What follows belongs to an exercise in optimizing a design on an open flow for small area; a production flow would make more cautious choices. Where RTL was checked, it was by simulation tests only, not by an equivalence proof against the original. Not every run is shown, and edits may drop behaviour that the tests do not exercise. For runs 12 to 14, only the layout was checked, not whether the RTL still works.

--- flow/design.v: outline only ---
// module mac_arith: 1308 lines
// module fa_cell: 4 lines
// module ha_cell: 4 lines
// module bwd_arith: 1245 lines
// module top_level: 393 lines
module top_level (
    clk, rst, seed,
    action, state, next_state, step_o, phase, episode_o, q_cur, q_next
);
  // ...
==> flow/run.sh <==
#!/bin/bash
# synth_recipe.tcl (not shown) runs the flow's synth.tcl, then flattens the netlist and writes it again
# the make line also repeats each setting of config.mk as NAME=value (left out here)
make -C /OpenROAD-flow-scripts/flow DESIGN_CONFIG=/design/flow/config.mk WORK_HOME=/design/flow/orfs CLKGATE_MAP_FILE= SYNTH_SCRIPT=/design/flow/synth_recipe.tcl finish
==> flow/config.mk <==
export PLATFORM = sky130hd
export DESIGN_NAME = top_level
export DESIGN_NICKNAME = top_level
export VERILOG_FILES = /design/flow/design.v
export SDC_FILE = /design/flow/constraint.sdc
export NUM_CORES = 8
export LEC_CHECK = 0
export CAP_MARGIN = 20
export CORE_MARGIN = 2
export CORE_UTILIZATION = 30
export PLACE_DENSITY = 0.45
export SLEW_MARGIN = 20
export SYNTH_HIERARCHICAL = 1
export SYNTH_MINIMUM_KEEP_SIZE = 0
==> flow/constraint.sdc <==
create_clock -name core_clock -period 20.0 [get_ports {clk}]
set_input_delay 4.0000 -clock core_clock [delete_from_list [all_inputs] [get_ports {clk}]]
set_output_delay 4.0000 -clock core_clock [all_outputs]
set_load 0.01 [all_outputs]
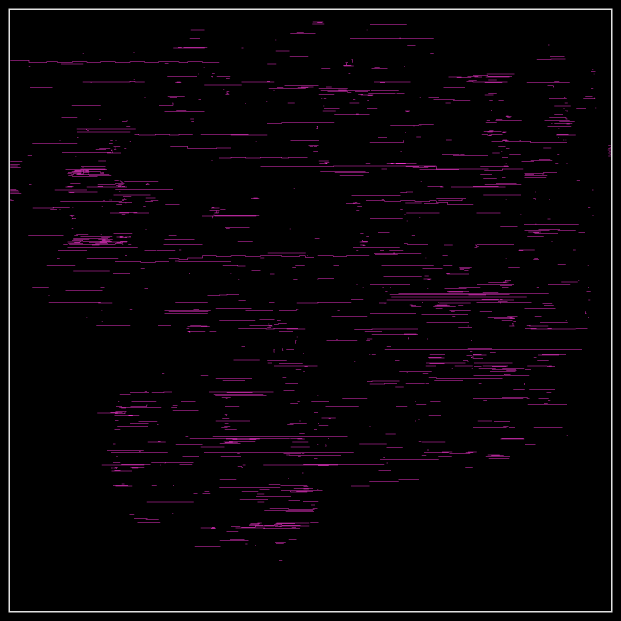
run_1/layer_met3.png
537 nets have wire on it. The layer carries 14100 um of wire. The longest straight run is 185 um. The wires run mostly horizontal.
via count: 74240
total routed wirelength: 313800 um
GR met3 Demand/Resource: 2.421%

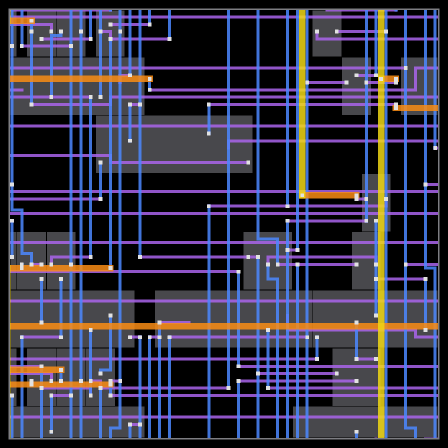
run_1/detail.png
Region (272, 159) to (292, 179) um. Cells in grey, sequential cells in the stronger grey; small squares are vias.
Key: metal 2 = blue; metal 3 = orange; metal 4 = yellow; metal 1 = purple
21 logic cells have their middle in the window. Most frequent: nand2_1 (12), fa_1 (7), and2_1 (2). Sequential cells in the window: 0.

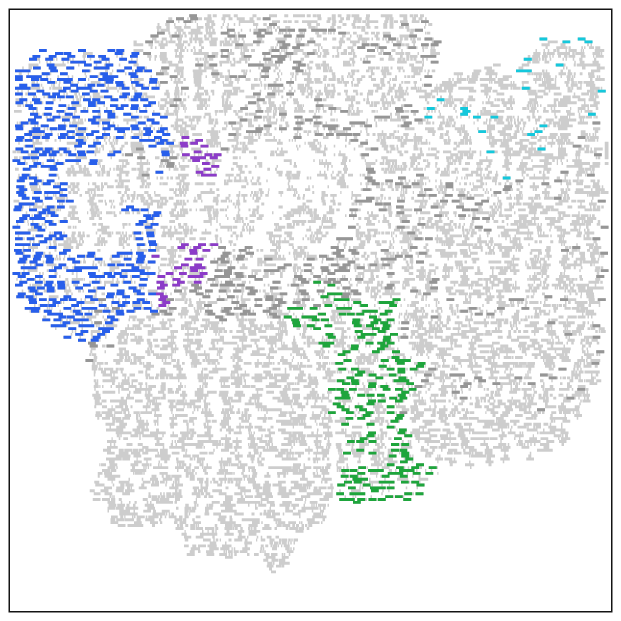
run_1/flops_by_reg.png
Other sequential cells in the stronger grey, the rest of the logic in the fainter grey.
Key: b2r = purple [placed flops 55]; w3r = green [placed flops 220]; w2r = blue [placed flops 495]; acc1 = cyan [placed flops 26, where upper right]
Another 428 sequential cells are not coloured.
register cell area after layout: 0.02453 sq mm
Seq/total area: 23.44%

==> implementation parameters, run 1 <==
Parameter                              Value

Setup path
  R2R depth    68
  Critical path data arrival time    17.93 ns
  Crit path buffers/inverters    3
  Crit. End Element    register
  Family with the most delay on the worst path    compound AO/OA/AOI/OAI gates
  Setup slack on the worst flop-to-flop path    between 2 and 3 ns
  Class of the most critical setup path    reg2reg
  Critical path depth in cells    between 60 and 70
  Worst stage delay on the critical path    0.81 ns
  Slowest CP cell    sky130_fd_sc_hd__xnor2_1
  Kind of start point of the critical path    register
  CP most frequent cell    sky130_fd_sc_hd__ha_1

Synthesis
  Post-synthesis instance area    0.09422 sq mm
  Unique cell type count in the Yosys netlist    about 130
  Cells after Synth    roughly 11000
  Compound-Gate Fraction of Synth Area    approximately 11%
  Average size of a mapped cell    between 8 and 9 sq um
  Top_reg_cell synth    sky130_fd_sc_hd__dfxtp_1
  Warnings from Yosys    7
  Top cell type by total area after synthesis    sky130_fd_sc_hd__dfxtp_1
  Number of enable-type register cells in the synthesized netlist    0
  Leading post-synthesis cells by instance count    2573 x sky130_fd_sc_hd__nand2_1, 1224 x sky130_fd_sc_hd__dfxtp_1, 1167 x sky130_fd_sc_hd__fa_1
  Main combinational cell family by area after synthesis    adder cells
  Adder-cell share of the synthesized area    33.09%
  Cell types occupying the most area after synthesis    sky130_fd_sc_hd__dfxtp_1 26%, sky130_fd_sc_hd__fa_1 25%, sky130_fd_sc_hd__nand2_1 10%, sky130_fd_sc_hd__ha_1 8.3%, sky130_fd_sc_hd__a21oi_1 3.4%
  Most numerous cell in the Yosys netlist    sky130_fd_sc_hd__nand2_1

Placed design
  I/O Buffers    between 150 and 200
  Half-perimeter wire length of the detailed placement result    approximately 230000 um
  Post-placement setup slack    2.931 ns
  Final weighted congestion of routability-driven global placement    0.8733
  Cell Area, Placed    ~0.10 sq mm
  Inst Count DP    14500

Layout
  Leading cell type in the layout, fill and taps excluded    sky130_fd_sc_hd__nand2_1
  Number of nets in the finished design    12310
  Multi-input combinational area share    62.64%
  Final instance area    0.1047 sq mm
  Count of plain and timing-repair buffers    315
  Final cell utilization of the core    33.53%
  Final Non-Filler Cells    14750
  Non-clock buffers, area share    2.721%
  Count of clock-net buffers in the final layout    202
  Flip-flop count of the largest register after layout    495
  Combined area of the multi-input logic cells    0.06555 sq mm
  Number of inserted diodes    5

Outcome
  Result of the run    complete, no violations

Drt
  WL/cell    21.28 um
  Via count normalized by instance count    5.033
  Routed wire length on met3    around 14000 um

Timing
  Count of final setup violators    0
  Summed negative setup slack over all endpoints    0 ns
  Slew HR    13.82%
  Hold WS    approximately 0.35 ns
  Worst setup margin    2.690 ns
  Clock Skew    0.06614 ns

Die
  Core Region    0.3122 sq mm
  Starting Density    30.18%
  Std-Cell Rows    205

Clock network
  Clock tree from TritonCTS    done
  Post-CTS Setup Repair Bufs    0
  Hold_buf cts    0
  Num Clock Sinks    1224
  Latest clock arrival within the worst-skew pair    0.83 ns
  Bufs on Longest Clock Path    4

Min path
  Worst hold-check path type    reg2reg

Global routing
  Antenna violations before repair    5
  Met2 track utilization from global routing    33.21%
--- run 2: outline of the changes from run 1 ---
flow/design.v: 2954 -> 2909 lines; modules unchanged: 2
  mac_arith: edited, 1308 -> 1309 lines
  bwd_arith: edited, 1245 -> 1203 lines
  top_level: edited, 393 -> 389 lines
==> module top_level as of run 2 <==
module top_level (
    clk, rst, seed,
    action, state, next_state, step_o, phase, episode_o, q_cur, q_next
);
    input clk, rst;
    input [11:0] seed;
    output [1:0] action;
    output [3:0] state;
    output [3:0] next_state;
    output [3:0] step_o;
    output [3:0] phase;
    output [11:0] episode_o;
    output [63:0] q_cur;
    output [63:0] q_next;
    integer r, p, i;
    function [15:0] w2init;           
        input integer row, col;
        begin
            case (row)
            0: case (col)
                0: w2init = 16'b0000000110101011;
                1: w2init = 16'b0000001000100111;
                2: w2init = 16'b0000000010001111;
                3: w2init = 16'b0000000000101000;
                default: w2init = 16'b0000001010111111;
               endcase
            1: w2init = 16'b0000000101001101;
            2: w2init = 16'b0000000100101010;
            3: w2init = 16'b0000000110001001;
            4: w2init = 16'b0000000100000110;
            5: w2init = 16'b0000000100100100;
            6: w2init = 16'b0000000110000011;
            7: w2init = 16'b0000000110101000;
            default: w2init = 16'b0000000100010010;
            endcase
        end
    endfunction
    function [15:0] w3init;           
        input integer out, col;
        begin
            case (out*5+col)
            0:  w3init = 16'b0000000111001010;
            1:  w3init = 16'b0000001110100010;
            2:  w3init = 16'b0000000100101100;
            3:  w3init = 16'b0000000100100110;
            4:  w3init = 16'b0000000010000101;
            5:  w3init = 16'b0000000000010100;
            6:  w3init = 16'b0000001010110111;
            7:  w3init = 16'b0000000011011101;
            8:  w3init = 16'b0000000100100110;
            9:  w3init = 16'b0000000010110101;
            10: w3init = 16'b0000000000010110;
            11: w3init = 16'b0000001110000100;
            12: w3init = 16'b0000000101100100;
            13: w3init = 16'b0000000001011010;
            14: w3init = 16'b0000000100110110;
            15: w3init = 16'b0000000010100011;
            16: w3init = 16'b0000000001011001;
            17: w3init = 16'b0000000001010111;
            18: w3init = 16'b0000000101010101;
            default: w3init = 16'b0000000100101011;
            endcase
        end
    endfunction
    function [4:0] w3lo;
        input integer out;
        input [2:0] col;
        reg [15:0] t;
        begin
            t = w3init(out, col);
            w3lo = t[4:0];
        end
    endfunction
    function [4:0] w2lof;
        input [3:0] row;
        input [2:0] col;
        reg [15:0] t;
        begin
            t = w2init(row, col);
            w2lof = t[4:0];
        end
    endfunction
    function [11:0] actf;
        input [15:0] z;
        reg neg, satp, satn, segb, segc, lz, cin;
        reg [11:0] sh, k;
        begin
            neg = z[15];
            satp = ~neg & (z > 16'd5120);
            satn = neg & (z < 16'hEC00);                        
            segc = neg ? ((z > 16'hEC00) & (z < 16'hF680))      
                       : ((z > 16'd2432) & (z < 16'd5120));
            segb = neg ? ((z > 16'hF680) & (z < 16'hFC00))      
                       : ((z > 16'd1024) & (z < 16'd2432));
            sh = segc ? {{4{z[15]}}, z[12:5]} : (segb ? {{2{z[15]}}, z[12:3]} : z[13:2]);
            k = segc ? (neg ? 12'd160 : 12'd864) : (segb ? (neg ? 12'd384 : 12'd640) : 12'd512);
            lz = segc ? (z[4:0] == 5'd0) : (segb ? (z[2:0] == 3'd0) : (z[1:0] == 2'd0));
            cin = neg & ~lz;
            actf = satp ? 12'd1024 : (satn ? 12'd0 : k + sh + {11'd0, cin});
        end
    endfunction
    function [3:0] gmove;
        input [1:0] ci, cj, a;
        input [3:0] stp;
        reg [1:0] im, jm, in_, jn;
        begin
            im = (a == 2'd1) ? (ci - 2'd1) : ((a == 2'd3) ? (ci + 2'd1) : ci);
            jm = (a == 2'd2) ? (cj - 2'd1) : ((a == 2'd0) ? (cj + 2'd1) : cj);
            in_ = (im == 2'd0) ? ci : im;
            jn = (jm == 2'd0) ? cj : jm;
            gmove = (stp == 4'd15) ? 4'b0101 : {in_, jn};
        end
    endfunction
    function [3:0] ij2st;
        input [3:0] ij;
        begin
            ij2st = ((ij[3:2] - 4'd1) * 4'd3) + ij[1:0];
        end
    endfunction
    function [11:0] lfsr_sh;
        input [11:0] x;
        begin
            lfsr_sh = {x[10:0], x[10] ^ x[7]};
        end
    endfunction
    reg [3:0] ctrl, step;
    reg [11:0] ep;
    wire [3:0] st1;
    always @(posedge clk) begin
        if (rst) begin
            ctrl <= 4'd0;
            step <= 4'd0;
            ep <= 12'd0;
        end else begin
            ctrl <= ctrl + 4'd1;
            if (ctrl == 4'd9) begin
                ctrl <= 4'd1;
                step <= step + 4'd1;
                if ((step == 4'd15) || (st1 == 4'd9)) begin
                    step <= 4'd1;
                    ep <= ep + 12'd1;
                end
            end
        end
    end
    reg [11:0] lf;
    always @(posedge clk) begin
        if (rst) lf <= seed;
        else lf <= lfsr_sh(lf);
    end
    reg [11:0] qc0, qc1, qc2, qc3, qn0, qn1, qn2, qn3;
    wire signed [11:0] sc0 = qc0, sc1 = qc1, sc2 = qc2, sc3 = qc3;
    wire signed [11:0] cm1 = (sc0 > sc1) ? sc0 : sc1;
    wire signed [11:0] cm2 = (sc2 > sc3) ? sc2 : sc3;
    wire signed [11:0] qt = (cm1 > cm2) ? cm1 : cm2;
    wire [1:0] qact = (qt == sc0) ? 2'd0 : (qt == sc1) ? 2'd1 : (qt == sc2) ? 2'd2 : 2'd3;
    wire [1:0] act = (ep < lf) ? qact : lf[1:0];
    reg [1:0] gi, gj;
    wire [3:0] ijn = gmove(gi, gj, act, step);
    assign st1 = ij2st(ijn);
    wire [3:0] st = ij2st({gi, gj});
    always @(posedge clk) begin
        if (rst) begin
            gi <= 2'd1;
            gj <= 2'd1;
        end else if (ctrl == 4'd1) begin
            gi <= ijn[3:2];
            gj <= ijn[1:0];
        end
    end
    reg [11:0] pq0, pq1;
    wire [11:0] aA, aB;
    wire signed [11:0] sn0 = pq0, sn1 = pq1, sn2 = aA, sn3 = aB;
    wire signed [11:0] nm1 = (sn0 > sn1) ? sn0 : sn1;
    wire signed [11:0] nm2 = (sn2 > sn3) ? sn2 : sn3;
    wire signed [11:0] qmx = (nm1 > nm2) ? nm1 : nm2;
    reg signed [4:0] dl0, dl1, dl2, dl3;
    wire [11:0] lf7 = lfsr_sh(lfsr_sh(lf));
    wire [1:0] act7 = (ep < lf7) ? qact : lf7[1:0];
    wire [3:0] st1_7 = ij2st(gmove(gi, gj, act7, step));
    wire signed [15:0] rw_a = ((st1_7 == 4'd5) || (st1_7 == 4'd7) || (st1_7 == 4'd8)) ? -16'sd5120 :
                              ((st1_7 == 4'd9) ? 16'sd10240 : 16'sd0);
    wire signed [15:0] rw_b = ((st1_7 == st) || (step == 4'd15)) ? -16'sd5120 : 16'sd0;
    wire signed [15:0] rwd = rw_a + rw_b;
    wire signed [15:0] tdu = (qmx >>> 1) + (qmx >>> 2) + (qmx >>> 3) + rwd - qt;
    wire signed [4:0] tdd = tdu[14:10];
    always @(posedge clk) begin
        if (rst) begin
            dl0 <= 5'sd0; dl1 <= 5'sd0; dl2 <= 5'sd0; dl3 <= 5'sd0;
        end else if ((ctrl == 4'd5) && (step != 4'd0)) begin
            case (act7)
                2'd0: dl0 <= tdd;
                2'd1: dl1 <= tdd;
                2'd2: dl2 <= tdd;
                default: dl3 <= tdd;
            endcase
        end
    end
    wire [11:0] lf9 = lfsr_sh(lfsr_sh(lfsr_sh(lf)));
    wire [11:0] lf1 = lfsr_sh(lf9);
    wire [1:0] act9 = (ep < lf9) ? qact : lf9[1:0];
    wire wrap9 = (step == 4'd15) || (ij2st(gmove(gi, gj, act9, step)) == 4'd9);
    wire [11:0] ep1 = wrap9 ? ep + 12'd1 : ep;
    wire [3:0] step1 = wrap9 ? 4'd1 : step + 4'd1;
    wire [1:0] act1 = (ep1 < lf1) ? qact : lf1[1:0];
    wire [3:0] stnew = ij2st(gmove(gi, gj, act1, step1));
    reg [3:0] st_old, st_new;
    always @(posedge clk) begin
        if (rst) begin
            st_old <= 4'd1;
            st_new <= 4'd1;
        end else if (ctrl == 4'd6) begin
            st_old <= st;
            st_new <= stnew;
        end
    end
    reg run;
    always @(posedge clk) begin
        if (rst) run <= 1'b0;
        else if (ctrl == 4'd6) run <= 1'b1;
    end
    wire s1 = (ctrl == 4'd6) || (ctrl == 4'd7) || (ctrl == 4'd8) || (ctrl == 4'd9) || (ctrl == 4'd1);
    wire s2 = run && ((ctrl == 4'd7) || (ctrl == 4'd8) || (ctrl == 4'd9) || (ctrl == 4'd1) || (ctrl == 4'd2));
    wire s3 = run && ((ctrl == 4'd8) || (ctrl == 4'd9) || (ctrl == 4'd1) || (ctrl == 4'd2) || (ctrl == 4'd3));
    reg [2:0] ph;
    always @(posedge clk) begin
        if (rst) ph <= 3'd0;
        else ph <= (ph == 3'd4) ? 3'd0 : ph + 3'd1;
    end
    function [2:0] colat;
        input [2:0] phase_, pos;
        reg [3:0] s;
        begin
            s = phase_ + pos;
            colat = (s >= 4'd5) ? s - 4'd5 : s;
        end
    endfunction
    wire [2:0] col0 = colat(ph, 3'd0);    
    wire [2:0] col4 = colat(ph, 3'd4);    
    wire [2:0] col3 = colat(ph, 3'd3);    
    reg [9*55-1:0] w2r;         
    reg [54:0] b2r;             
    reg [4*55-1:0] w3r;         
    reg [54:0] apr;             
    reg [54:0] acr;             
    localparam [4:0] POL_A = 5'b00101;    
    localparam [4:0] POL_B = 5'b01010;    
    wire [10:0] acr0 = ~acr[10:0];        
    reg [10:0] b3h0, b3h1, b3h2, b3h3;
    wire signed [15:0] w3s0 = {w3r[0*55 +: 11], w3lo(0, col0)};
    wire signed [15:0] w3s1 = {w3r[1*55 +: 11], w3lo(1, col0)};
    wire signed [15:0] w3s2 = {w3r[2*55 +: 11], w3lo(2, col0)};
    wire signed [15:0] w3s3 = {w3r[3*55 +: 11], w3lo(3, col0)};
    wire [10:0] aprev = apr[10:0];
    wire [7:0] delta2;
    wire [4:0] q0, q1, q2, q3;
    bwd_arith u_bwd (
        .w3s0(w3s0), .w3s1(w3s1), .w3s2(w3s2), .w3s3(w3s3),
        .dl0(dl0), .dl1(dl1), .dl2(dl2), .dl3(dl3),
        .aprev(aprev), .delta2(delta2), .q0(q0), .q1(q1), .q2(q2), .q3(q3)
    );
    wire [10:0] w3n0 = w3r[0*55 +: 11] + {{6{q0[4]}}, q0};
    wire [10:0] w3n1 = w3r[1*55 +: 11] + {{6{q1[4]}}, q1};
    wire [10:0] w3n2 = w3r[2*55 +: 11] + {{6{q2[4]}}, q2};
    wire [10:0] w3n3 = w3r[3*55 +: 11] + {{6{q3[4]}}, q3};
    reg [7:0] d2r;              
    always @(posedge clk) d2r <= delta2;
    wire [3:0] orow = st_old - 4'd1;
    wire [3:0] nrow = st_new - 4'd1;
    reg [10:0] w2o, w2nr;
    always @* begin
        w2o = 11'd0;
        w2nr = 11'd0;
        for (r = 0; r < 9; r = r + 1) begin
            w2o = w2o | ({11{orow == r}} & w2r[r*55+44 +: 11]);
            w2nr = w2nr | ({11{nrow == r}} & w2r[r*55+44 +: 11]);
        end
    end
    wire [10:0] w2u = w2o + {{3{d2r[7]}}, d2r};
    wire [10:0] w2n = (st_new == st_old) ? w2u : w2nr;
    wire [10:0] b2n = b2r[54:44] - {10'd0, d2r[7]};
    wire [4:0] w2lo = w2lof(nrow, col4);
    wire [15:0] z2 = {w2n, w2lo} + {b2n, 5'b11111};
    wire [10:0] anext = aA[10:0];
    wire signed [15:0] w3t0 = {~w3r[0*55+33 +: 11], w3lo(0, col3)};    
    wire signed [15:0] w3t1 = {~w3r[1*55+33 +: 11], w3lo(1, col3)};
    wire signed [15:0] w3t2 = {~w3r[2*55+33 +: 11], w3lo(2, col3)};
    wire signed [15:0] w3t3 = {~w3r[3*55+33 +: 11], w3lo(3, col3)};
    reg [25:0] acc0, acc1, acc2, acc3;
    wire clr = (ctrl == 4'd8);
    wire [25:0] macc0, macc1, macc2, macc3;
    mac_arith u_mac (
        .acc0(acc0), .acc1(acc1), .acc2(acc2), .acc3(acc3), .clr(clr),
        .b3h0(b3h0), .b3h1(b3h1), .b3h2(b3h2), .b3h3(b3h3),
        .w3t0(w3t0), .w3t1(w3t1), .w3t2(w3t2), .w3t3(w3t3), .acur3(acr[43:33] & {11{s3}}),
        .macc0(macc0), .macc1(macc1), .macc2(macc2), .macc3(macc3)
    );
    always @(posedge clk) begin
        if (rst) begin
            acc0 <= 26'd0; acc1 <= 26'd0; acc2 <= 26'd0; acc3 <= 26'd0;
        end else begin              
            acc0 <= macc0;
            acc1 <= macc1;
            acc2 <= macc2;
            acc3 <= macc3;
        end
    end
    wire [10:0] w3n [0:3];
    assign w3n[0] = w3n0;
    assign w3n[1] = w3n1;
    assign w3n[2] = w3n2;
    assign w3n[3] = w3n3;
    reg [10:0] c11;
    always @(posedge clk) begin
        for (r = 0; r < 9; r = r + 1)
            for (p = 0; p < 5; p = p + 1) begin
                c11 = w2init(r, p) >> 5;
                if (p == 3)
                    w2r[r*55+33 +: 11] <= (rst || (s2 && (orow == r))) ? (rst ? c11 : w2u) : w2r[r*55+44 +: 11];
                else
                    w2r[r*55+p*11 +: 11] <= rst ? (c11 ^ {11{POL_A[p]}}) : ~w2r[r*55+((p+1)%5)*11 +: 11];
            end
        for (p = 0; p < 5; p = p + 1) begin
            if (p == 3)
                b2r[33 +: 11] <= (rst || s2) ? (rst ? 11'h7FF : b2n) : b2r[44 +: 11];
            else
                b2r[p*11 +: 11] <= rst ? (11'h7FF ^ {11{POL_A[p]}}) : ~b2r[((p+1)%5)*11 +: 11];
        end
        for (i = 0; i < 4; i = i + 1)
            for (p = 0; p < 5; p = p + 1) begin
                c11 = w3init(i, p) >> 5;
                if (p == 4)
                    w3r[i*55+44 +: 11] <= (rst || s1) ? (rst ? c11 : w3n[i]) : w3r[i*55 +: 11];
                else
                    w3r[i*55+p*11 +: 11] <= rst ? (c11 ^ {11{POL_B[p]}}) : ~w3r[i*55+(p+1)*11 +: 11];
            end
        for (p = 0; p < 5; p = p + 1) begin
            if (p == 4)
                apr[44 +: 11] <= (rst || s1) ? (rst ? 11'd0 : acr0) : apr[0 +: 11];
            else
                apr[p*11 +: 11] <= rst ? (11'd0 ^ {11{POL_B[p]}}) : ~apr[(p+1)*11 +: 11];
        end
        for (p = 0; p < 5; p = p + 1) begin
            if (p == 3)
                acr[33 +: 11] <= (rst || s2) ? (rst ? 11'd512 : anext) : acr[44 +: 11];
            else
                acr[p*11 +: 11] <= rst ? (11'd512 ^ {11{POL_A[p]}}) : ~acr[((p+1)%5)*11 +: 11];
        end
    end
    wire qsel = (ctrl == 4'd5);
    wire [15:0] zA = qsel ? acc2[25:10] : acc0[25:10];
    wire [15:0] zB = qsel ? acc3[25:10] : acc1[25:10];
    assign aA = actf(s2 ? z2 : zA);
    assign aB = actf(zB);
    wire b3upd = (ctrl == 4'd6);
    always @(posedge clk) begin     
        pq0 <= aA;
        pq1 <= aB;
    end
    always @(posedge clk) begin
        if (rst) begin
            b3h0 <= 11'h7FF; b3h1 <= 11'h7FF; b3h2 <= 11'h7FF; b3h3 <= 11'h7FF;
            qn0 <= 12'd0; qn1 <= 12'd0; qn2 <= 12'd0; qn3 <= 12'd0;
            qc0 <= 12'd0; qc1 <= 12'd0; qc2 <= 12'd0; qc3 <= 12'd0;
        end else begin
            b3h0 <= b3h0 - {10'd0, dl0[4] & b3upd};
            b3h1 <= b3h1 - {10'd0, dl1[4] & b3upd};
            b3h2 <= b3h2 - {10'd0, dl2[4] & b3upd};
            b3h3 <= b3h3 - {10'd0, dl3[4] & b3upd};
            if (ctrl == 4'd5) begin
                qn0 <= pq0;
                qn1 <= pq1;
                qn2 <= aA;
                qn3 <= aB;
            end
            if ((ctrl == 4'd1) && (step != 4'd0)) begin
                qc0 <= qn0; qc1 <= qn1; qc2 <= qn2; qc3 <= qn3;
            end
        end
    end
    assign action = act;
    assign state = st;
    assign next_state = st1;
    assign step_o = step;
    assign phase = ctrl;
    assign episode_o = ep;
    assign q_cur = {{4{qc3[11]}}, qc3, {4{qc2[11]}}, qc2, {4{qc1[11]}}, qc1, {4{qc0[11]}}, qc0};
    assign q_next = {{4{qn3[11]}}, qn3, {4{qn2[11]}}, qn2, {4{qn1[11]}}, qn1, {4{qn0[11]}}, qn0};
endmodule
--- a/flow/config.mk
+++ b/flow/config.mk
@@ -9,4 +9,5 @@
 export CORE_MARGIN = 2
 export CORE_UTILIZATION = 30
+export CTS_BUF_LIST = sky130_fd_sc_hd__clkbuf_4
 export PLACE_DENSITY = 0.45
 export SLEW_MARGIN = 20
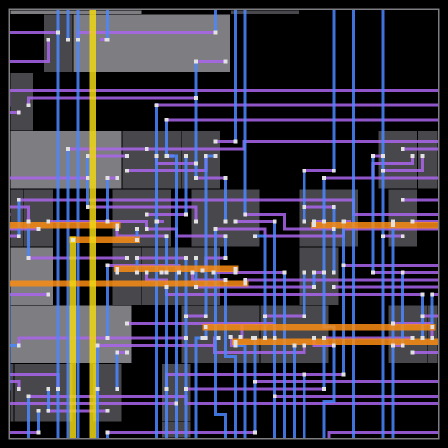
run_2/detail.png
Region (268, 157) to (288, 177) um. Cells in grey, sequential cells in the stronger grey; small squares are vias.
Key: metal 4 = yellow; metal 3 = orange; metal 1 = purple; metal 2 = blue
Most frequent: nand2_1 (7), a22oi_1 (3), dfxtp_1 (3). 22 logic cells have their middle in the window. Sequential cells in the window: 3.

==> implementation parameters, run 2 <==
Parameter                              Value

Clock network
  Post-CTS Setup Repair Bufs    0
  Hold_buf cts    0
  Number of H-tree levels    5
  Latest clock arrival within the worst-skew pair    1.35 ns
  Bufs on Longest Clock Path    4
  Clock tree from TritonCTS    done
  Num Clock Sinks    1224

Layout
  Relative area change from synthesis to final layout    10.62%
  Number of nets in the finished design    11800
  Count of clock-net buffers in the final layout    461
  Fraction of layout instances using a drive strength above 1    between 7 and 8%
  Non-clock inverter count in the final layout    457
  Combined area of the multi-input logic cells    0.06275 sq mm
  Leading cell type in the layout, fill and taps excluded    sky130_fd_sc_hd__nand2_1
  Seq/total area    between 20% and 30%
  Non-clock buffers, area share    2.778%
  Commonest cells after routing, fill and taps aside    2161 x sky130_fd_sc_hd__nand2_1, 1214 x sky130_fd_sc_hd__dfxtp_1, 1146 x sky130_fd_sc_hd__fa_1, 662 x sky130_fd_sc_hd__nor2_1, 604 x sky130_fd_sc_hd__ha_1
  Count of plain and timing-repair buffers    approximately 300
  Final instance area    roughly 0.10 sq mm
  Flip-flop count of the largest register after layout    495
  Multi-In Gates    7702
  Clock buffer and inverter area fraction after layout    slightly above 4%
  Final Non-Filler Cells    between 10000 and 15000
  Register cell area after layout    0.02452 sq mm
  Number of inserted diodes    16
  Multi-input combinational area share    between 60% and 70%

Setup path
  Crit. End Element    register
  CP most frequent cell    sky130_fd_sc_hd__a21oi_1
  Crit path buffers/inverters    6
  Setup slack on the worst flop-to-flop path    1.78 ns
  Family with the most delay on the worst path    compound AO/OA/AOI/OAI gates
  Worst stage delay on the critical path    0.72 ns
  Class of the most critical setup path    reg2reg
  Critical path data arrival time    19.42 ns
  R2R depth    73
  Slowest CP cell    sky130_fd_sc_hd__xnor2_1
  Critical path depth in cells    73
  Worst-path maximum fanout    21
  Required time of the worst setup path    approximately 21 ns
  Kind of start point of the critical path    register

Synthesis
  Cells after Synth    9971
  Unique cell type count in the Yosys netlist    112
  Post-synthesis register bit count    approximately 1200
  Main combinational cell family by area after synthesis    adder cells
  Warnings from Yosys    7
  Most numerous cell in the Yosys netlist    sky130_fd_sc_hd__nand2_1
  Top cell type by total area after synthesis    sky130_fd_sc_hd__dfxtp_1
  Average size of a mapped cell    9.147 sq um
  Leading post-synthesis cells by instance count    2161 x sky130_fd_sc_hd__nand2_1, 1224 x sky130_fd_sc_hd__dfxtp_1, 1146 x sky130_fd_sc_hd__fa_1
  Compound-Gate Fraction of Synth Area    a little over a tenth
  Top_reg_cell synth    sky130_fd_sc_hd__dfxtp_1
  Adder-cell share of the synthesized area    33.48%
  Cell types occupying the most area after synthesis    sky130_fd_sc_hd__dfxtp_1 27%, sky130_fd_sc_hd__fa_1 25%, sky130_fd_sc_hd__nand2_1 8.9%, sky130_fd_sc_hd__ha_1 8.3%, sky130_fd_sc_hd__nor2_1 2.7%
  Post-synthesis instance area    0.09121 sq mm
  Number of enable-type register cells in the synthesized netlist    0

Min path
  Worst hold-check path type    reg2reg

Timing
  Highest achievable clock rate    54.87 MHz
  Max-slew violation count    0
  Min Tclk post-route    18.22 ns
  Count of final setup violators    0
  Final worst-path cycle share    91.12%
  Worst setup margin    ~1.8 ns
  Final hold violation count    0
  Summed negative setup slack over all endpoints    0 ns
  Slew HR    20.26%
  Hold WS    0.3025 ns
  Clock Skew    0.1320 ns
  Unrepaired setup endpoints after global routing    no

Global routing
  First-pass GRT wire length    465700 um
  Met1 track utilization from global routing    27.83%
  GR met3 Demand/Resource    between 2 and 3%
  Pin count of the biggest net entering global routing    165
  Antenna violations before repair    16
  GRT Max-Usage Layer    met2

Die
  Starting Density    30.12%
  Number of tapcells    3978
  Core Region    0.3028 sq mm
  Std-Cell Rows    202
  Die H    555.4 um

Placed design
  Half-perimeter wire length of the detailed placement result    221500 um
  Final weighted congestion of routability-driven global placement    0.8738
  I/O Buffers    171
  Post-placement setup slack    2.064 ns
  Inst Count DP    13670
  Cell Area, Placed    between 0.09 and 0.1 sq mm

Drt
  Detailed-route wire length on metal 1    144400 um
  WL/cell    21.18 um
  Via count    70920
  Total routed wirelength    302100 um
  Via count normalized by instance count    4.972
  Met2 routed WL    between 100000 and 150000 um
  Antenna violation net count after detailed routing    0
  DRT Pass-1 Iters    6
  Routed wire length on met3    14970 um

Run
  Max cap viols    0

Outcome
  Result of the run    complete, no violations
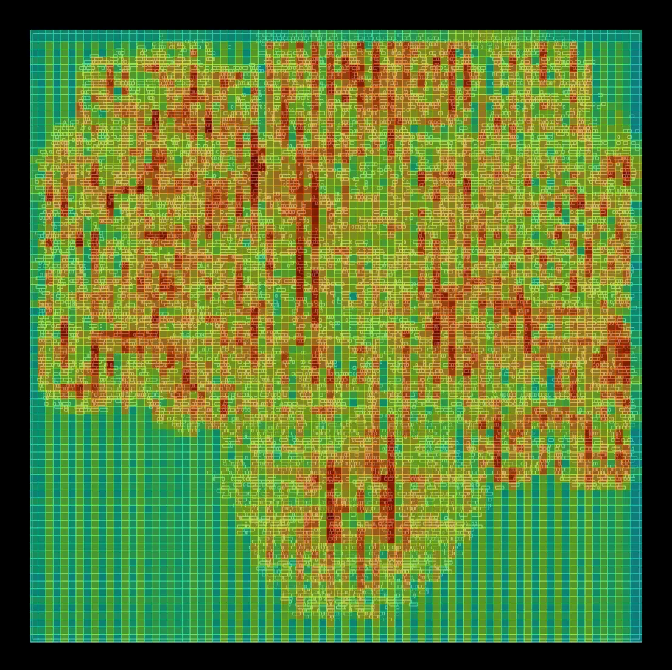
run_2/congestion.png
met2 track utilization from global routing: 30.84%
final cell utilization of the core: 33.32%

==> run 2 -> run 3 <==
--- a/flow/config.mk
+++ b/flow/config.mk
@@ -10,4 +10,5 @@
 export CORE_UTILIZATION = 30
 export CTS_BUF_LIST = sky130_fd_sc_hd__clkbuf_4
+export CTS_CLUSTER_SIZE = 30
 export PLACE_DENSITY = 0.45
 export SLEW_MARGIN = 20
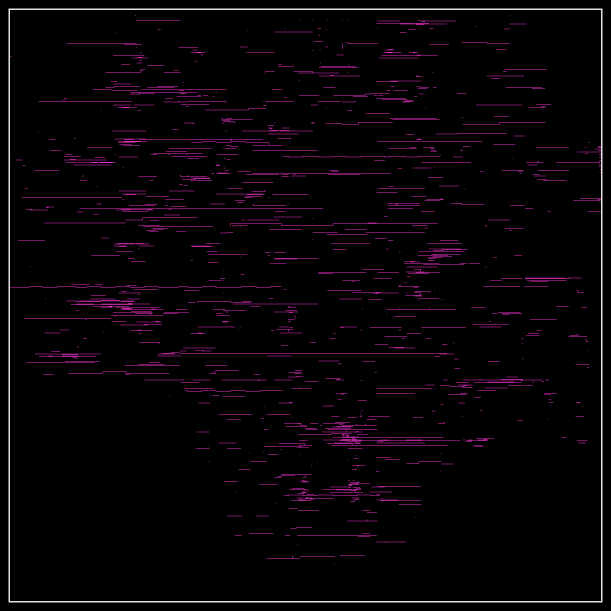
run_3/layer_met3.png
The wires run mostly horizontal. The layer carries 15000 um of wire. The longest straight run is 252 um. 551 nets have wire on it.
total routed wirelength: 302100 um
GR met3 Demand/Resource: 2.913%
via count: 70920

==> implementation parameters, run 3 <==
Parameter                              Value

Outcome
  Result of the run    complete, no violations

Timing
  Clock Skew    0.1320 ns
  Highest achievable clock rate    54.87 MHz
  Final worst-path cycle share    91.12%
  Final hold violation count    0
  Max-slew violation count    0
  Count of final setup violators    0
  Unrepaired setup endpoints after global routing    no
  Hold WS    between 0.3 and 0.4 ns
  Slew HR    20.26%
  Summed negative setup slack over all endpoints    0 ns

Synthesis
  Top_reg_cell synth    sky130_fd_sc_hd__dfxtp_1
  Number of enable-type register cells in the synthesized netlist    0
  Leading post-synthesis cells by instance count    2161 x sky130_fd_sc_hd__nand2_1, 1224 x sky130_fd_sc_hd__dfxtp_1, 1146 x sky130_fd_sc_hd__fa_1
  Unique cell type count in the Yosys netlist    112
  Compound-Gate Fraction of Synth Area    10.48%
  Main combinational cell family by area after synthesis    adder cells
  Most numerous cell in the Yosys netlist    sky130_fd_sc_hd__nand2_1
  Post-synth top area share    between 20% and 30%
  Post-synthesis register bit count    1224
  Average size of a mapped cell    9.147 sq um
  Cells after Synth    9971
  Top cell type by total area after synthesis    sky130_fd_sc_hd__dfxtp_1
  Warnings from Yosys    7
  Cell types occupying the most area after synthesis    sky130_fd_sc_hd__dfxtp_1 27%, sky130_fd_sc_hd__fa_1 25%, sky130_fd_sc_hd__nand2_1 8.9%, sky130_fd_sc_hd__ha_1 8.3%, sky130_fd_sc_hd__nor2_1 2.7%
  Adder-cell share of the synthesized area    33.48%
  Post-synthesis instance area    0.09121 sq mm

Setup path
  CP most frequent cell    sky130_fd_sc_hd__a21oi_1
  Family with the most delay on the worst path    compound AO/OA/AOI/OAI gates
  Setup slack on the worst flop-to-flop path    1.78 ns
  Required time of the worst setup path    ~21 ns
  Critical path data arrival time    19.42 ns
  Worst stage delay on the critical path    0.72 ns
  Worst-path maximum fanout    21
  Crit. End Element    register
  Class of the most critical setup path    reg2reg
  R2R depth    73
  Critical path depth in cells    73
  Slowest CP cell    sky130_fd_sc_hd__xnor2_1
  Kind of start point of the critical path    register

Layout
  Flip-flop count of the largest register after layout    495
  Number of inserted diodes    16
  Multi-input combinational area share    62.19%
  Clock buffer and inverter area fraction after layout    4.048%
  Commonest cells after routing, fill and taps aside    2161 x sky130_fd_sc_hd__nand2_1, 1214 x sky130_fd_sc_hd__dfxtp_1, 1146 x sky130_fd_sc_hd__fa_1, 662 x sky130_fd_sc_hd__nor2_1, 604 x sky130_fd_sc_hd__ha_1
  Combined area of the multi-input logic cells    0.06275 sq mm
  Leading cell type in the layout, fill and taps excluded    sky130_fd_sc_hd__nand2_1
  Register cell area after layout    approximately 0.025 sq mm
  Number of nets in the finished design    11800
  Count of plain and timing-repair buffers    309
  Final instance area    0.1009 sq mm
  Fraction of layout instances using a drive strength above 1    7.828%
  Final cell utilization of the core    roughly 33%
  Final Non-Filler Cells    14270
  Non-clock inverter count in the final layout    457
  Multi-In Gates    7702
  Filler Cells Inserted    31400
  Count of clock-net buffers in the final layout    461
  Relative area change from synthesis to final layout    10.62%
  Seq/total area    24.30%

Drt
  Detailed-route wire length on metal 1    144400 um
  DRT iter0 DRCs    4798
  DRT Pass-1 Iters    6
  Met2 routed WL    ~140000 um
  Via count normalized by instance count    4.972
  Routed wire length on met3    14970 um
  Antenna violation net count after detailed routing    0

Global routing
  Antenna violations before repair    16
  Met2 track utilization from global routing    30.84%
  Pin count of the biggest net entering global routing    ~170
  Met1 track utilization from global routing    27.83%
  First-pass GRT wire length    465700 um

Placed design
  Half-perimeter wire length of the detailed placement result    221500 um
  I/O Buffers    171
  Post-placement setup slack    2.064 ns
  Final weighted congestion of routability-driven global placement    0.8738

Clock network
  Clock tree from TritonCTS    done
  Post-CTS Setup Repair Bufs    0
  Number of H-tree levels    5
  Bufs on Longest Clock Path    4
  Hold_buf cts    0
  Latest clock arrival within the worst-skew pair    roughly 1.4 ns

Die
  Die H    555.4 um
  Core Region    0.3028 sq mm
  Number of tapcells    just under 4000
  Std-Cell Rows    202

Min path
  Worst hold-check path type    reg2reg

Run
  Max cap viols    0
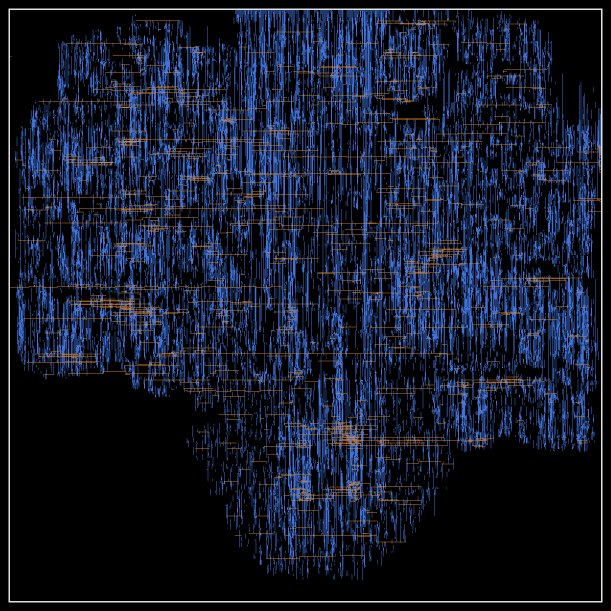
run_3/wires.png
Two of the layers only.
Key: metal 3 = orange [wire length 15000 um]; metal 2 = blue [wire length 137 mm]
global-route usage over all layers: 19.48%
WL/cell: 21.18 um

==> run 3 -> run 4 <==
--- a/flow/config.mk
+++ b/flow/config.mk
@@ -9,6 +9,4 @@
 export CORE_MARGIN = 2
 export CORE_UTILIZATION = 30
-export CTS_BUF_LIST = sky130_fd_sc_hd__clkbuf_4
-export CTS_CLUSTER_SIZE = 30
 export PLACE_DENSITY = 0.45
 export SLEW_MARGIN = 20
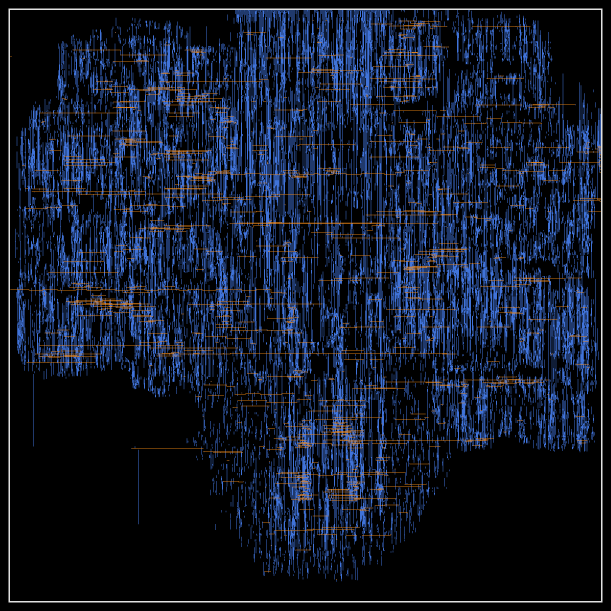
run_4/wires.png
Two of the layers only.
Key: metal 3 = orange [wire length 13500 um]; metal 2 = blue [wire length 137 mm]
via count: 69830
total routed wirelength: 301000 um
WL/cell: 21.59 um
global-route usage over all layers: 19.39%

==> implementation parameters, run 4 <==
Parameter                              Value

Drt
  Antenna violation net count after detailed routing    0
  Via count normalized by instance count    5.008
  Detailed-route wire length on metal 1    145100 um

Min path
  Worst hold-check path type    reg2reg

Setup path
  Crit path buffers/inverters    5
  Slowest CP cell    sky130_fd_sc_hd__xnor2_1
  Crit. End Element    register
  Kind of start point of the critical path    register
  Setup slack on the worst flop-to-flop path    1.76 ns
  Critical path data arrival time    18.88 ns
  Worst stage delay on the critical path    0.75 ns
  Class of the most critical setup path    reg2reg
  CP most frequent cell    sky130_fd_sc_hd__a21oi_1
  R2R depth    73

Die
  Core Region    between 0.3 and 0.4 sq mm
  Die H    555.4 um
  Std-Cell Rows    202
  Starting Density    30.12%
  Number of tapcells    3978

Synthesis
  Unique cell type count in the Yosys netlist    112
  Cells after Synth    9971
  Post-synthesis instance area    a little over 0.09 sq mm
  Most numerous cell in the Yosys netlist    sky130_fd_sc_hd__nand2_1
  Leading post-synthesis cells by instance count    2161 x sky130_fd_sc_hd__nand2_1, 1224 x sky130_fd_sc_hd__dfxtp_1, 1146 x sky130_fd_sc_hd__fa_1
  Post-synthesis register bit count    ~1200
  Top_reg_cell synth    sky130_fd_sc_hd__dfxtp_1
  Cell types occupying the most area after synthesis    sky130_fd_sc_hd__dfxtp_1 27%, sky130_fd_sc_hd__fa_1 25%, sky130_fd_sc_hd__nand2_1 8.9%, sky130_fd_sc_hd__ha_1 8.3%, sky130_fd_sc_hd__nor2_1 2.7%

Timing
  Unrepaired setup endpoints after global routing    no
  Summed negative setup slack over all endpoints    0 ns
  Highest achievable clock rate    approximately 55 MHz
  Worst setup margin    1.757 ns
  Min Tclk post-route    18.24 ns
  Clock Skew    0.07655 ns
  Final hold violation count    0
  Count of final setup violators    0
  Hold WS    0.2994 ns

Layout
  Filler Cells Inserted    31090
  Multi-input combinational area share    61.58%
  Clock buffer and inverter area fraction after layout    under 10%
  Leading cell type in the layout, fill and taps excluded    sky130_fd_sc_hd__nand2_1
  Final instance area    0.1019 sq mm
  Seq/total area    24.06%
  Count of plain and timing-repair buffers    309
  Number of inserted diodes    9
  Multi-In Gates    7702
  Final Non-Filler Cells    13940
  Fraction of layout instances using a drive strength above 1    between 5 and 6%
  Commonest cells after routing, fill and taps aside    2161 x sky130_fd_sc_hd__nand2_1, 1214 x sky130_fd_sc_hd__dfxtp_1, 1146 x sky130_fd_sc_hd__fa_1, 662 x sky130_fd_sc_hd__nor2_1, 604 x sky130_fd_sc_hd__ha_1
  Flip-flop count of the largest register after layout    about 500
  Relative area change from synthesis to final layout    11.72%
  Number of nets in the finished design    11610
  Register cell area after layout    roughly 0.025 sq mm
  Non-clock inverter count in the final layout    457
  Combined area of the multi-input logic cells    between 0.06 and 0.07 sq mm
  Count of clock-net buffers in the final layout    approximately 200

Clock network
  Latest clock arrival within the worst-skew pair    approximately 0.85 ns
  Hold_buf cts    0
  Num Clock Sinks    1224
  Clock tree from TritonCTS    done
  Post-CTS Setup Repair Bufs    0
  Bufs on Longest Clock Path    4

Global routing
  First-pass GRT wire length    462800 um
  GR met3 Demand/Resource    2.178%
  GRT Max-Usage Layer    met2
  Antenna violations before repair    12
  Met2 track utilization from global routing    30.83%

Placed design
  Post-placement setup slack    2.064 ns
  I/O Buffers    171
  Final weighted congestion of routability-driven global placement    around 0.9
  Inst Count DP    roughly 14000

Outcome
  Result of the run    complete, no violations
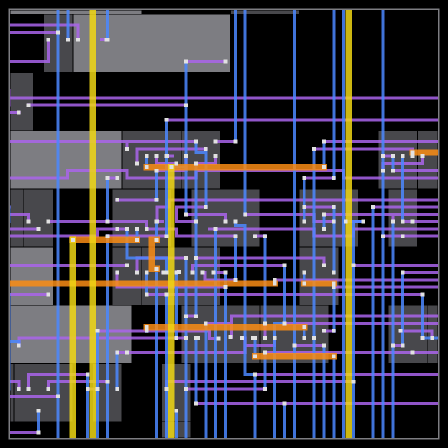
run_4/detail.png
Region (268, 157) to (288, 177) um. Cells in grey, sequential cells in the stronger grey; small squares are vias.
Key: metal 2 = blue; metal 1 = purple; metal 4 = yellow; metal 3 = orange
Most frequent: nand2_1 (7), a22oi_1 (3), dfxtp_1 (3). 22 logic cells have their middle in the window. Sequential cells in the window: 3.

==> run 4 -> run 5 <==
--- a/flow/config.mk
+++ b/flow/config.mk
@@ -9,4 +9,5 @@
 export CORE_MARGIN = 2
 export CORE_UTILIZATION = 30
+export CTS_BUF_LIST = sky130_fd_sc_hd__clkbuf_8
 export PLACE_DENSITY = 0.45
 export SLEW_MARGIN = 20
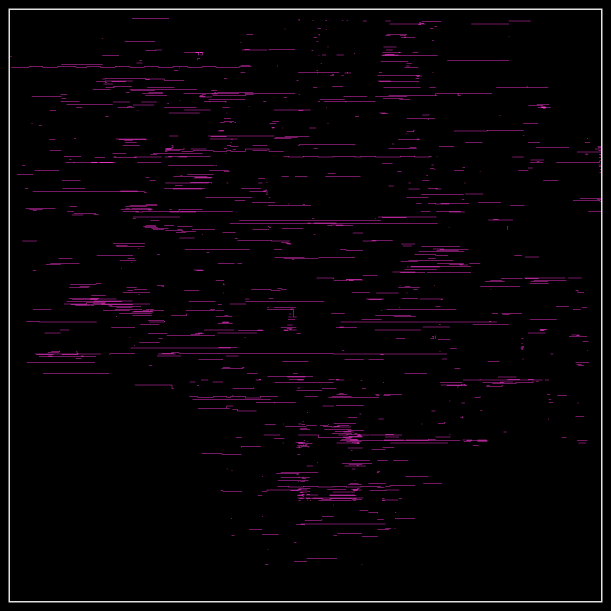
run_5/layer_met3.png
The wires run mostly horizontal. The longest straight run is 195 um.
total routed wirelength: 301900 um
GR met3 Demand/Resource: 2.403%

==> implementation parameters, run 5 <==
Parameter                              Value

Synthesis
  Main combinational cell family by area after synthesis    adder cells
  Number of enable-type register cells in the synthesized netlist    0
  Average size of a mapped cell    between 9 and 10 sq um
  Post-synthesis register bit count    about 1200
  Adder-cell share of the synthesized area    33.48%
  Compound-Gate Fraction of Synth Area    10.48%
  Post-synthesis instance area    0.09121 sq mm
  Cell types occupying the most area after synthesis    sky130_fd_sc_hd__dfxtp_1 27%, sky130_fd_sc_hd__fa_1 25%, sky130_fd_sc_hd__nand2_1 8.9%, sky130_fd_sc_hd__ha_1 8.3%, sky130_fd_sc_hd__nor2_1 2.7%
  Leading post-synthesis cells by instance count    2161 x sky130_fd_sc_hd__nand2_1, 1224 x sky130_fd_sc_hd__dfxtp_1, 1146 x sky130_fd_sc_hd__fa_1
  Most numerous cell in the Yosys netlist    sky130_fd_sc_hd__nand2_1
  Unique cell type count in the Yosys netlist    112
  Cells after Synth    9971
  Post-synth top area share    26.87%

Layout
  Non-clock buffers, area share    2.757%
  Count of plain and timing-repair buffers    309
  Commonest cells after routing, fill and taps aside    2161 x sky130_fd_sc_hd__nand2_1, 1214 x sky130_fd_sc_hd__dfxtp_1, 1146 x sky130_fd_sc_hd__fa_1, 662 x sky130_fd_sc_hd__nor2_1, 604 x sky130_fd_sc_hd__ha_1
  Multi-input combinational area share    61.71%
  Non-clock inverter count in the final layout    457
  Relative area change from synthesis to final layout    11.47%
  Number of nets in the finished design    11680
  Count of clock-net buffers in the final layout    271
  Flip-flop count of the largest register after layout    495
  Fraction of layout instances using a drive strength above 1    under 10%
  Combined area of the multi-input logic cells    0.06275 sq mm
  Leading cell type in the layout, fill and taps excluded    sky130_fd_sc_hd__nand2_1
  Multi-In Gates    7702

Setup path
  Crit path buffers/inverters    7
  Kind of start point of the critical path    register
  Worst-path maximum fanout    21
  Slowest CP cell    sky130_fd_sc_hd__xnor2_1
  R2R depth    74
  Critical path depth in cells    74
  Setup slack on the worst flop-to-flop path    1.77 ns
  Crit. End Element    register
  Class of the most critical setup path    reg2reg
  Critical path data arrival time    ~19 ns

Die
  Std-Cell Rows    202
  Starting Density    a little under a third
  Core Region    0.3028 sq mm
  Number of tapcells    3978

Timing
  Unrepaired setup endpoints after global routing    no
  Final worst-path cycle share    ~91%
  Final hold violation count    0
  Max-slew violation count    0
  Count of final setup violators    0
  Summed negative setup slack over all endpoints    0 ns
  Hold WS    between 0.2 and 0.3 ns
  Worst setup margin    1.775 ns
  Clock Skew    0.1101 ns
  Slew HR    16.43%

Min path
  Worst hold-check path type    reg2reg

Placed design
  Inst Count DP    13670
  Post-placement setup slack    2.064 ns
  Half-perimeter wire length of the detailed placement result    221500 um
  I/O Buffers    about 170
  Final weighted congestion of routability-driven global placement    about 0.87
  Cell Area, Placed    0.09674 sq mm

Clock network
  Number of H-tree levels    4
  Clock tree from TritonCTS    done
  Bufs on Longest Clock Path    4
  Hold_buf cts    0
  Post-CTS Setup Repair Bufs    0
  Latest clock arrival within the worst-skew pair    1.04 ns

Drt
  Via count    about 70000
  Detailed-route wire length on metal 1    145400 um
  Via count normalized by instance count    ~5
  WL/cell    about 21 um
  DRT Pass-1 Iters    6
  DRT iter0 DRCs    ~4700
  Routed wire length on met3    13730 um
  Met2 routed WL    approximately 140000 um

Global routing
  Global-route usage over all layers    19.44%
  GRT Max-Usage Layer    met2
  Met1 track utilization from global routing    28.04%

Outcome
  Result of the run    complete, no violations
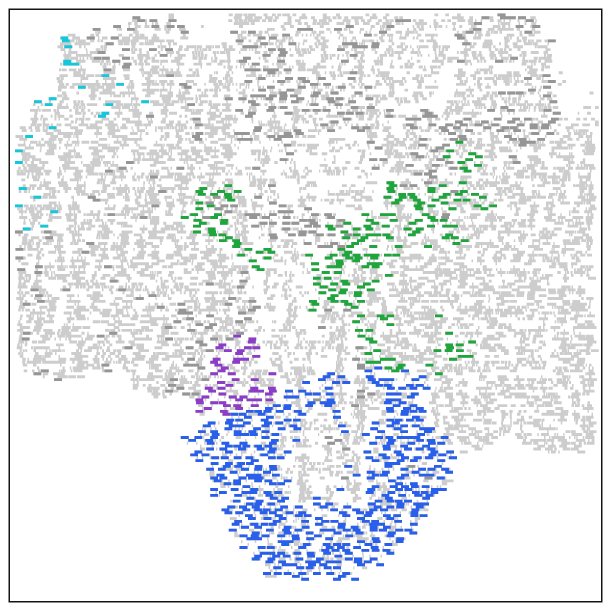
run_5/flops_by_reg.png
Other sequential cells in the stronger grey, the rest of the logic in the fainter grey.
Key: b2r = purple [placed flops 55]; w2r = blue [placed flops 495, where bottom centre]; acc1 = cyan [placed flops 26, where upper left]; w3r = green [placed flops 220]
Another 428 sequential cells are not coloured.
final cell utilization of the core: 33.58%
Seq/total area: 24.11%
register cell area after layout: 0.02452 sq mm

==> run 6: too many edits to list; what changed since run 5 <==
flow/design.v: 2909 -> 3425 lines; modules unchanged: 2
  mac_arith: edited, 1309 -> 1617 lines
  bwd_arith: edited, 1203 -> 1371 lines
  top_level: edited, 389 -> 420 lines
  rs_cell: new, 9 lines
==> module rs_cell as of run 6 <==
module rs_cell #(parameter V = 1'b0) (input q, input rst, input rstn, output d);
    generate
        if (V) begin : g_one
            assign d = ~(q & rstn);
        end else begin : g_zero
            assign d = ~(q | rst);
        end
    endgenerate
endmodule
==> module top_level as of run 6 <==
module top_level (
    clk, rst, seed,
    action, state, next_state, step_o, phase, episode_o, q_cur, q_next
);
    input clk, rst;
    input [11:0] seed;
    output [1:0] action;
    output [3:0] state;
    output [3:0] next_state;
    output [3:0] step_o;
    output [3:0] phase;
    output [11:0] episode_o;
    output [63:0] q_cur;
    output [63:0] q_next;
    integer r, p, i;
    function [15:0] w2init;           
        input integer row, col;
        begin
            case (row)
            0: case (col)
                0: w2init = 16'b0000000110101011;
                1: w2init = 16'b0000001000100111;
                2: w2init = 16'b0000000010001111;
                3: w2init = 16'b0000000000101000;
                default: w2init = 16'b0000001010111111;
               endcase
            1: w2init = 16'b0000000101001101;
            2: w2init = 16'b0000000100101010;
            3: w2init = 16'b0000000110001001;
            4: w2init = 16'b0000000100000110;
            5: w2init = 16'b0000000100100100;
            6: w2init = 16'b0000000110000011;
            7: w2init = 16'b0000000110101000;
            default: w2init = 16'b0000000100010010;
            endcase
        end
    endfunction
    function [15:0] w3init;           
        input integer out, col;
        begin
            case (out*5+col)
            0:  w3init = 16'b0000000111001010;
            1:  w3init = 16'b0000001110100010;
            2:  w3init = 16'b0000000100101100;
            3:  w3init = 16'b0000000100100110;
            4:  w3init = 16'b0000000010000101;
            5:  w3init = 16'b0000000000010100;
            6:  w3init = 16'b0000001010110111;
            7:  w3init = 16'b0000000011011101;
            8:  w3init = 16'b0000000100100110;
            9:  w3init = 16'b0000000010110101;
            10: w3init = 16'b0000000000010110;
            11: w3init = 16'b0000001110000100;
            12: w3init = 16'b0000000101100100;
            13: w3init = 16'b0000000001011010;
            14: w3init = 16'b0000000100110110;
            15: w3init = 16'b0000000010100011;
            16: w3init = 16'b0000000001011001;
            17: w3init = 16'b0000000001010111;
            18: w3init = 16'b0000000101010101;
            default: w3init = 16'b0000000100101011;
            endcase
        end
    endfunction
    function [4:0] w3lo;
        input integer out;
        input [2:0] col;
        reg [15:0] t;
        begin
            t = w3init(out, col);
            w3lo = t[4:0];
        end
    endfunction
    function [4:0] w2lof;
        input [3:0] row;
        input [2:0] col;
        reg [15:0] t;
        begin
            t = w2init(row, col);
            w2lof = t[4:0];
        end
    endfunction
    function [11:0] actf;
        input [15:0] z;
        reg neg, satp, satn, segb, segc, lz, cin;
        reg [11:0] sh, k;
        begin
            neg = z[15];
            satp = ~neg & (z > 16'd5120);
            satn = neg & (z < 16'hEC00);                        
            segc = neg ? ((z > 16'hEC00) & (z < 16'hF680))      
                       : ((z > 16'd2432) & (z < 16'd5120));
            segb = neg ? ((z > 16'hF680) & (z < 16'hFC00))      
                       : ((z > 16'd1024) & (z < 16'd2432));
            sh = segc ? {{4{z[15]}}, z[12:5]} : (segb ? {{2{z[15]}}, z[12:3]} : z[13:2]);
            k = segc ? (neg ? 12'd160 : 12'd864) : (segb ? (neg ? 12'd384 : 12'd640) : 12'd512);
            lz = segc ? (z[4:0] == 5'd0) : (segb ? (z[2:0] == 3'd0) : (z[1:0] == 2'd0));
            cin = neg & ~lz;
            actf = satp ? 12'd1024 : (satn ? 12'd0 : k + sh + {11'd0, cin});
        end
    endfunction
    function [3:0] gmove;
        input [1:0] ci, cj, a;
        input [3:0] stp;
        reg [1:0] im, jm, in_, jn;
        begin
            im = (a == 2'd1) ? (ci - 2'd1) : ((a == 2'd3) ? (ci + 2'd1) : ci);
            jm = (a == 2'd2) ? (cj - 2'd1) : ((a == 2'd0) ? (cj + 2'd1) : cj);
            in_ = (im == 2'd0) ? ci : im;
            jn = (jm == 2'd0) ? cj : jm;
            gmove = (stp == 4'd15) ? 4'b0101 : {in_, jn};
        end
    endfunction
    function [3:0] ij2st;
        input [3:0] ij;
        begin
            ij2st = ((ij[3:2] - 4'd1) * 4'd3) + ij[1:0];
        end
    endfunction
    function [11:0] lfsr_sh;
        input [11:0] x;
        begin
            lfsr_sh = {x[10:0], x[10] ^ x[7]};
        end
    endfunction
    reg [3:0] ctrl, step;
    reg [11:0] ep;
    wire [3:0] st1;
    always @(posedge clk) begin
        if (rst) begin
            ctrl <= 4'd0;
            step <= 4'd0;
            ep <= 12'd0;
        end else begin
            ctrl <= ctrl + 4'd1;
            if (ctrl == 4'd9) begin
                ctrl <= 4'd1;
                step <= step + 4'd1;
                if ((step == 4'd15) || (st1 == 4'd9)) begin
                    step <= 4'd1;
                    ep <= ep + 12'd1;
                end
            end
        end
    end
    reg [11:0] lf;
    always @(posedge clk) begin
        if (rst) lf <= seed;
        else lf <= lfsr_sh(lf);
    end
    reg [11:0] qc0, qc1, qc2, qc3, qn0, qn1, qn2, qn3;
    wire signed [11:0] sc0 = qc0, sc1 = qc1, sc2 = qc2, sc3 = qc3;
    wire signed [11:0] cm1 = (sc0 > sc1) ? sc0 : sc1;
    wire signed [11:0] cm2 = (sc2 > sc3) ? sc2 : sc3;
    wire signed [11:0] qt = (cm1 > cm2) ? cm1 : cm2;
    wire [1:0] qact = (qt == sc0) ? 2'd0 : (qt == sc1) ? 2'd1 : (qt == sc2) ? 2'd2 : 2'd3;
    wire [1:0] act = (ep < lf) ? qact : lf[1:0];
    reg [1:0] gi, gj;
    wire [3:0] ijn = gmove(gi, gj, act, step);
    assign st1 = ij2st(ijn);
    wire [3:0] st = ij2st({gi, gj});
    always @(posedge clk) begin
        if (rst) begin
            gi <= 2'd1;
            gj <= 2'd1;
        end else if (ctrl == 4'd1) begin
            gi <= ijn[3:2];
            gj <= ijn[1:0];
        end
    end
    reg [11:0] pq0, pq1;
    wire [11:0] aA, aB;
    wire signed [11:0] sn0 = pq0, sn1 = pq1, sn2 = aA, sn3 = aB;
    wire signed [11:0] nm1 = (sn0 > sn1) ? sn0 : sn1;
    wire signed [11:0] nm2 = (sn2 > sn3) ? sn2 : sn3;
    wire signed [11:0] qmx = (nm1 > nm2) ? nm1 : nm2;
    reg signed [4:0] dl0, dl1, dl2, dl3;
    wire [11:0] lf7 = lfsr_sh(lfsr_sh(lf));
    wire [1:0] act7 = (ep < lf7) ? qact : lf7[1:0];
    wire [3:0] st1_7 = ij2st(gmove(gi, gj, act7, step));
    wire signed [15:0] rw_a = ((st1_7 == 4'd5) || (st1_7 == 4'd7) || (st1_7 == 4'd8)) ? -16'sd5120 :
                              ((st1_7 == 4'd9) ? 16'sd10240 : 16'sd0);
    wire signed [15:0] rw_b = ((st1_7 == st) || (step == 4'd15)) ? -16'sd5120 : 16'sd0;
    wire signed [15:0] rwd = rw_a + rw_b;
    wire signed [15:0] tdu = (qmx >>> 1) + (qmx >>> 2) + (qmx >>> 3) + rwd - qt;
    wire signed [4:0] tdd = tdu[14:10];
    always @(posedge clk) begin
        if (rst) begin
            dl0 <= 5'sd0; dl1 <= 5'sd0; dl2 <= 5'sd0; dl3 <= 5'sd0;
        end else if ((ctrl == 4'd5) && (step != 4'd0)) begin
            case (act7)
                2'd0: dl0 <= tdd;
                2'd1: dl1 <= tdd;
                2'd2: dl2 <= tdd;
                default: dl3 <= tdd;
            endcase
        end
    end
    wire [11:0] lf9 = lfsr_sh(lfsr_sh(lfsr_sh(lf)));
    wire [11:0] lf1 = lfsr_sh(lf9);
    wire [1:0] act9 = (ep < lf9) ? qact : lf9[1:0];
    wire wrap9 = (step == 4'd15) || (ij2st(gmove(gi, gj, act9, step)) == 4'd9);
    wire [11:0] ep1 = wrap9 ? ep + 12'd1 : ep;
    wire [3:0] step1 = wrap9 ? 4'd1 : step + 4'd1;
    wire [1:0] act1 = (ep1 < lf1) ? qact : lf1[1:0];
    wire [3:0] stnew = ij2st(gmove(gi, gj, act1, step1));
    reg [3:0] st_old, st_new;
    always @(posedge clk) begin
        if (rst) begin
            st_old <= 4'd1;
            st_new <= 4'd1;
        end else if (ctrl == 4'd6) begin
            st_old <= st;
            st_new <= stnew;
        end
    end
    reg run;
    always @(posedge clk) begin
        if (rst) run <= 1'b0;
        else if (ctrl == 4'd6) run <= 1'b1;
    end
    wire s1 = (ctrl == 4'd6) || (ctrl == 4'd7) || (ctrl == 4'd8) || (ctrl == 4'd9) || (ctrl == 4'd1);
    wire s2 = run && ((ctrl == 4'd7) || (ctrl == 4'd8) || (ctrl == 4'd9) || (ctrl == 4'd1) || (ctrl == 4'd2));
    wire s3 = run && ((ctrl == 4'd8) || (ctrl == 4'd9) || (ctrl == 4'd1) || (ctrl == 4'd2) || (ctrl == 4'd3));
    reg [2:0] ph;
    always @(posedge clk) begin
        if (rst) ph <= 3'd0;
        else ph <= (ph == 3'd4) ? 3'd0 : ph + 3'd1;
    end
    function [2:0] colat;
        input [2:0] phase_, pos;
        reg [3:0] s;
        begin
            s = phase_ + pos;
            colat = (s >= 4'd5) ? s - 4'd5 : s;
        end
    endfunction
    wire [2:0] col0 = colat(ph, 3'd0);    
    wire [2:0] col4 = colat(ph, 3'd4);    
    wire [2:0] col3 = colat(ph, 3'd3);    
    reg [9*55-1:0] w2r;         
    reg [54:0] b2r;             
    reg [4*55-1:0] w3r;         
    reg [54:0] apr;             
    reg [54:0] acr;             
    localparam [4:0] POL_A = 5'b00101;    
    localparam [4:0] POL_B = 5'b01010;    
    wire [10:0] acr0 = ~acr[10:0];        
    reg [10:0] b3h0, b3h1, b3h2, b3h3;
    wire signed [15:0] w3s0 = {w3r[0*55 +: 11], w3lo(0, col0)};
    wire signed [15:0] w3s1 = {w3r[1*55 +: 11], w3lo(1, col0)};
    wire signed [15:0] w3s2 = {w3r[2*55 +: 11], w3lo(2, col0)};
    wire signed [15:0] w3s3 = {w3r[3*55 +: 11], w3lo(3, col0)};
    wire [10:0] aprev = apr[10:0];
    wire [7:0] delta2;
    wire [4:0] q0, q1, q2, q3;
    bwd_arith u_bwd (
        .w3s0(w3s0), .w3s1(w3s1), .w3s2(w3s2), .w3s3(w3s3),
        .dl0(dl0), .dl1(dl1), .dl2(dl2), .dl3(dl3),
        .aprev(aprev), .delta2(delta2), .q0(q0), .q1(q1), .q2(q2), .q3(q3)
    );
    wire [10:0] w3n0 = w3r[0*55 +: 11] + {{6{q0[4]}}, q0};
    wire [10:0] w3n1 = w3r[1*55 +: 11] + {{6{q1[4]}}, q1};
    wire [10:0] w3n2 = w3r[2*55 +: 11] + {{6{q2[4]}}, q2};
    wire [10:0] w3n3 = w3r[3*55 +: 11] + {{6{q3[4]}}, q3};
    reg [7:0] d2r;              
    always @(posedge clk) d2r <= delta2;
    wire [3:0] orow = st_old - 4'd1;
    wire [3:0] nrow = st_new - 4'd1;
    reg [10:0] w2o, w2nr;
    always @* begin
        w2o = 11'd0;
        w2nr = 11'd0;
        for (r = 0; r < 9; r = r + 1) begin
            w2o = w2o | ({11{orow == r}} & w2r[r*55+44 +: 11]);
            w2nr = w2nr | ({11{nrow == r}} & w2r[r*55+44 +: 11]);
        end
    end
    wire [10:0] w2u = w2o + {{3{d2r[7]}}, d2r};
    wire [10:0] w2n = (st_new == st_old) ? w2u : w2nr;
    wire [10:0] b2n = b2r[54:44] - {10'd0, d2r[7]};
    wire [4:0] w2lo = w2lof(nrow, col4);
    wire [15:0] z2 = {w2n, w2lo} + {b2n, 5'b11111};
    wire [10:0] anext = aA[10:0];
    wire signed [15:0] w3t0 = {~w3r[0*55+33 +: 11], w3lo(0, col3)};    
    wire signed [15:0] w3t1 = {~w3r[1*55+33 +: 11], w3lo(1, col3)};
    wire signed [15:0] w3t2 = {~w3r[2*55+33 +: 11], w3lo(2, col3)};
    wire signed [15:0] w3t3 = {~w3r[3*55+33 +: 11], w3lo(3, col3)};
    reg [25:0] acc0, acc1, acc2, acc3;
    wire clr = (ctrl == 4'd8);
    wire [25:0] macc0, macc1, macc2, macc3;
    mac_arith u_mac (
        .acc0(acc0), .acc1(acc1), .acc2(acc2), .acc3(acc3), .clr(clr),
        .b3h0(b3h0), .b3h1(b3h1), .b3h2(b3h2), .b3h3(b3h3),
        .w3t0(w3t0), .w3t1(w3t1), .w3t2(w3t2), .w3t3(w3t3), .acur3(acr[43:33] & {11{s3}}),
        .macc0(macc0), .macc1(macc1), .macc2(macc2), .macc3(macc3)
    );
    always @(posedge clk) begin
        if (rst) begin
            acc0 <= 26'd0; acc1 <= 26'd0; acc2 <= 26'd0; acc3 <= 26'd0;
        end else begin              
            acc0 <= macc0;
            acc1 <= macc1;
            acc2 <= macc2;
            acc3 <= macc3;
        end
    end
    wire rstn = ~rst;
    wire [10:0] w3n [0:3];
    assign w3n[0] = w3n0;
    assign w3n[1] = w3n1;
    assign w3n[2] = w3n2;
    assign w3n[3] = w3n3;
    wire [9*55-1:0] w2d;
    wire [54:0] b2d, apd, acd;
    wire [4*55-1:0] w3d;
    genvar gr, gp, gb;
    generate
        for (gr = 0; gr < 9; gr = gr + 1) begin : g_w2
            for (gp = 0; gp < 5; gp = gp + 1) begin : g_p
                if (gp == 3) begin : g_wr
                    localparam [10:0] C = w2init(gr, gp) >> 5;
                    assign w2d[gr*55+33 +: 11] = (rst || (s2 && (orow == gr))) ? (rst ? C : w2u) : w2r[gr*55+44 +: 11];
                end else begin : g_sh
                    localparam [10:0] C = (w2init(gr, gp) >> 5) ^ {11{POL_A[gp]}};
                    for (gb = 0; gb < 11; gb = gb + 1) begin : g_b
                        rs_cell #(.V(C[gb])) u (.q(w2r[gr*55+((gp+1)%5)*11+gb]), .rst(rst), .rstn(rstn), .d(w2d[gr*55+gp*11+gb]));
                    end
                end
            end
        end
        for (gp = 0; gp < 5; gp = gp + 1) begin : g_b2
            if (gp == 3) begin : g_wr
                assign b2d[33 +: 11] = (rst || s2) ? (rst ? 11'h7FF : b2n) : b2r[44 +: 11];
            end else begin : g_sh
                for (gb = 0; gb < 11; gb = gb + 1) begin : g_b
                    rs_cell #(.V(~POL_A[gp])) u (.q(b2r[((gp+1)%5)*11+gb]), .rst(rst), .rstn(rstn), .d(b2d[gp*11+gb]));
                end
            end
        end
        for (gr = 0; gr < 4; gr = gr + 1) begin : g_w3
            for (gp = 0; gp < 5; gp = gp + 1) begin : g_p
                if (gp == 4) begin : g_wr
                    localparam [10:0] C = w3init(gr, gp) >> 5;
                    assign w3d[gr*55+44 +: 11] = (rst || s1) ? (rst ? C : w3n[gr]) : w3r[gr*55 +: 11];
                end else begin : g_sh
                    localparam [10:0] C = (w3init(gr, gp) >> 5) ^ {11{POL_B[gp]}};
                    for (gb = 0; gb < 11; gb = gb + 1) begin : g_b
                        rs_cell #(.V(C[gb])) u (.q(w3r[gr*55+(gp+1)*11+gb]), .rst(rst), .rstn(rstn), .d(w3d[gr*55+gp*11+gb]));
                    end
                end
            end
        end
        for (gp = 0; gp < 5; gp = gp + 1) begin : g_ap
            if (gp == 4) begin : g_wr
                assign apd[44 +: 11] = (rst || s1) ? (rst ? 11'd0 : acr0) : apr[0 +: 11];
            end else begin : g_sh
                for (gb = 0; gb < 11; gb = gb + 1) begin : g_b
                    rs_cell #(.V(POL_B[gp])) u (.q(apr[(gp+1)*11+gb]), .rst(rst), .rstn(rstn), .d(apd[gp*11+gb]));
                end
            end
        end
        for (gp = 0; gp < 5; gp = gp + 1) begin : g_ac
            if (gp == 3) begin : g_wr
                assign acd[33 +: 11] = (rst || s2) ? (rst ? 11'd512 : anext) : acr[44 +: 11];
            end else begin : g_sh
                localparam [10:0] C = 11'd512 ^ {11{POL_A[gp]}};
                for (gb = 0; gb < 11; gb = gb + 1) begin : g_b
                    rs_cell #(.V(C[gb])) u (.q(acr[((gp+1)%5)*11+gb]), .rst(rst), .rstn(rstn), .d(acd[gp*11+gb]));
                end
            end
        end
    endgenerate
    always @(posedge clk) begin
        w2r <= w2d;
        b2r <= b2d;
        w3r <= w3d;
        apr <= apd;
        acr <= acd;
    end
    wire qsel = (ctrl == 4'd5);
    wire [15:0] zA = qsel ? acc2[25:10] : acc0[25:10];
    wire [15:0] zB = qsel ? acc3[25:10] : acc1[25:10];
    assign aA = actf(s2 ? z2 : zA);
    assign aB = actf(zB);
    wire b3upd = (ctrl == 4'd6);
    always @(posedge clk) begin     
        pq0 <= aA;
        pq1 <= aB;
    end
    always @(posedge clk) begin
        if (rst) begin
            b3h0 <= 11'h7FF; b3h1 <= 11'h7FF; b3h2 <= 11'h7FF; b3h3 <= 11'h7FF;
            qn0 <= 12'd0; qn1 <= 12'd0; qn2 <= 12'd0; qn3 <= 12'd0;
            qc0 <= 12'd0; qc1 <= 12'd0; qc2 <= 12'd0; qc3 <= 12'd0;
        end else begin
            b3h0 <= b3h0 - {10'd0, dl0[4] & b3upd};
            b3h1 <= b3h1 - {10'd0, dl1[4] & b3upd};
            b3h2 <= b3h2 - {10'd0, dl2[4] & b3upd};
            b3h3 <= b3h3 - {10'd0, dl3[4] & b3upd};
            if (ctrl == 4'd5) begin
                qn0 <= pq0;
                qn1 <= pq1;
                qn2 <= aA;
                qn3 <= aB;
            end
            if ((ctrl == 4'd1) && (step != 4'd0)) begin
                qc0 <= qn0; qc1 <= qn1; qc2 <= qn2; qc3 <= qn3;
            end
        end
    end
    assign action = act;
    assign state = st;
    assign next_state = st1;
    assign step_o = step;
    assign phase = ctrl;
    assign episode_o = ep;
    assign q_cur = {{4{qc3[11]}}, qc3, {4{qc2[11]}}, qc2, {4{qc1[11]}}, qc1, {4{qc0[11]}}, qc0};
    assign q_next = {{4{qn3[11]}}, qn3, {4{qn2[11]}}, qn2, {4{qn1[11]}}, qn1, {4{qn0[11]}}, qn0};
endmodule
--- a/flow/config.mk
+++ b/flow/config.mk
@@ -10,4 +10,6 @@
 export CORE_UTILIZATION = 30
 export CTS_BUF_LIST = sky130_fd_sc_hd__clkbuf_8
+export CTS_CLUSTER_DIAMETER = 80
+export CTS_CLUSTER_SIZE = 15
 export PLACE_DENSITY = 0.45
 export SLEW_MARGIN = 20
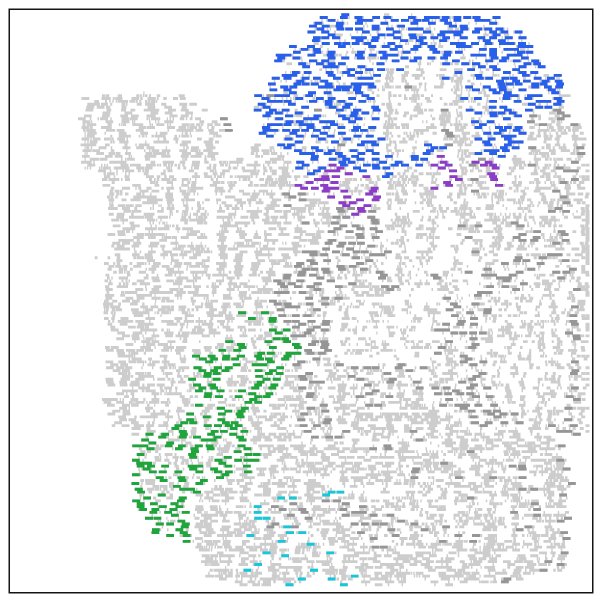
run_6/flops_by_reg.png
Other sequential cells in the stronger grey, the rest of the logic in the fainter grey.
Key: w2r = blue [placed flops 495]; acc1 = cyan [placed flops 26, where bottom centre]; w3r = green [placed flops 220]; b2r = purple [placed flops 55]
Seq/total area: 25.42%
register cell area after layout: 0.02451 sq mm
final cell utilization of the core: 32.85%

==> implementation parameters, run 6 <==
Parameter                              Value

Setup path
  Class of the most critical setup path    reg2reg
  Critical path data arrival time    ~18 ns
  Family with the most delay on the worst path    compound AO/OA/AOI/OAI gates
  R2R depth    66
  CP most frequent cell    sky130_fd_sc_hd__a21o_1
  Crit. End Element    register
  Critical path depth in cells    66
  Worst stage delay on the critical path    0.76 ns
  Crit path buffers/inverters    4

Layout
  Fraction of layout instances using a drive strength above 1    4.457%
  Multi-In Gates    7122
  Number of inserted diodes    6
  Non-clock buffers, area share    approximately 3%
  Final Non-Filler Cells    13330
  Filler Cells Inserted    30170
  Relative area change from synthesis to final layout    9.023%
  Non-clock inverter count in the final layout    575
  Commonest cells after routing, fill and taps aside    2109 x sky130_fd_sc_hd__nand2_1, 1295 x sky130_fd_sc_hd__fa_1, 1217 x sky130_fd_sc_hd__dfxtp_1, 631 x sky130_fd_sc_hd__nor2_1, 571 x sky130_fd_sc_hd__inv_1
  Combined area of the multi-input logic cells    0.05988 sq mm
  Leading cell type in the layout, fill and taps excluded    sky130_fd_sc_hd__nand2_1

Timing
  Highest achievable clock rate    57.72 MHz
  Final hold violation count    0
  Final worst-path cycle share    approximately 87%
  Slew HR    12.55%
  Worst setup margin    ~2.7 ns
  Max-slew violation count    0
  Count of final setup violators    0
  Summed negative setup slack over all endpoints    0 ns
  Min Tclk post-route    17.32 ns
  Hold WS    0.3403 ns

Drt
  Total routed wirelength    280800 um
  Via count    65300
  Met2 routed WL    ~130000 um
  DRT iter0 DRCs    4344
  Antenna violation net count after detailed routing    0
  Routed wire length on met3    roughly 13000 um

Outcome
  Result of the run    complete, no violations

Die
  Std-Cell Rows    199
  Die H    547.0 um

Synthesis
  Top_reg_cell synth    sky130_fd_sc_hd__dfxtp_1
  Post-synthesis register bit count    1224
  Post-synthesis instance area    between 0.08 and 0.09 sq mm
  Top cell type by total area after synthesis    sky130_fd_sc_hd__fa_1
  Main combinational cell family by area after synthesis    adder cells
  Unique cell type count in the Yosys netlist    102

Placed design
  Half-perimeter wire length of the detailed placement result    ~210000 um
  Cell Area, Placed    about 0.094 sq mm
  Post-placement setup slack    between 2 and 3 ns
  Inst Count DP    13170

Clock network
  Bufs on Longest Clock Path    3
  Latest clock arrival within the worst-skew pair    0.90 ns
  Hold_buf cts    0

Global routing
  Met2 track utilization from global routing    30.38%

Min path
  Worst hold-check path type    reg2reg
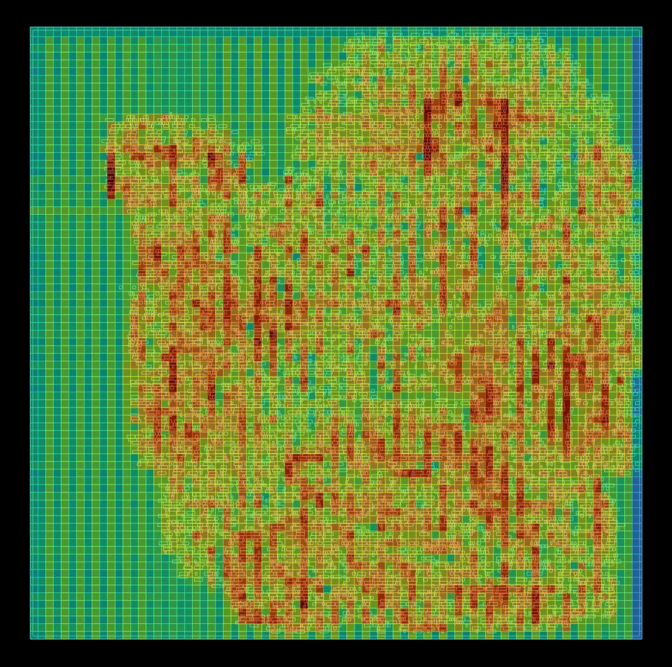
run_6/congestion.png
global-route usage over all layers: 18.79%
met1 track utilization from global routing: 26.84%
GR met3 Demand/Resource: 2.355%

==> run 6 -> run 7 <==
--- a/flow/config.mk
+++ b/flow/config.mk
@@ -9,7 +9,7 @@
 export CORE_MARGIN = 2
 export CORE_UTILIZATION = 30
-export CTS_BUF_LIST = sky130_fd_sc_hd__clkbuf_8
-export CTS_CLUSTER_DIAMETER = 80
-export CTS_CLUSTER_SIZE = 15
+export CTS_BUF_LIST = sky130_fd_sc_hd__clkbuf_16
+export CTS_CLUSTER_DIAMETER = 120
+export CTS_CLUSTER_SIZE = 24
 export PLACE_DENSITY = 0.45
 export SLEW_MARGIN = 20
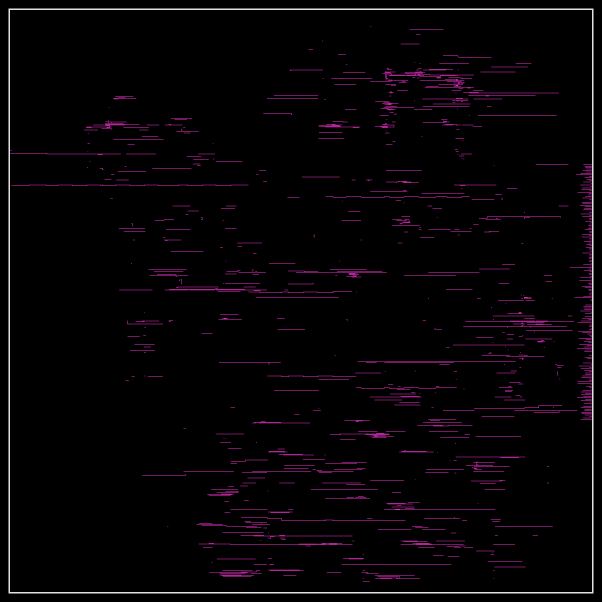
run_7/layer_met3.png
The layer carries 12100 um of wire. The wires run mostly horizontal. 607 nets have wire on it. The layer holds 4.3% of the routed length. The longest straight run is 122 um.
via count: 65050
GR met3 Demand/Resource: 2.165%
total routed wirelength: 279800 um

==> implementation parameters, run 7 <==
Parameter                              Value

Synthesis
  Leading post-synthesis cells by instance count    2109 x sky130_fd_sc_hd__nand2_1, 1295 x sky130_fd_sc_hd__fa_1, 1224 x sky130_fd_sc_hd__dfxtp_1
  Average size of a mapped cell    9.405 sq um
  Post-synthesis instance area    between 0.08 and 0.09 sq mm
  Post-synthesis register bit count    around 1200
  Top_reg_cell synth    sky130_fd_sc_hd__dfxtp_1
  Main combinational cell family by area after synthesis    adder cells

Layout
  Number of inserted diodes    3
  Count of clock-net buffers in the final layout    67
  Seq/total area    25.44%
  Commonest cells after routing, fill and taps aside    2109 x sky130_fd_sc_hd__nand2_1, 1295 x sky130_fd_sc_hd__fa_1, 1217 x sky130_fd_sc_hd__dfxtp_1, 631 x sky130_fd_sc_hd__nor2_1, 570 x sky130_fd_sc_hd__inv_1
  Clock buffer and inverter area fraction after layout    slightly below 2%
  Fraction of layout instances using a drive strength above 1    3.833%
  Combined area of the multi-input logic cells    about 0.06 sq mm
  Filler Cells Inserted    approximately 30000

Clock network
  Bufs on Longest Clock Path    3
  Hold_buf cts    0
  Latest clock arrival within the worst-skew pair    0.73 ns
  Num Clock Sinks    1224

Timing
  Final hold violation count    0
  Slew HR    16.14%
  Clock Skew    0.06266 ns
  Final worst-path cycle share    87.36%
  Hold WS    0.3259 ns
  Min Tclk post-route    17.47 ns

Drt
  DRT Pass-1 Iters    8
  Antenna violation net count after detailed routing    0
  Routed wire length on met3    12080 um

Placed design
  Cell Area, Placed    0.09440 sq mm
  Final weighted congestion of routability-driven global placement    0.8681

Setup path
  Kind of start point of the critical path    register
  CP most frequent cell    sky130_fd_sc_hd__ha_1
  Crit. End Element    register
  Class of the most critical setup path    reg2reg

Global routing
  GRT Max-Usage Layer    met2

Outcome
  Result of the run    complete, no violations

Die
  Core Region    0.2936 sq mm
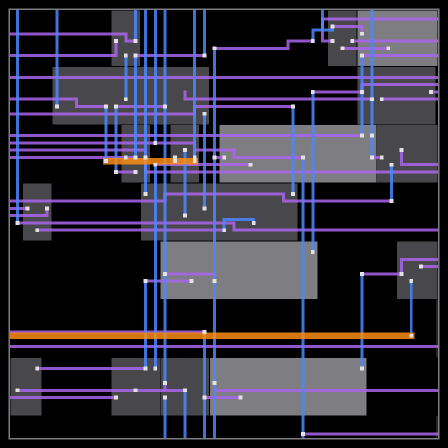
run_7/detail.png
Region (263, 154) to (283, 174) um. Cells in grey, sequential cells in the stronger grey; small squares are vias.
Key: metal 2 = blue; metal 1 = purple; metal 3 = orange
17 logic cells have their middle in the window. Sequential cells in the window: 4. Most frequent: nand2_1 (5), dfxtp_1 (4).

==> run 7 -> run 8 <==
--- a/flow/config.mk
+++ b/flow/config.mk
@@ -10,6 +10,6 @@
 export CORE_UTILIZATION = 30
 export CTS_BUF_LIST = sky130_fd_sc_hd__clkbuf_16
-export CTS_CLUSTER_DIAMETER = 120
-export CTS_CLUSTER_SIZE = 24
+export CTS_CLUSTER_DIAMETER = 130
+export CTS_CLUSTER_SIZE = 27
 export PLACE_DENSITY = 0.45
 export SLEW_MARGIN = 20
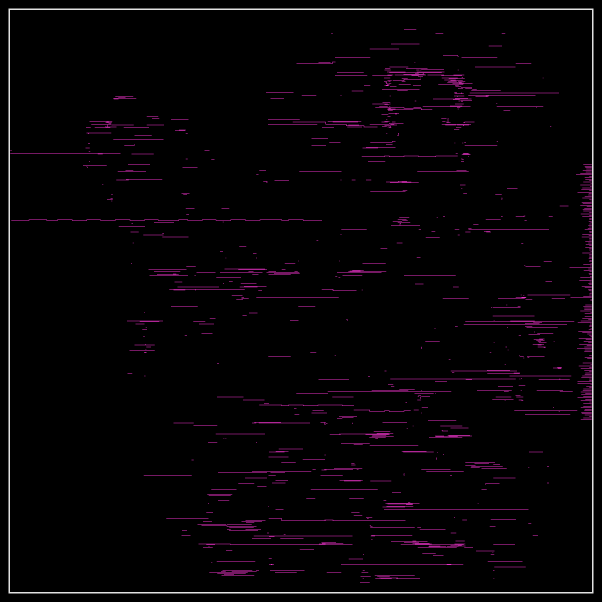
run_8/layer_met3.png
The layer carries 11400 um of wire. The longest straight run is 136 um. The layer holds 4.1% of the routed length. The wires run mostly horizontal. 597 nets have wire on it.
GR met3 Demand/Resource: 1.929%
via count: 65010
total routed wirelength: 279600 um

==> implementation parameters, run 8 <==
Parameter                              Value

Timing
  Worst setup margin    2.557 ns
  Count of final setup violators    0
  Measured slew at the worst slew-check pin    1.209 ns
  Final hold violation count    0
  Highest achievable clock rate    57.33 MHz
  Min Tclk post-route    17.44 ns
  Final worst-path cycle share    87.21%
  Unrepaired setup endpoints after global routing    no
  Clock Skew    around 0.051 ns
  Summed negative setup slack over all endpoints    0 ns
  Slew HR    19.07%
  Max-slew violation count    0

Die
  Core Region    roughly 0.29 sq mm
  Std-Cell Rows    199
  Die H    547.0 um
  Number of tapcells    3919

Setup path
  Setup slack on the worst flop-to-flop path    2.56 ns
  Worst stage delay on the critical path    0.76 ns
  Critical path data arrival time    18.04 ns
  Class of the most critical setup path    reg2reg
  Crit. End Element    register
  Worst-path maximum fanout    18
  Critical path depth in cells    62
  Kind of start point of the critical path    register
  Slowest CP cell    sky130_fd_sc_hd__nor3_1
  Required time of the worst setup path    20.60 ns
  Family with the most delay on the worst path    compound AO/OA/AOI/OAI gates
  CP most frequent cell    sky130_fd_sc_hd__ha_1
  Crit path buffers/inverters    4
  R2R depth    62

Synthesis
  Main combinational cell family by area after synthesis    adder cells
  Most numerous cell in the Yosys netlist    sky130_fd_sc_hd__nand2_1
  Top_reg_cell synth    sky130_fd_sc_hd__dfxtp_1
  Unique cell type count in the Yosys netlist    102
  Warnings from Yosys    7
  Average size of a mapped cell    9.405 sq um
  Post-synthesis instance area    0.08844 sq mm
  Number of enable-type register cells in the synthesized netlist    0
  Post-synthesis register bit count    1224
  Cell types occupying the most area after synthesis    sky130_fd_sc_hd__fa_1 29%, sky130_fd_sc_hd__dfxtp_1 28%, sky130_fd_sc_hd__nand2_1 9.0%, sky130_fd_sc_hd__ha_1 6.6%, sky130_fd_sc_hd__nor2_1 2.7%
  Top cell type by total area after synthesis    sky130_fd_sc_hd__fa_1
  Cells after Synth    approximately 9400
  Adder-cell share of the synthesized area    35.91%
  Post-synth top area share    between 20% and 30%

Layout
  Relative area change from synthesis to final layout    8.617%
  Multi-input combinational area share    about 62%
  Non-clock inverter count in the final layout    about 580
  Combined area of the multi-input logic cells    0.05988 sq mm
  Number of nets in the finished design    between 10000 and 15000
  Count of plain and timing-repair buffers    331
  Fraction of layout instances using a drive strength above 1    approximately 3.7%
  Final instance area    0.09606 sq mm
  Commonest cells after routing, fill and taps aside    2109 x sky130_fd_sc_hd__nand2_1, 1295 x sky130_fd_sc_hd__fa_1, 1217 x sky130_fd_sc_hd__dfxtp_1, 630 x sky130_fd_sc_hd__nor2_1, 569 x sky130_fd_sc_hd__inv_1
  Flip-flop count of the largest register after layout    495
  Multi-In Gates    7122
  Final Non-Filler Cells    13250
  Number of inserted diodes    1
  Leading cell type in the layout, fill and taps excluded    sky130_fd_sc_hd__nand2_1
  Register cell area after layout    0.02451 sq mm
  Non-clock buffers, area share    ~3%
  Clock buffer and inverter area fraction after layout    1.700%
  Filler Cells Inserted    30150

Clock network
  Post-CTS Setup Repair Bufs    0
  Latest clock arrival within the worst-skew pair    between 0.7 and 0.8 ns
  Bufs on Longest Clock Path    3
  Number of H-tree levels    2
  Clock tree from TritonCTS    done
  Num Clock Sinks    1224
  Hold_buf cts    0

Drt
  Detailed-route wire length on metal 1    134000 um
  DRT Pass-1 Iters    7
  Antenna violation net count after detailed routing    0
  DRT iter0 DRCs    roughly 4200
  Met2 routed WL    128800 um
  Routed wire length on met3    approximately 11000 um
  WL/cell    21.11 um
  Via count normalized by instance count    4.908

Min path
  Worst hold-check path type    reg2reg
  Cells on Worst Hold Path    1

Global routing
  Pin count of the biggest net entering global routing    154
  Met2 track utilization from global routing    30.36%
  Met1 track utilization from global routing    a little over a quarter
  Number of global-route vias before repair    between 60000 and 70000
  First-pass GRT wire length    434500 um
  GRT Max-Usage Layer    met2
  Antenna violations before repair    4

Placed design
  I/O Buffers    roughly 170
  Half-perimeter wire length of the detailed placement result    208500 um
  Final weighted congestion of routability-driven global placement    0.8681
  Inst Count DP    between 10000 and 15000
  Post-placement setup slack    roughly 2.7 ns
  Cell Area, Placed    0.09440 sq mm

Outcome
  Result of the run    complete, no violations

Run
  Max cap viols    0
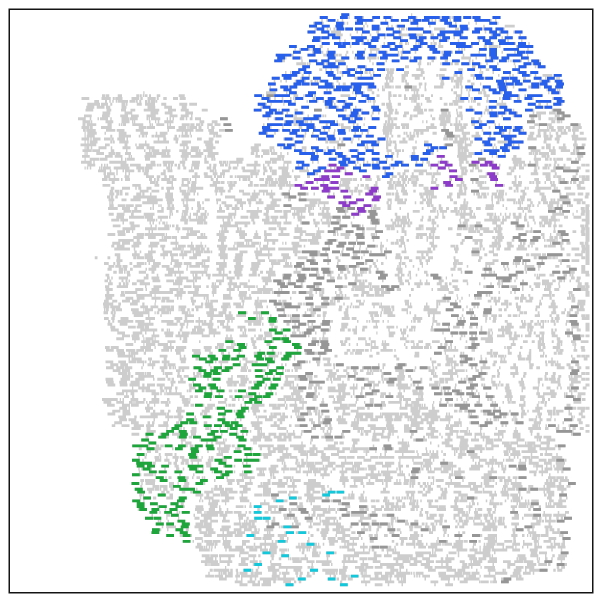
run_8/flops_by_reg.png
Other sequential cells in the stronger grey, the rest of the logic in the fainter grey.
Key: b2r = purple [placed flops 55]; acc1 = cyan [placed flops 26, where bottom centre]; w2r = blue [placed flops 495]; w3r = green [placed flops 220]
final cell utilization of the core: 32.72%
Seq/total area: 25.52%

==> run 8 -> run 9 <==
--- a/flow/config.mk
+++ b/flow/config.mk
@@ -9,7 +9,5 @@
 export CORE_MARGIN = 2
 export CORE_UTILIZATION = 30
-export CTS_BUF_LIST = sky130_fd_sc_hd__clkbuf_16
-export CTS_CLUSTER_DIAMETER = 130
-export CTS_CLUSTER_SIZE = 27
+export CTS_BUF_LIST = sky130_fd_sc_hd__clkbuf_4
 export PLACE_DENSITY = 0.45
 export SLEW_MARGIN = 20
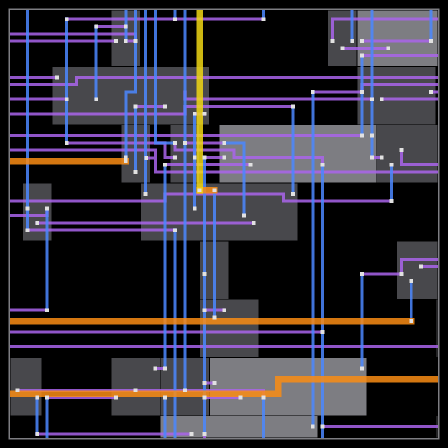
run_9/detail.png
Region (263, 154) to (283, 174) um. Cells in grey, sequential cells in the stronger grey; small squares are vias.
Key: metal 3 = orange; metal 4 = yellow; metal 2 = blue; metal 1 = purple
Sequential cells in the window: 3. Most frequent: nand2_1 (5). 18 logic cells have their middle in the window.

==> implementation parameters, run 9 <==
Parameter                              Value

Outcome
  Result of the run    complete, no violations

Global routing
  Antenna violations before repair    11
  Met2 track utilization from global routing    30.56%
  Number of global-route vias before repair    71520
  Met1 track utilization from global routing    26.66%
  Pin count of the biggest net entering global routing    154
  GRT Max-Usage Layer    met2

Placed design
  Half-perimeter wire length of the detailed placement result    roughly 210000 um
  Inst Count DP    13170

Min path
  Worst hold-check path type    reg2reg
  Cells on Worst Hold Path    1

Layout
  Combined area of the multi-input logic cells    0.05989 sq mm
  Multi-input combinational area share    60.76%
  Non-clock inverter count in the final layout    575
  Register cell area after layout    0.02451 sq mm
  Fraction of layout instances using a drive strength above 1    7.859%
  Flip-flop count of the largest register after layout    roughly 500
  Non-clock buffers, area share    2.991%
  Clock buffer and inverter area fraction after layout    4.179%
  Leading cell type in the layout, fill and taps excluded    sky130_fd_sc_hd__nand2_1
  Relative area change from synthesis to final layout    11.44%

Clock network
  Bufs on Longest Clock Path    4
  Num Clock Sinks    1224
  Number of H-tree levels    5
  Hold_buf cts    0

Synthesis
  Cell types occupying the most area after synthesis    sky130_fd_sc_hd__fa_1 29%, sky130_fd_sc_hd__dfxtp_1 28%, sky130_fd_sc_hd__nand2_1 9.0%, sky130_fd_sc_hd__ha_1 6.6%, sky130_fd_sc_hd__nor2_1 2.7%
  Top cell type by total area after synthesis    sky130_fd_sc_hd__fa_1
  Warnings from Yosys    7
  Unique cell type count in the Yosys netlist    ~100
  Main combinational cell family by area after synthesis    adder cells
  Adder-cell share of the synthesized area    roughly 36%
  Post-synthesis instance area    0.08844 sq mm
  Top_reg_cell synth    sky130_fd_sc_hd__dfxtp_1
  Most numerous cell in the Yosys netlist    sky130_fd_sc_hd__nand2_1
  Leading post-synthesis cells by instance count    2109 x sky130_fd_sc_hd__nand2_1, 1295 x sky130_fd_sc_hd__fa_1, 1224 x sky130_fd_sc_hd__dfxtp_1

Timing
  Final worst-path cycle share    between 80% and 90%
  Min Tclk post-route    17.49 ns
  Final hold violation count    0
  Measured slew at the worst slew-check pin    1.317 ns
  Unrepaired setup endpoints after global routing    no
  Max-slew violation count    0

Drt
  Antenna violation net count after detailed routing    0
  Via count    67060

Setup path
  Worst stage delay on the critical path    0.76 ns
  Slowest CP cell    sky130_fd_sc_hd__nor3_1

Die
  Die H    roughly 550 um
  Number of tapcells    approximately 3900
  Starting Density    30.13%

Run
  Max cap viols    0
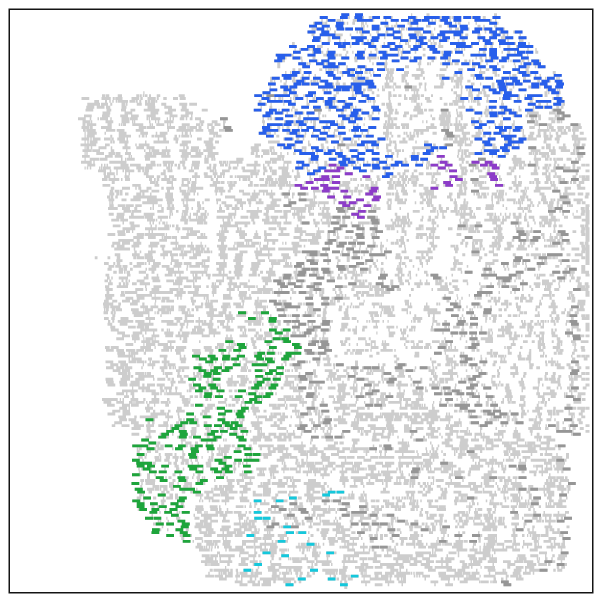
run_9/flops_by_reg.png
Other sequential cells in the stronger grey, the rest of the logic in the fainter grey.
Key: acc1 = cyan [placed flops 26, where bottom centre]; b2r = purple [placed flops 55]; w2r = blue [placed flops 495]; w3r = green [placed flops 220]
Another 428 sequential cells are not coloured.
final cell utilization of the core: 33.57%
Seq/total area: 24.87%

==> run 10: too many edits to list; what changed since run 9 <==
flow/design.v: 3425 -> 3648 lines; modules unchanged: 4
  bwd_arith: edited, 1371 -> 1589 lines
  top_level: edited, 420 -> 425 lines
--- a/flow/config.mk
+++ b/flow/config.mk
@@ -8,7 +8,9 @@
 export CAP_MARGIN = 20
 export CORE_MARGIN = 2
-export CORE_UTILIZATION = 30
-export CTS_BUF_LIST = sky130_fd_sc_hd__clkbuf_4
-export PLACE_DENSITY = 0.45
+export CORE_UTILIZATION = 50
+export CTS_BUF_LIST = sky130_fd_sc_hd__clkbuf_8
+export CTS_CLUSTER_DIAMETER = 80
+export CTS_CLUSTER_SIZE = 15
+export PLACE_DENSITY = 0.6
 export SLEW_MARGIN = 20
 export SYNTH_HIERARCHICAL = 1
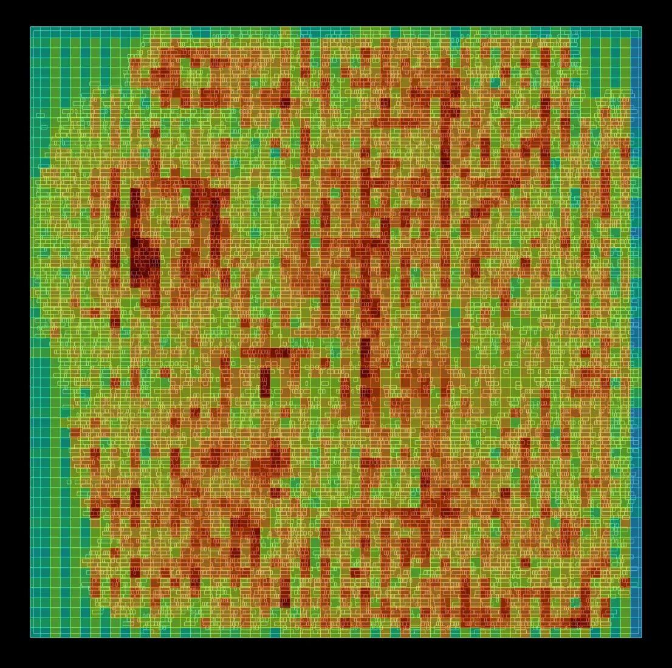
run_10/congestion.png
met1 track utilization from global routing: 40.44%
GRT Max-Usage Layer: met2
WL/cell: 22.21 um

==> implementation parameters, run 10 <==
Parameter                              Value

Outcome
  Result of the run    complete, no violations

Synthesis
  Post-synthesis instance area    0.08723 sq mm
  Compound-Gate Fraction of Synth Area    8.153%
  Cells after Synth    around 9100
  Most numerous cell in the Yosys netlist    sky130_fd_sc_hd__nand2_1
  Post-synthesis register bit count    approximately 1200
  Warnings from Yosys    7

Layout
  Register cell area after layout    between 0.02 and 0.025 sq mm
  Flip-flop count of the largest register after layout    495
  Commonest cells after routing, fill and taps aside    2036 x sky130_fd_sc_hd__nand2_1, 1349 x sky130_fd_sc_hd__fa_1, 1215 x sky130_fd_sc_hd__dfxtp_1, 611 x sky130_fd_sc_hd__nor2_1, 584 x sky130_fd_sc_hd__inv_1
  Number of nets in the finished design    10780
  Filler Cells Inserted    between 15000 and 20000
  Multi-input combinational area share    62.85%
  Fraction of layout instances using a drive strength above 1    5.061%

Timing
  Final hold violation count    0
  Min Tclk post-route    18.63 ns
  Hold WS    0.3007 ns
  Final worst-path cycle share    93.15%
  Summed negative setup slack over all endpoints    0 ns

Drt
  Met2 routed WL    between 100000 and 150000 um
  Detailed-route wire length on metal 1    111800 um
  Antenna violation net count after detailed routing    0
  Routed wire length on met3    16500 um

Setup path
  R2R depth    67
  Class of the most critical setup path    reg2reg
  Worst stage delay on the critical path    0.88 ns
  Worst-path maximum fanout    17
  Critical path data arrival time    approximately 19 ns

Die
  Starting Density    50.24%
  Core Region    0.1736 sq mm

Min path
  Cells on Worst Hold Path    1
  Worst hold-check path type    reg2reg

Clock network
  Bufs on Longest Clock Path    3
  Number of H-tree levels    3

Placed design
  Final weighted congestion of routability-driven global placement    0.9371
  Post-placement setup slack    1.449 ns
  Cell Area, Placed    0.09083 sq mm
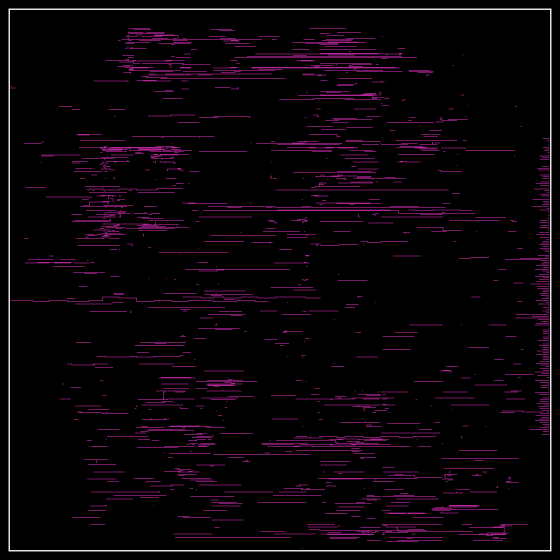
run_10/layer_met3.png
715 nets have wire on it. The layer holds 6.5% of the routed length. The layer carries 16500 um of wire. The wires run mostly horizontal. The longest straight run is 153 um.
via count: 63340
total routed wirelength: 252200 um
GR met3 Demand/Resource: 4.843%

==> run 10 -> run 11 <==
==> flow/flow/run.sh (new file) <==
#!/bin/bash
set -euo pipefail
export BUFFER_PORTS_ARGS="-buffer_cell sky130_fd_sc_hd__buf_1"
export CTS_ARGS="-sink_clustering_enable -repair_clock_nets -dont_use_dummy_load -buf_list sky130_fd_sc_hd__clkbuf_8 -sink_clustering_size 15 -sink_clustering_max_diameter 80"
bash standard.sh > standard.log 2>&1
==> flow/standard.sh (new file) <==
#!/bin/bash
# synth_recipe.tcl (not shown) runs the flow's synth.tcl, then flattens the netlist and writes it again
# the make line also repeats each setting of config.mk as NAME=value (left out here)
make -C /OpenROAD-flow-scripts/flow DESIGN_CONFIG=/design/flow/config.mk WORK_HOME=/design/flow/orfs CLKGATE_MAP_FILE= SYNTH_SCRIPT=/design/flow/synth_recipe.tcl "${@:-finish}"
--- a/flow/config.mk
+++ b/flow/config.mk
@@ -6,5 +6,5 @@
 export NUM_CORES = 8
 export LEC_CHECK = 0
-export CAP_MARGIN = 20
+export CAP_MARGIN = 5
 export CORE_MARGIN = 2
 export CORE_UTILIZATION = 50
@@ -13,5 +13,5 @@
 export CTS_CLUSTER_SIZE = 15
 export PLACE_DENSITY = 0.6
-export SLEW_MARGIN = 20
+export SLEW_MARGIN = 5
 export SYNTH_HIERARCHICAL = 1
 export SYNTH_MINIMUM_KEEP_SIZE = 0
removed: flow/run.sh
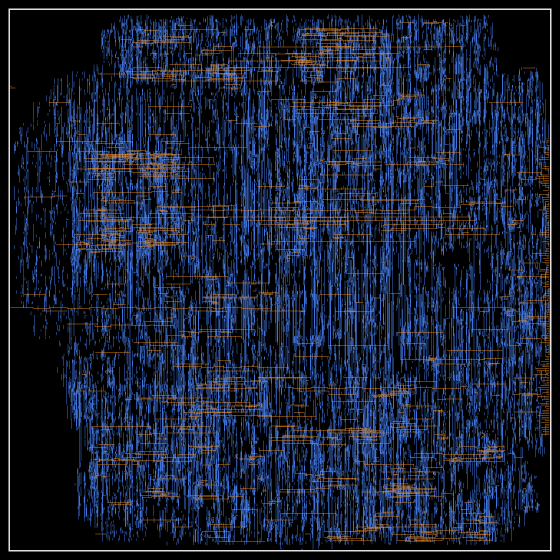
run_11/wires.png
Two of the layers only.
Key: metal 2 = blue [wire length 116 mm]; metal 3 = orange [wire length 15900 um]
total routed wirelength: 249900 um
global-route usage over all layers: 28.45%
via count: 63220
WL/cell: 22.06 um

==> implementation parameters, run 11 <==
Parameter                              Value

Synthesis
  Warnings from Yosys    7
  Top cell type by total area after synthesis    sky130_fd_sc_hd__fa_1
  Top_reg_cell synth    sky130_fd_sc_hd__dfxtp_1
  Post-synth top area share    between 30% and 40%
  Post-synthesis instance area    0.08723 sq mm
  Leading post-synthesis cells by instance count    2036 x sky130_fd_sc_hd__nand2_1, 1349 x sky130_fd_sc_hd__fa_1, 1224 x sky130_fd_sc_hd__dfxtp_1
  Unique cell type count in the Yosys netlist    roughly 120
  Compound-Gate Fraction of Synth Area    8.153%

Layout
  Final instance area    0.09112 sq mm
  Leading cell type in the layout, fill and taps excluded    sky130_fd_sc_hd__nand2_1
  Non-clock inverter count in the final layout    589
  Seq/total area    a little over a quarter
  Final Non-Filler Cells    11330
  Fraction of layout instances using a drive strength above 1    4.590%
  Number of inserted diodes    4
  Flip-flop count of the largest register after layout    a little under 500
  Filler Cells Inserted    16000
  Relative area change from synthesis to final layout    4.465%
  Multi-In Gates    6749
  Register cell area after layout    approximately 0.025 sq mm
  Non-clock buffers, area share    2.065%
  Combined area of the multi-input logic cells    ~0.058 sq mm
  Multi-input combinational area share    63.88%

Clock network
  Bufs on Longest Clock Path    3
  Clock tree from TritonCTS    done
  Latest clock arrival within the worst-skew pair    0.94 ns
  Hold_buf cts    0

Drt
  Via count normalized by instance count    5.582
  Detailed-route wire length on metal 1    around 110000 um
  DRT Pass-1 Iters    8
  DRT iter0 DRCs    5001

Setup path
  Critical path data arrival time    19.09 ns
  Family with the most delay on the worst path    compound AO/OA/AOI/OAI gates
  Crit path buffers/inverters    4
  Setup slack on the worst flop-to-flop path    1.54 ns
  Worst stage delay on the critical path    between 1 and 1.5 ns
  Crit. End Element    register
  CP most frequent cell    sky130_fd_sc_hd__ha_1
  Critical path depth in cells    66
  R2R depth    66
  Slowest CP cell    sky130_fd_sc_hd__a2111oi_0
  Kind of start point of the critical path    register

Die
  Number of tapcells    approximately 2300
  Std-Cell Rows    around 150
  Die H    421.7 um

Timing
  Slew HR    between 10% and 20%
  Worst setup margin    between 1.5 and 2 ns
  Summed negative setup slack over all endpoints    0 ns
  Count of final setup violators    0
  Highest achievable clock rate    54.17 MHz
  Min Tclk post-route    around 18 ns
  Final hold violation count    0
  Max-slew violation count    0
  Clock Skew    between 0.15 and 0.2 ns
  Measured slew at the worst slew-check pin    1.337 ns
  Final worst-path cycle share    92.30%

Outcome
  Result of the run    complete, no violations

Global routing
  First-pass GRT wire length    393800 um
  Number of global-route vias before repair    66230
  Pin count of the biggest net entering global routing    217

Min path
  Worst hold-check path type    reg2reg

Placed design
  Half-perimeter wire length of the detailed placement result    182200 um
  Inst Count DP    roughly 11000
  I/O Buffers    171
  Post-placement setup slack    between 1.5 and 2 ns

Run
  Max cap viols    0
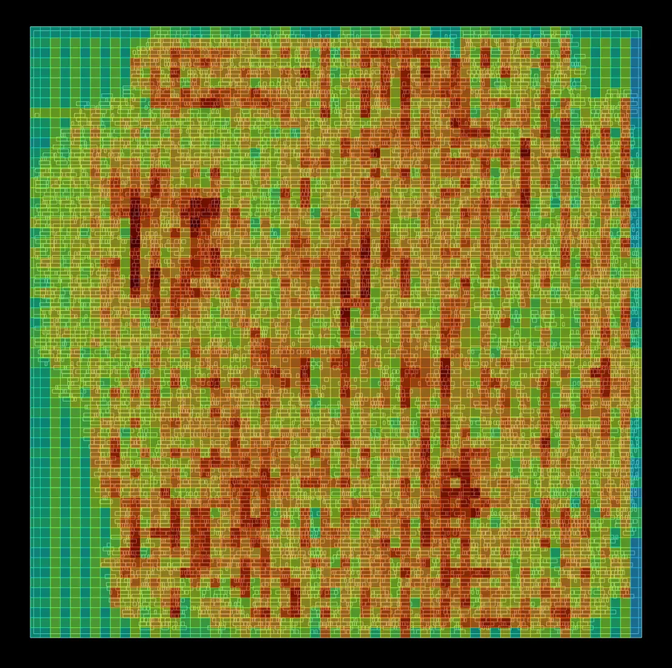
run_11/congestion.png
final cell utilization of the core: 52.48%
GR met3 Demand/Resource: 4.432%
met2 track utilization from global routing: 45.88%
met1 track utilization from global routing: 39.82%

==> run 11 -> run 12 <==
--- a/flow/design.v
+++ b/flow/design.v
@@ -3364,11 +3364,6 @@
     end
     reg [11:0] qc0, qc1, qc2, qc3, qn0, qn1, qn2, qn3;
-    wire signed [11:0] sc0 = qc0, sc1 = qc1, sc2 = qc2, sc3 = qc3;
-    wire ge01 = (sc0 >= sc1), ge23 = (sc2 >= sc3);
-    wire signed [11:0] cm1 = ge01 ? sc0 : sc1;
-    wire signed [11:0] cm2 = ge23 ? sc2 : sc3;
-    wire gew = (cm1 >= cm2);
-    wire signed [11:0] qt = gew ? cm1 : cm2;
-    wire [1:0] qact = gew ? {1'b0, ~ge01} : {1'b1, ~ge23};
+    reg signed [11:0] mxr, qt;
+    reg [1:0] ixr, qact;
     wire [1:0] act = (ep < lf) ? qact : lf[1:0];
     reg [1:0] gi, gj;
@@ -3388,7 +3383,10 @@
     wire [11:0] aA, aB;
     wire signed [11:0] sn0 = pq0, sn1 = pq1, sn2 = aA, sn3 = aB;
-    wire signed [11:0] nm1 = (sn0 > sn1) ? sn0 : sn1;
-    wire signed [11:0] nm2 = (sn2 > sn3) ? sn2 : sn3;
-    wire signed [11:0] qmx = (nm1 > nm2) ? nm1 : nm2;
+    wire nge01 = (sn0 >= sn1), nge23 = (sn2 >= sn3);
+    wire signed [11:0] nm1 = nge01 ? sn0 : sn1;
+    wire signed [11:0] nm2 = nge23 ? sn2 : sn3;
+    wire ngew = (nm1 >= nm2);
+    wire signed [11:0] qmx = ngew ? nm1 : nm2;
+    wire [1:0] qmi = ngew ? {1'b0, ~nge01} : {1'b1, ~nge23};
     reg signed [4:0] dl0, dl1, dl2, dl3;
     wire [11:0] lf7 = lfsr_sh(lfsr_sh(lf));
@@ -3613,4 +3611,5 @@
             qn0 <= 12'd0; qn1 <= 12'd0; qn2 <= 12'd0; qn3 <= 12'd0;
             qc0 <= 12'd0; qc1 <= 12'd0; qc2 <= 12'd0; qc3 <= 12'd0;
+            mxr <= 12'sd0; ixr <= 2'd0; qt <= 12'sd0; qact <= 2'd0;
         end else begin
             b3h0 <= b3h0 - {10'd0, dl0[4] & b3upd};
@@ -3623,7 +3622,11 @@
                 qn2 <= aA;
                 qn3 <= aB;
+                mxr <= qmx;
+                ixr <= qmi;
             end
             if ((ctrl == 4'd1) && (step != 4'd0)) begin
                 qc0 <= qn0; qc1 <= qn1; qc2 <= qn2; qc3 <= qn3;
+                qt <= mxr;
+                qact <= ixr;
             end
         end
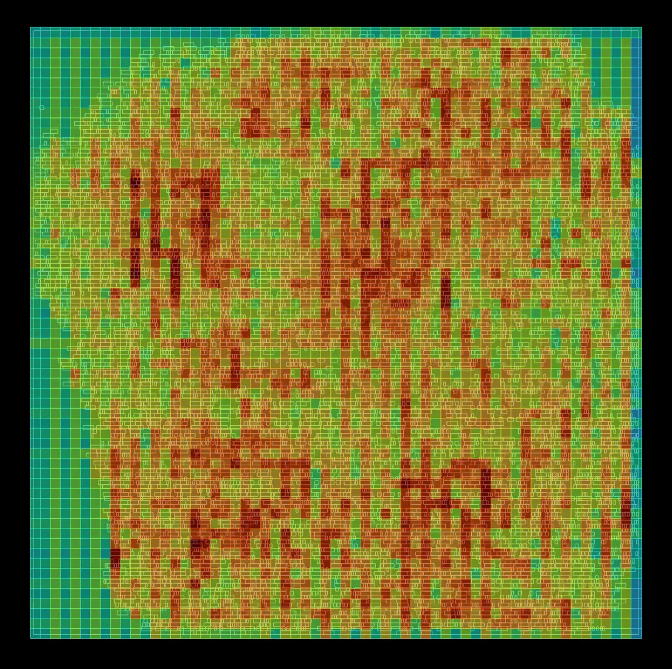
run_12/congestion.png
global-route usage over all layers: 27.79%
GR met3 Demand/Resource: 4.026%

==> implementation parameters, run 12 <==
Parameter                              Value

Outcome
  Result of the run    complete, no violations

Synthesis
  Adder-cell share of the synthesized area    36.43%
  Post-synthesis register bit count    1252
  Warnings from Yosys    7
  Leading post-synthesis cells by instance count    2033 x sky130_fd_sc_hd__nand2_1, 1349 x sky130_fd_sc_hd__fa_1, 1252 x sky130_fd_sc_hd__dfxtp_1
  Most numerous cell in the Yosys netlist    sky130_fd_sc_hd__nand2_1
  Post-synthesis instance area    0.08711 sq mm

Placed design
  Cell Area, Placed    between 0.08 and 0.09 sq mm
  Half-perimeter wire length of the detailed placement result    175900 um
  Final weighted congestion of routability-driven global placement    0.9247

Timing
  Worst setup margin    ~1.5 ns
  Unrepaired setup endpoints after global routing    no
  Max-slew violation count    0
  Hold WS    0.3108 ns
  Slew HR    about an eighth
  Clock Skew    0.1220 ns

Layout
  Final cell utilization of the core    between 50% and 60%
  Combined area of the multi-input logic cells    0.05768 sq mm
  Count of clock-net buffers in the final layout    104
  Count of plain and timing-repair buffers    328
  Fraction of layout instances using a drive strength above 1    between 4 and 5%
  Multi-input combinational area share    between 60% and 70%
  Filler Cells Inserted    15990
  Multi-In Gates    6677
  Flip-flop count of the largest register after layout    495
  Final instance area    0.09105 sq mm
  Clock buffer and inverter area fraction after layout    1.572%

Clock network
  Post-CTS Setup Repair Bufs    0
  Number of H-tree levels    3
  Latest clock arrival within the worst-skew pair    between 0.8 and 0.9 ns
  Bufs on Longest Clock Path    3

Global routing
  First-pass GRT wire length    386300 um
  Met1 track utilization from global routing    between 30% and 40%

Setup path
  Family with the most delay on the worst path    compound AO/OA/AOI/OAI gates
  Required time of the worst setup path    20.68 ns
  Setup slack on the worst flop-to-flop path    1.53 ns
  Class of the most critical setup path    reg2reg
  Crit. End Element    register
  Critical path data arrival time    19.14 ns

Drt
  Via count    62470
  Met2 routed WL    112900 um
  Total routed wirelength    243300 um

Die
  Starting Density    50.22%
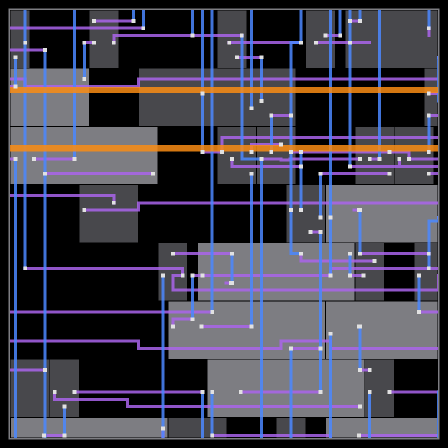
run_12/detail.png
Region (201, 116) to (221, 136) um. Cells in grey, sequential cells in the stronger grey; small squares are vias.
Key: metal 1 = purple; metal 2 = blue; metal 3 = orange
24 logic cells have their middle in the window. Most frequent: dfxtp_1 (7), o21ai_0 (5). Sequential cells in the window: 7.

==> run 12 -> run 13 <==
==> flow/flow/run.sh (replaced) <==
#!/bin/bash
set -euo pipefail
export BUFFER_PORTS_ARGS="-buffer_cell sky130_fd_sc_hd__buf_1"
export CTS_ARGS="-sink_clustering_enable -repair_clock_nets -dont_use_dummy_load -buf_list sky130_fd_sc_hd__clkbuf_8 -sink_clustering_size 20 -sink_clustering_max_diameter 60"
bash standard.sh > standard.log 2>&1
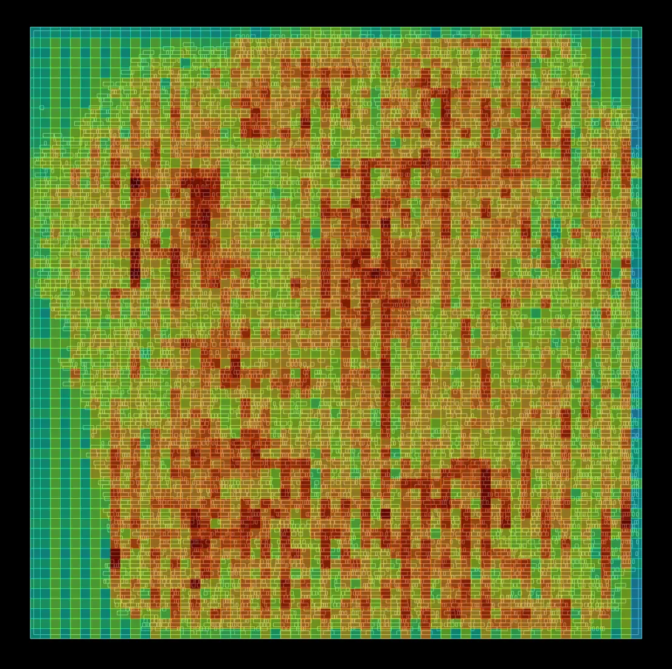
run_13/congestion.png
met1 track utilization from global routing: 39.25%
GR met3 Demand/Resource: 4.066%
global-route usage over all layers: 27.77%
met2 track utilization from global routing: 44.33%
final cell utilization of the core: 52.47%

==> implementation parameters, run 13 <==
Parameter                              Value

Clock network
  Post-CTS Setup Repair Bufs    0
  Hold_buf cts    0
  Num Clock Sinks    about 1300
  Bufs on Longest Clock Path    3
  Latest clock arrival within the worst-skew pair    0.92 ns

Die
  Die H    421.4 um
  Std-Cell Rows    ~150
  Starting Density    50.22%

Min path
  Worst hold-check path type    reg2reg
  Cells on Worst Hold Path    1

Layout
  Fraction of layout instances using a drive strength above 1    4.922%
  Commonest cells after routing, fill and taps aside    2032 x sky130_fd_sc_hd__nand2_1, 1349 x sky130_fd_sc_hd__fa_1, 1245 x sky130_fd_sc_hd__dfxtp_1, 614 x sky130_fd_sc_hd__nor2_1, 555 x sky130_fd_sc_hd__inv_1
  Number of nets in the finished design    10660
  Final instance area    between 0.09 and 0.1 sq mm
  Final Non-Filler Cells    about 11000
  Number of inserted diodes    3
  Count of plain and timing-repair buffers    between 300 and 400
  Relative area change from synthesis to final layout    4.480%
  Multi-input combinational area share    roughly 63%
  Multi-In Gates    6677
  Count of clock-net buffers in the final layout    103
  Filler Cells Inserted    between 15000 and 20000
  Non-clock inverter count in the final layout    560

Drt
  Routed wire length on met3    approximately 15000 um
  Via count normalized by instance count    between 5 and 6
  DRT Pass-1 Iters    8
  Met2 routed WL    112200 um
  Antenna violation net count after detailed routing    0
  Detailed-route wire length on metal 1    109000 um

Setup path
  Crit. End Element    register
  Worst stage delay on the critical path    0.71 ns
  Critical path data arrival time    19.35 ns
  CP most frequent cell    sky130_fd_sc_hd__a21o_1
  Setup slack on the worst flop-to-flop path    1.43 ns
  Crit path buffers/inverters    2
  Kind of start point of the critical path    register

Timing
  Highest achievable clock rate    approximately 54 MHz
  Slew HR    15.40%
  Worst setup margin    between 1 and 1.5 ns
  Measured slew at the worst slew-check pin    1.256 ns

Synthesis
  Cell types occupying the most area after synthesis    sky130_fd_sc_hd__fa_1 31%, sky130_fd_sc_hd__dfxtp_1 29%, sky130_fd_sc_hd__nand2_1 8.8%, sky130_fd_sc_hd__ha_1 5.4%, sky130_fd_sc_hd__nor2_1 2.7%
  Post-synthesis instance area    0.08711 sq mm
  Compound-Gate Fraction of Synth Area    7.847%
  Number of enable-type register cells in the synthesized netlist    0
  Adder-cell share of the synthesized area    36.43%
  Top cell type by total area after synthesis    sky130_fd_sc_hd__fa_1
  Main combinational cell family by area after synthesis    adder cells
  Average size of a mapped cell    9.658 sq um
  Unique cell type count in the Yosys netlist    124
  Warnings from Yosys    7
  Leading post-synthesis cells by instance count    2033 x sky130_fd_sc_hd__nand2_1, 1349 x sky130_fd_sc_hd__fa_1, 1252 x sky130_fd_sc_hd__dfxtp_1

Placed design
  Cell Area, Placed    0.08954 sq mm
  Inst Count DP    11140
  Final weighted congestion of routability-driven global placement    0.9247
  I/O Buffers    171
  Post-placement setup slack    0.8055 ns

Outcome
  Result of the run    complete, no violations

Global routing
  GRT Max-Usage Layer    met2
  Number of global-route vias before repair    65370
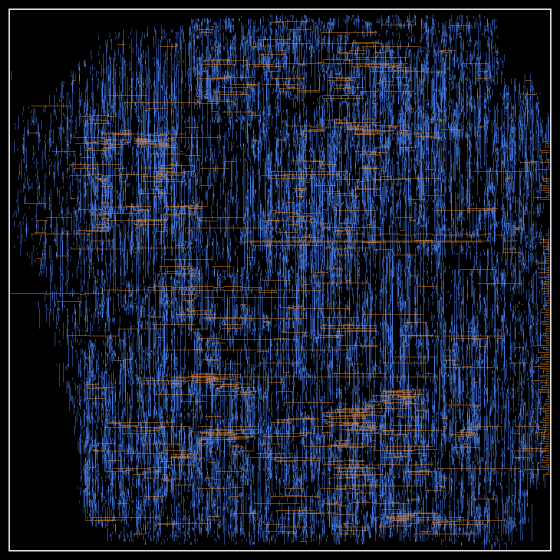
run_13/wires.png
Two of the layers only.
Key: metal 2 = blue [wire length 112 mm]; metal 3 = orange [wire length 14800 um]
total routed wirelength: 243300 um
WL/cell: 21.63 um
via count: 62420

==> run 13 -> run 14 <==
==> flow/flow/run.sh (replaced) <==
#!/bin/bash
set -euo pipefail
export BUFFER_PORTS_ARGS="-buffer_cell sky130_fd_sc_hd__buf_1"
export CTS_ARGS="-sink_clustering_enable -repair_clock_nets -dont_use_dummy_load -buf_list sky130_fd_sc_hd__clkbuf_16 -sink_clustering_size 30 -sink_clustering_max_diameter 80"
bash standard.sh > standard.log 2>&1
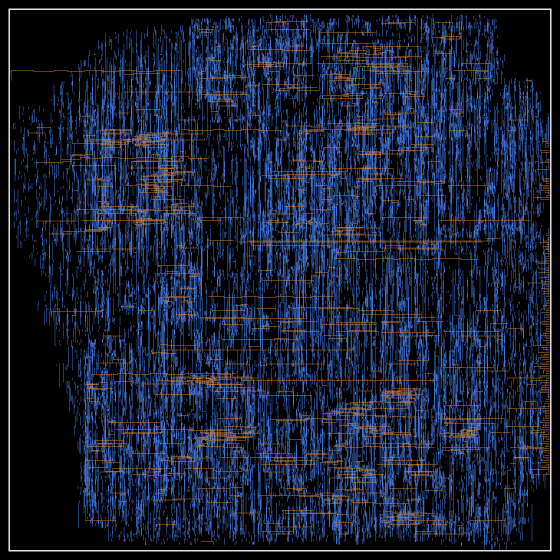
run_14/wires.png
Two of the layers only.
Key: metal 3 = orange [wire length 14800 um]; metal 2 = blue [wire length 113 mm]
total routed wirelength: 243100 um
via count: 62470
global-route usage over all layers: 27.75%
WL/cell: 21.67 um

==> implementation parameters, run 14 <==
Parameter                              Value

Timing
  Clock Skew    roughly 0.096 ns
  Slew HR    between 15 and 20%
  Worst setup margin    around 1.4 ns
  Max-slew violation count    0

Layout
  Clock buffer and inverter area fraction after layout    2.079%
  Count of clock-net buffers in the final layout    76
  Non-clock buffers, area share    2.008%
  Non-clock inverter count in the final layout    560
  Count of plain and timing-repair buffers    328
  Leading cell type in the layout, fill and taps excluded    sky130_fd_sc_hd__nand2_1
  Multi-In Gates    6677
  Seq/total area    27.41%
  Commonest cells after routing, fill and taps aside    2032 x sky130_fd_sc_hd__nand2_1, 1349 x sky130_fd_sc_hd__fa_1, 1245 x sky130_fd_sc_hd__dfxtp_1, 614 x sky130_fd_sc_hd__nor2_1, 555 x sky130_fd_sc_hd__inv_1
  Final cell utilization of the core    52.75%
  Final Non-Filler Cells    11220

Global routing
  Antenna violations before repair    3
  Pin count of the biggest net entering global routing    between 150 and 200
  Number of global-route vias before repair    65290

Synthesis
  Warnings from Yosys    7
  Top_reg_cell synth    sky130_fd_sc_hd__dfxtp_1
  Average size of a mapped cell    9.658 sq um
  Top cell type by total area after synthesis    sky130_fd_sc_hd__fa_1

Setup path
  Required time of the worst setup path    between 20 and 25 ns
  Setup slack on the worst flop-to-flop path    1.39 ns

Clock network
  Num Clock Sinks    1252
  Bufs on Longest Clock Path    3
  Clock tree from TritonCTS    done
  Latest clock arrival within the worst-skew pair    0.73 ns
  Post-CTS Setup Repair Bufs    0

Drt
  Detailed-route wire length on metal 1    108700 um
  Met2 routed WL    112700 um
  Antenna violation net count after detailed routing    0

Outcome
  Result of the run    complete, no violations

Min path
  Worst hold-check path type    reg2reg

Placed design
  Post-placement setup slack    approximately 0.8 ns

Die
  Std-Cell Rows    153
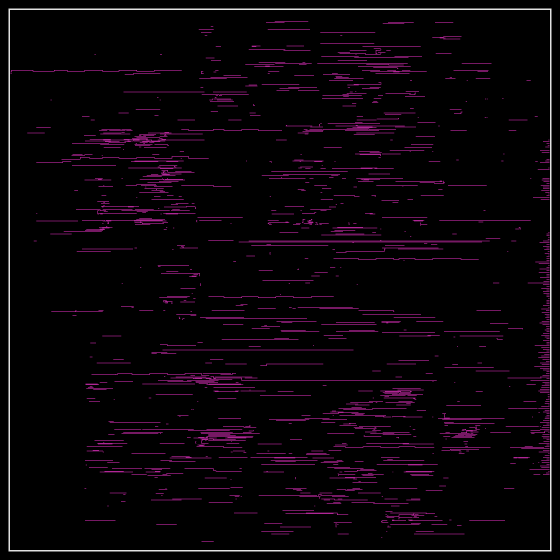
run_14/layer_met3.png
The layer holds 6.1% of the routed length. The layer carries 14800 um of wire. The wires run mostly horizontal. 739 nets have wire on it.
GR met3 Demand/Resource: 3.871%

[port drivers added, routing unchanged]
How much do the figures lean on ideal ports? The routed layouts below were timed once more, with nothing changed but the port constraints. Step 1, drivers: a clkbuf_16 drives clk and a buf_2 each remaining input, both assumed. Step 2, shift: input delay + t, output delay - t, t = (earliest + latest rising clock arrival at the registers) / 2. This alone moves slack from input paths to output paths. Slacks: no drivers / after step 1 / after step 2; pairs: no drivers / after step 1.
| run | t, ns | slack for setup (ns) | worst setup path after step 2 | worst slew at a driven data input, ns |
|---|---|---|---|---|
| run 1 | 0.878 | 2.690 / 2.690 / 2.690 | register to register | 0.05 |
| run 2 | 1.369 | 1.776 / 1.776 / 1.776 | register to register | 0.07 |
| run 3 | 1.369 | 1.776 / 1.776 / 1.776 | register to register | 0.07 |
| run 4 | 0.903 | 1.757 / 1.757 / 1.757 | register to register | 0.07 |
| run 5 | 1.075 | 1.775 / 1.775 / 1.775 | register to register | 0.07 |
| run 6 | 0.949 | 2.676 / 2.676 / 2.676 | register to register | 0.11 |
| run 7 | 0.792 | 2.528 / 2.528 / 2.528 | register to register | 0.11 |
| run 8 | 0.805 | 2.557 / 2.557 / 2.557 | register to register | 0.11 |
| run 9 | 1.220 | 2.508 / 2.508 / 2.508 | register to register | 0.11 |
| run 10 | 0.952 | 1.370 / 1.370 / 1.370 | register to register | 0.05 |
| run 11 | 0.927 | 1.540 / 1.540 / 1.540 | register to register | 0.03 |
| run 12 | 0.909 | 1.532 / 1.532 / 1.532 | register to register | 0.04 |
| run 13 | 0.915 | 1.429 / 1.429 / 1.429 | register to register | 0.04 |
| run 14 | 0.774 | 1.387 / 1.387 / 1.387 | register to register | 0.04 |
After both steps every run listed still meets setup and hold.
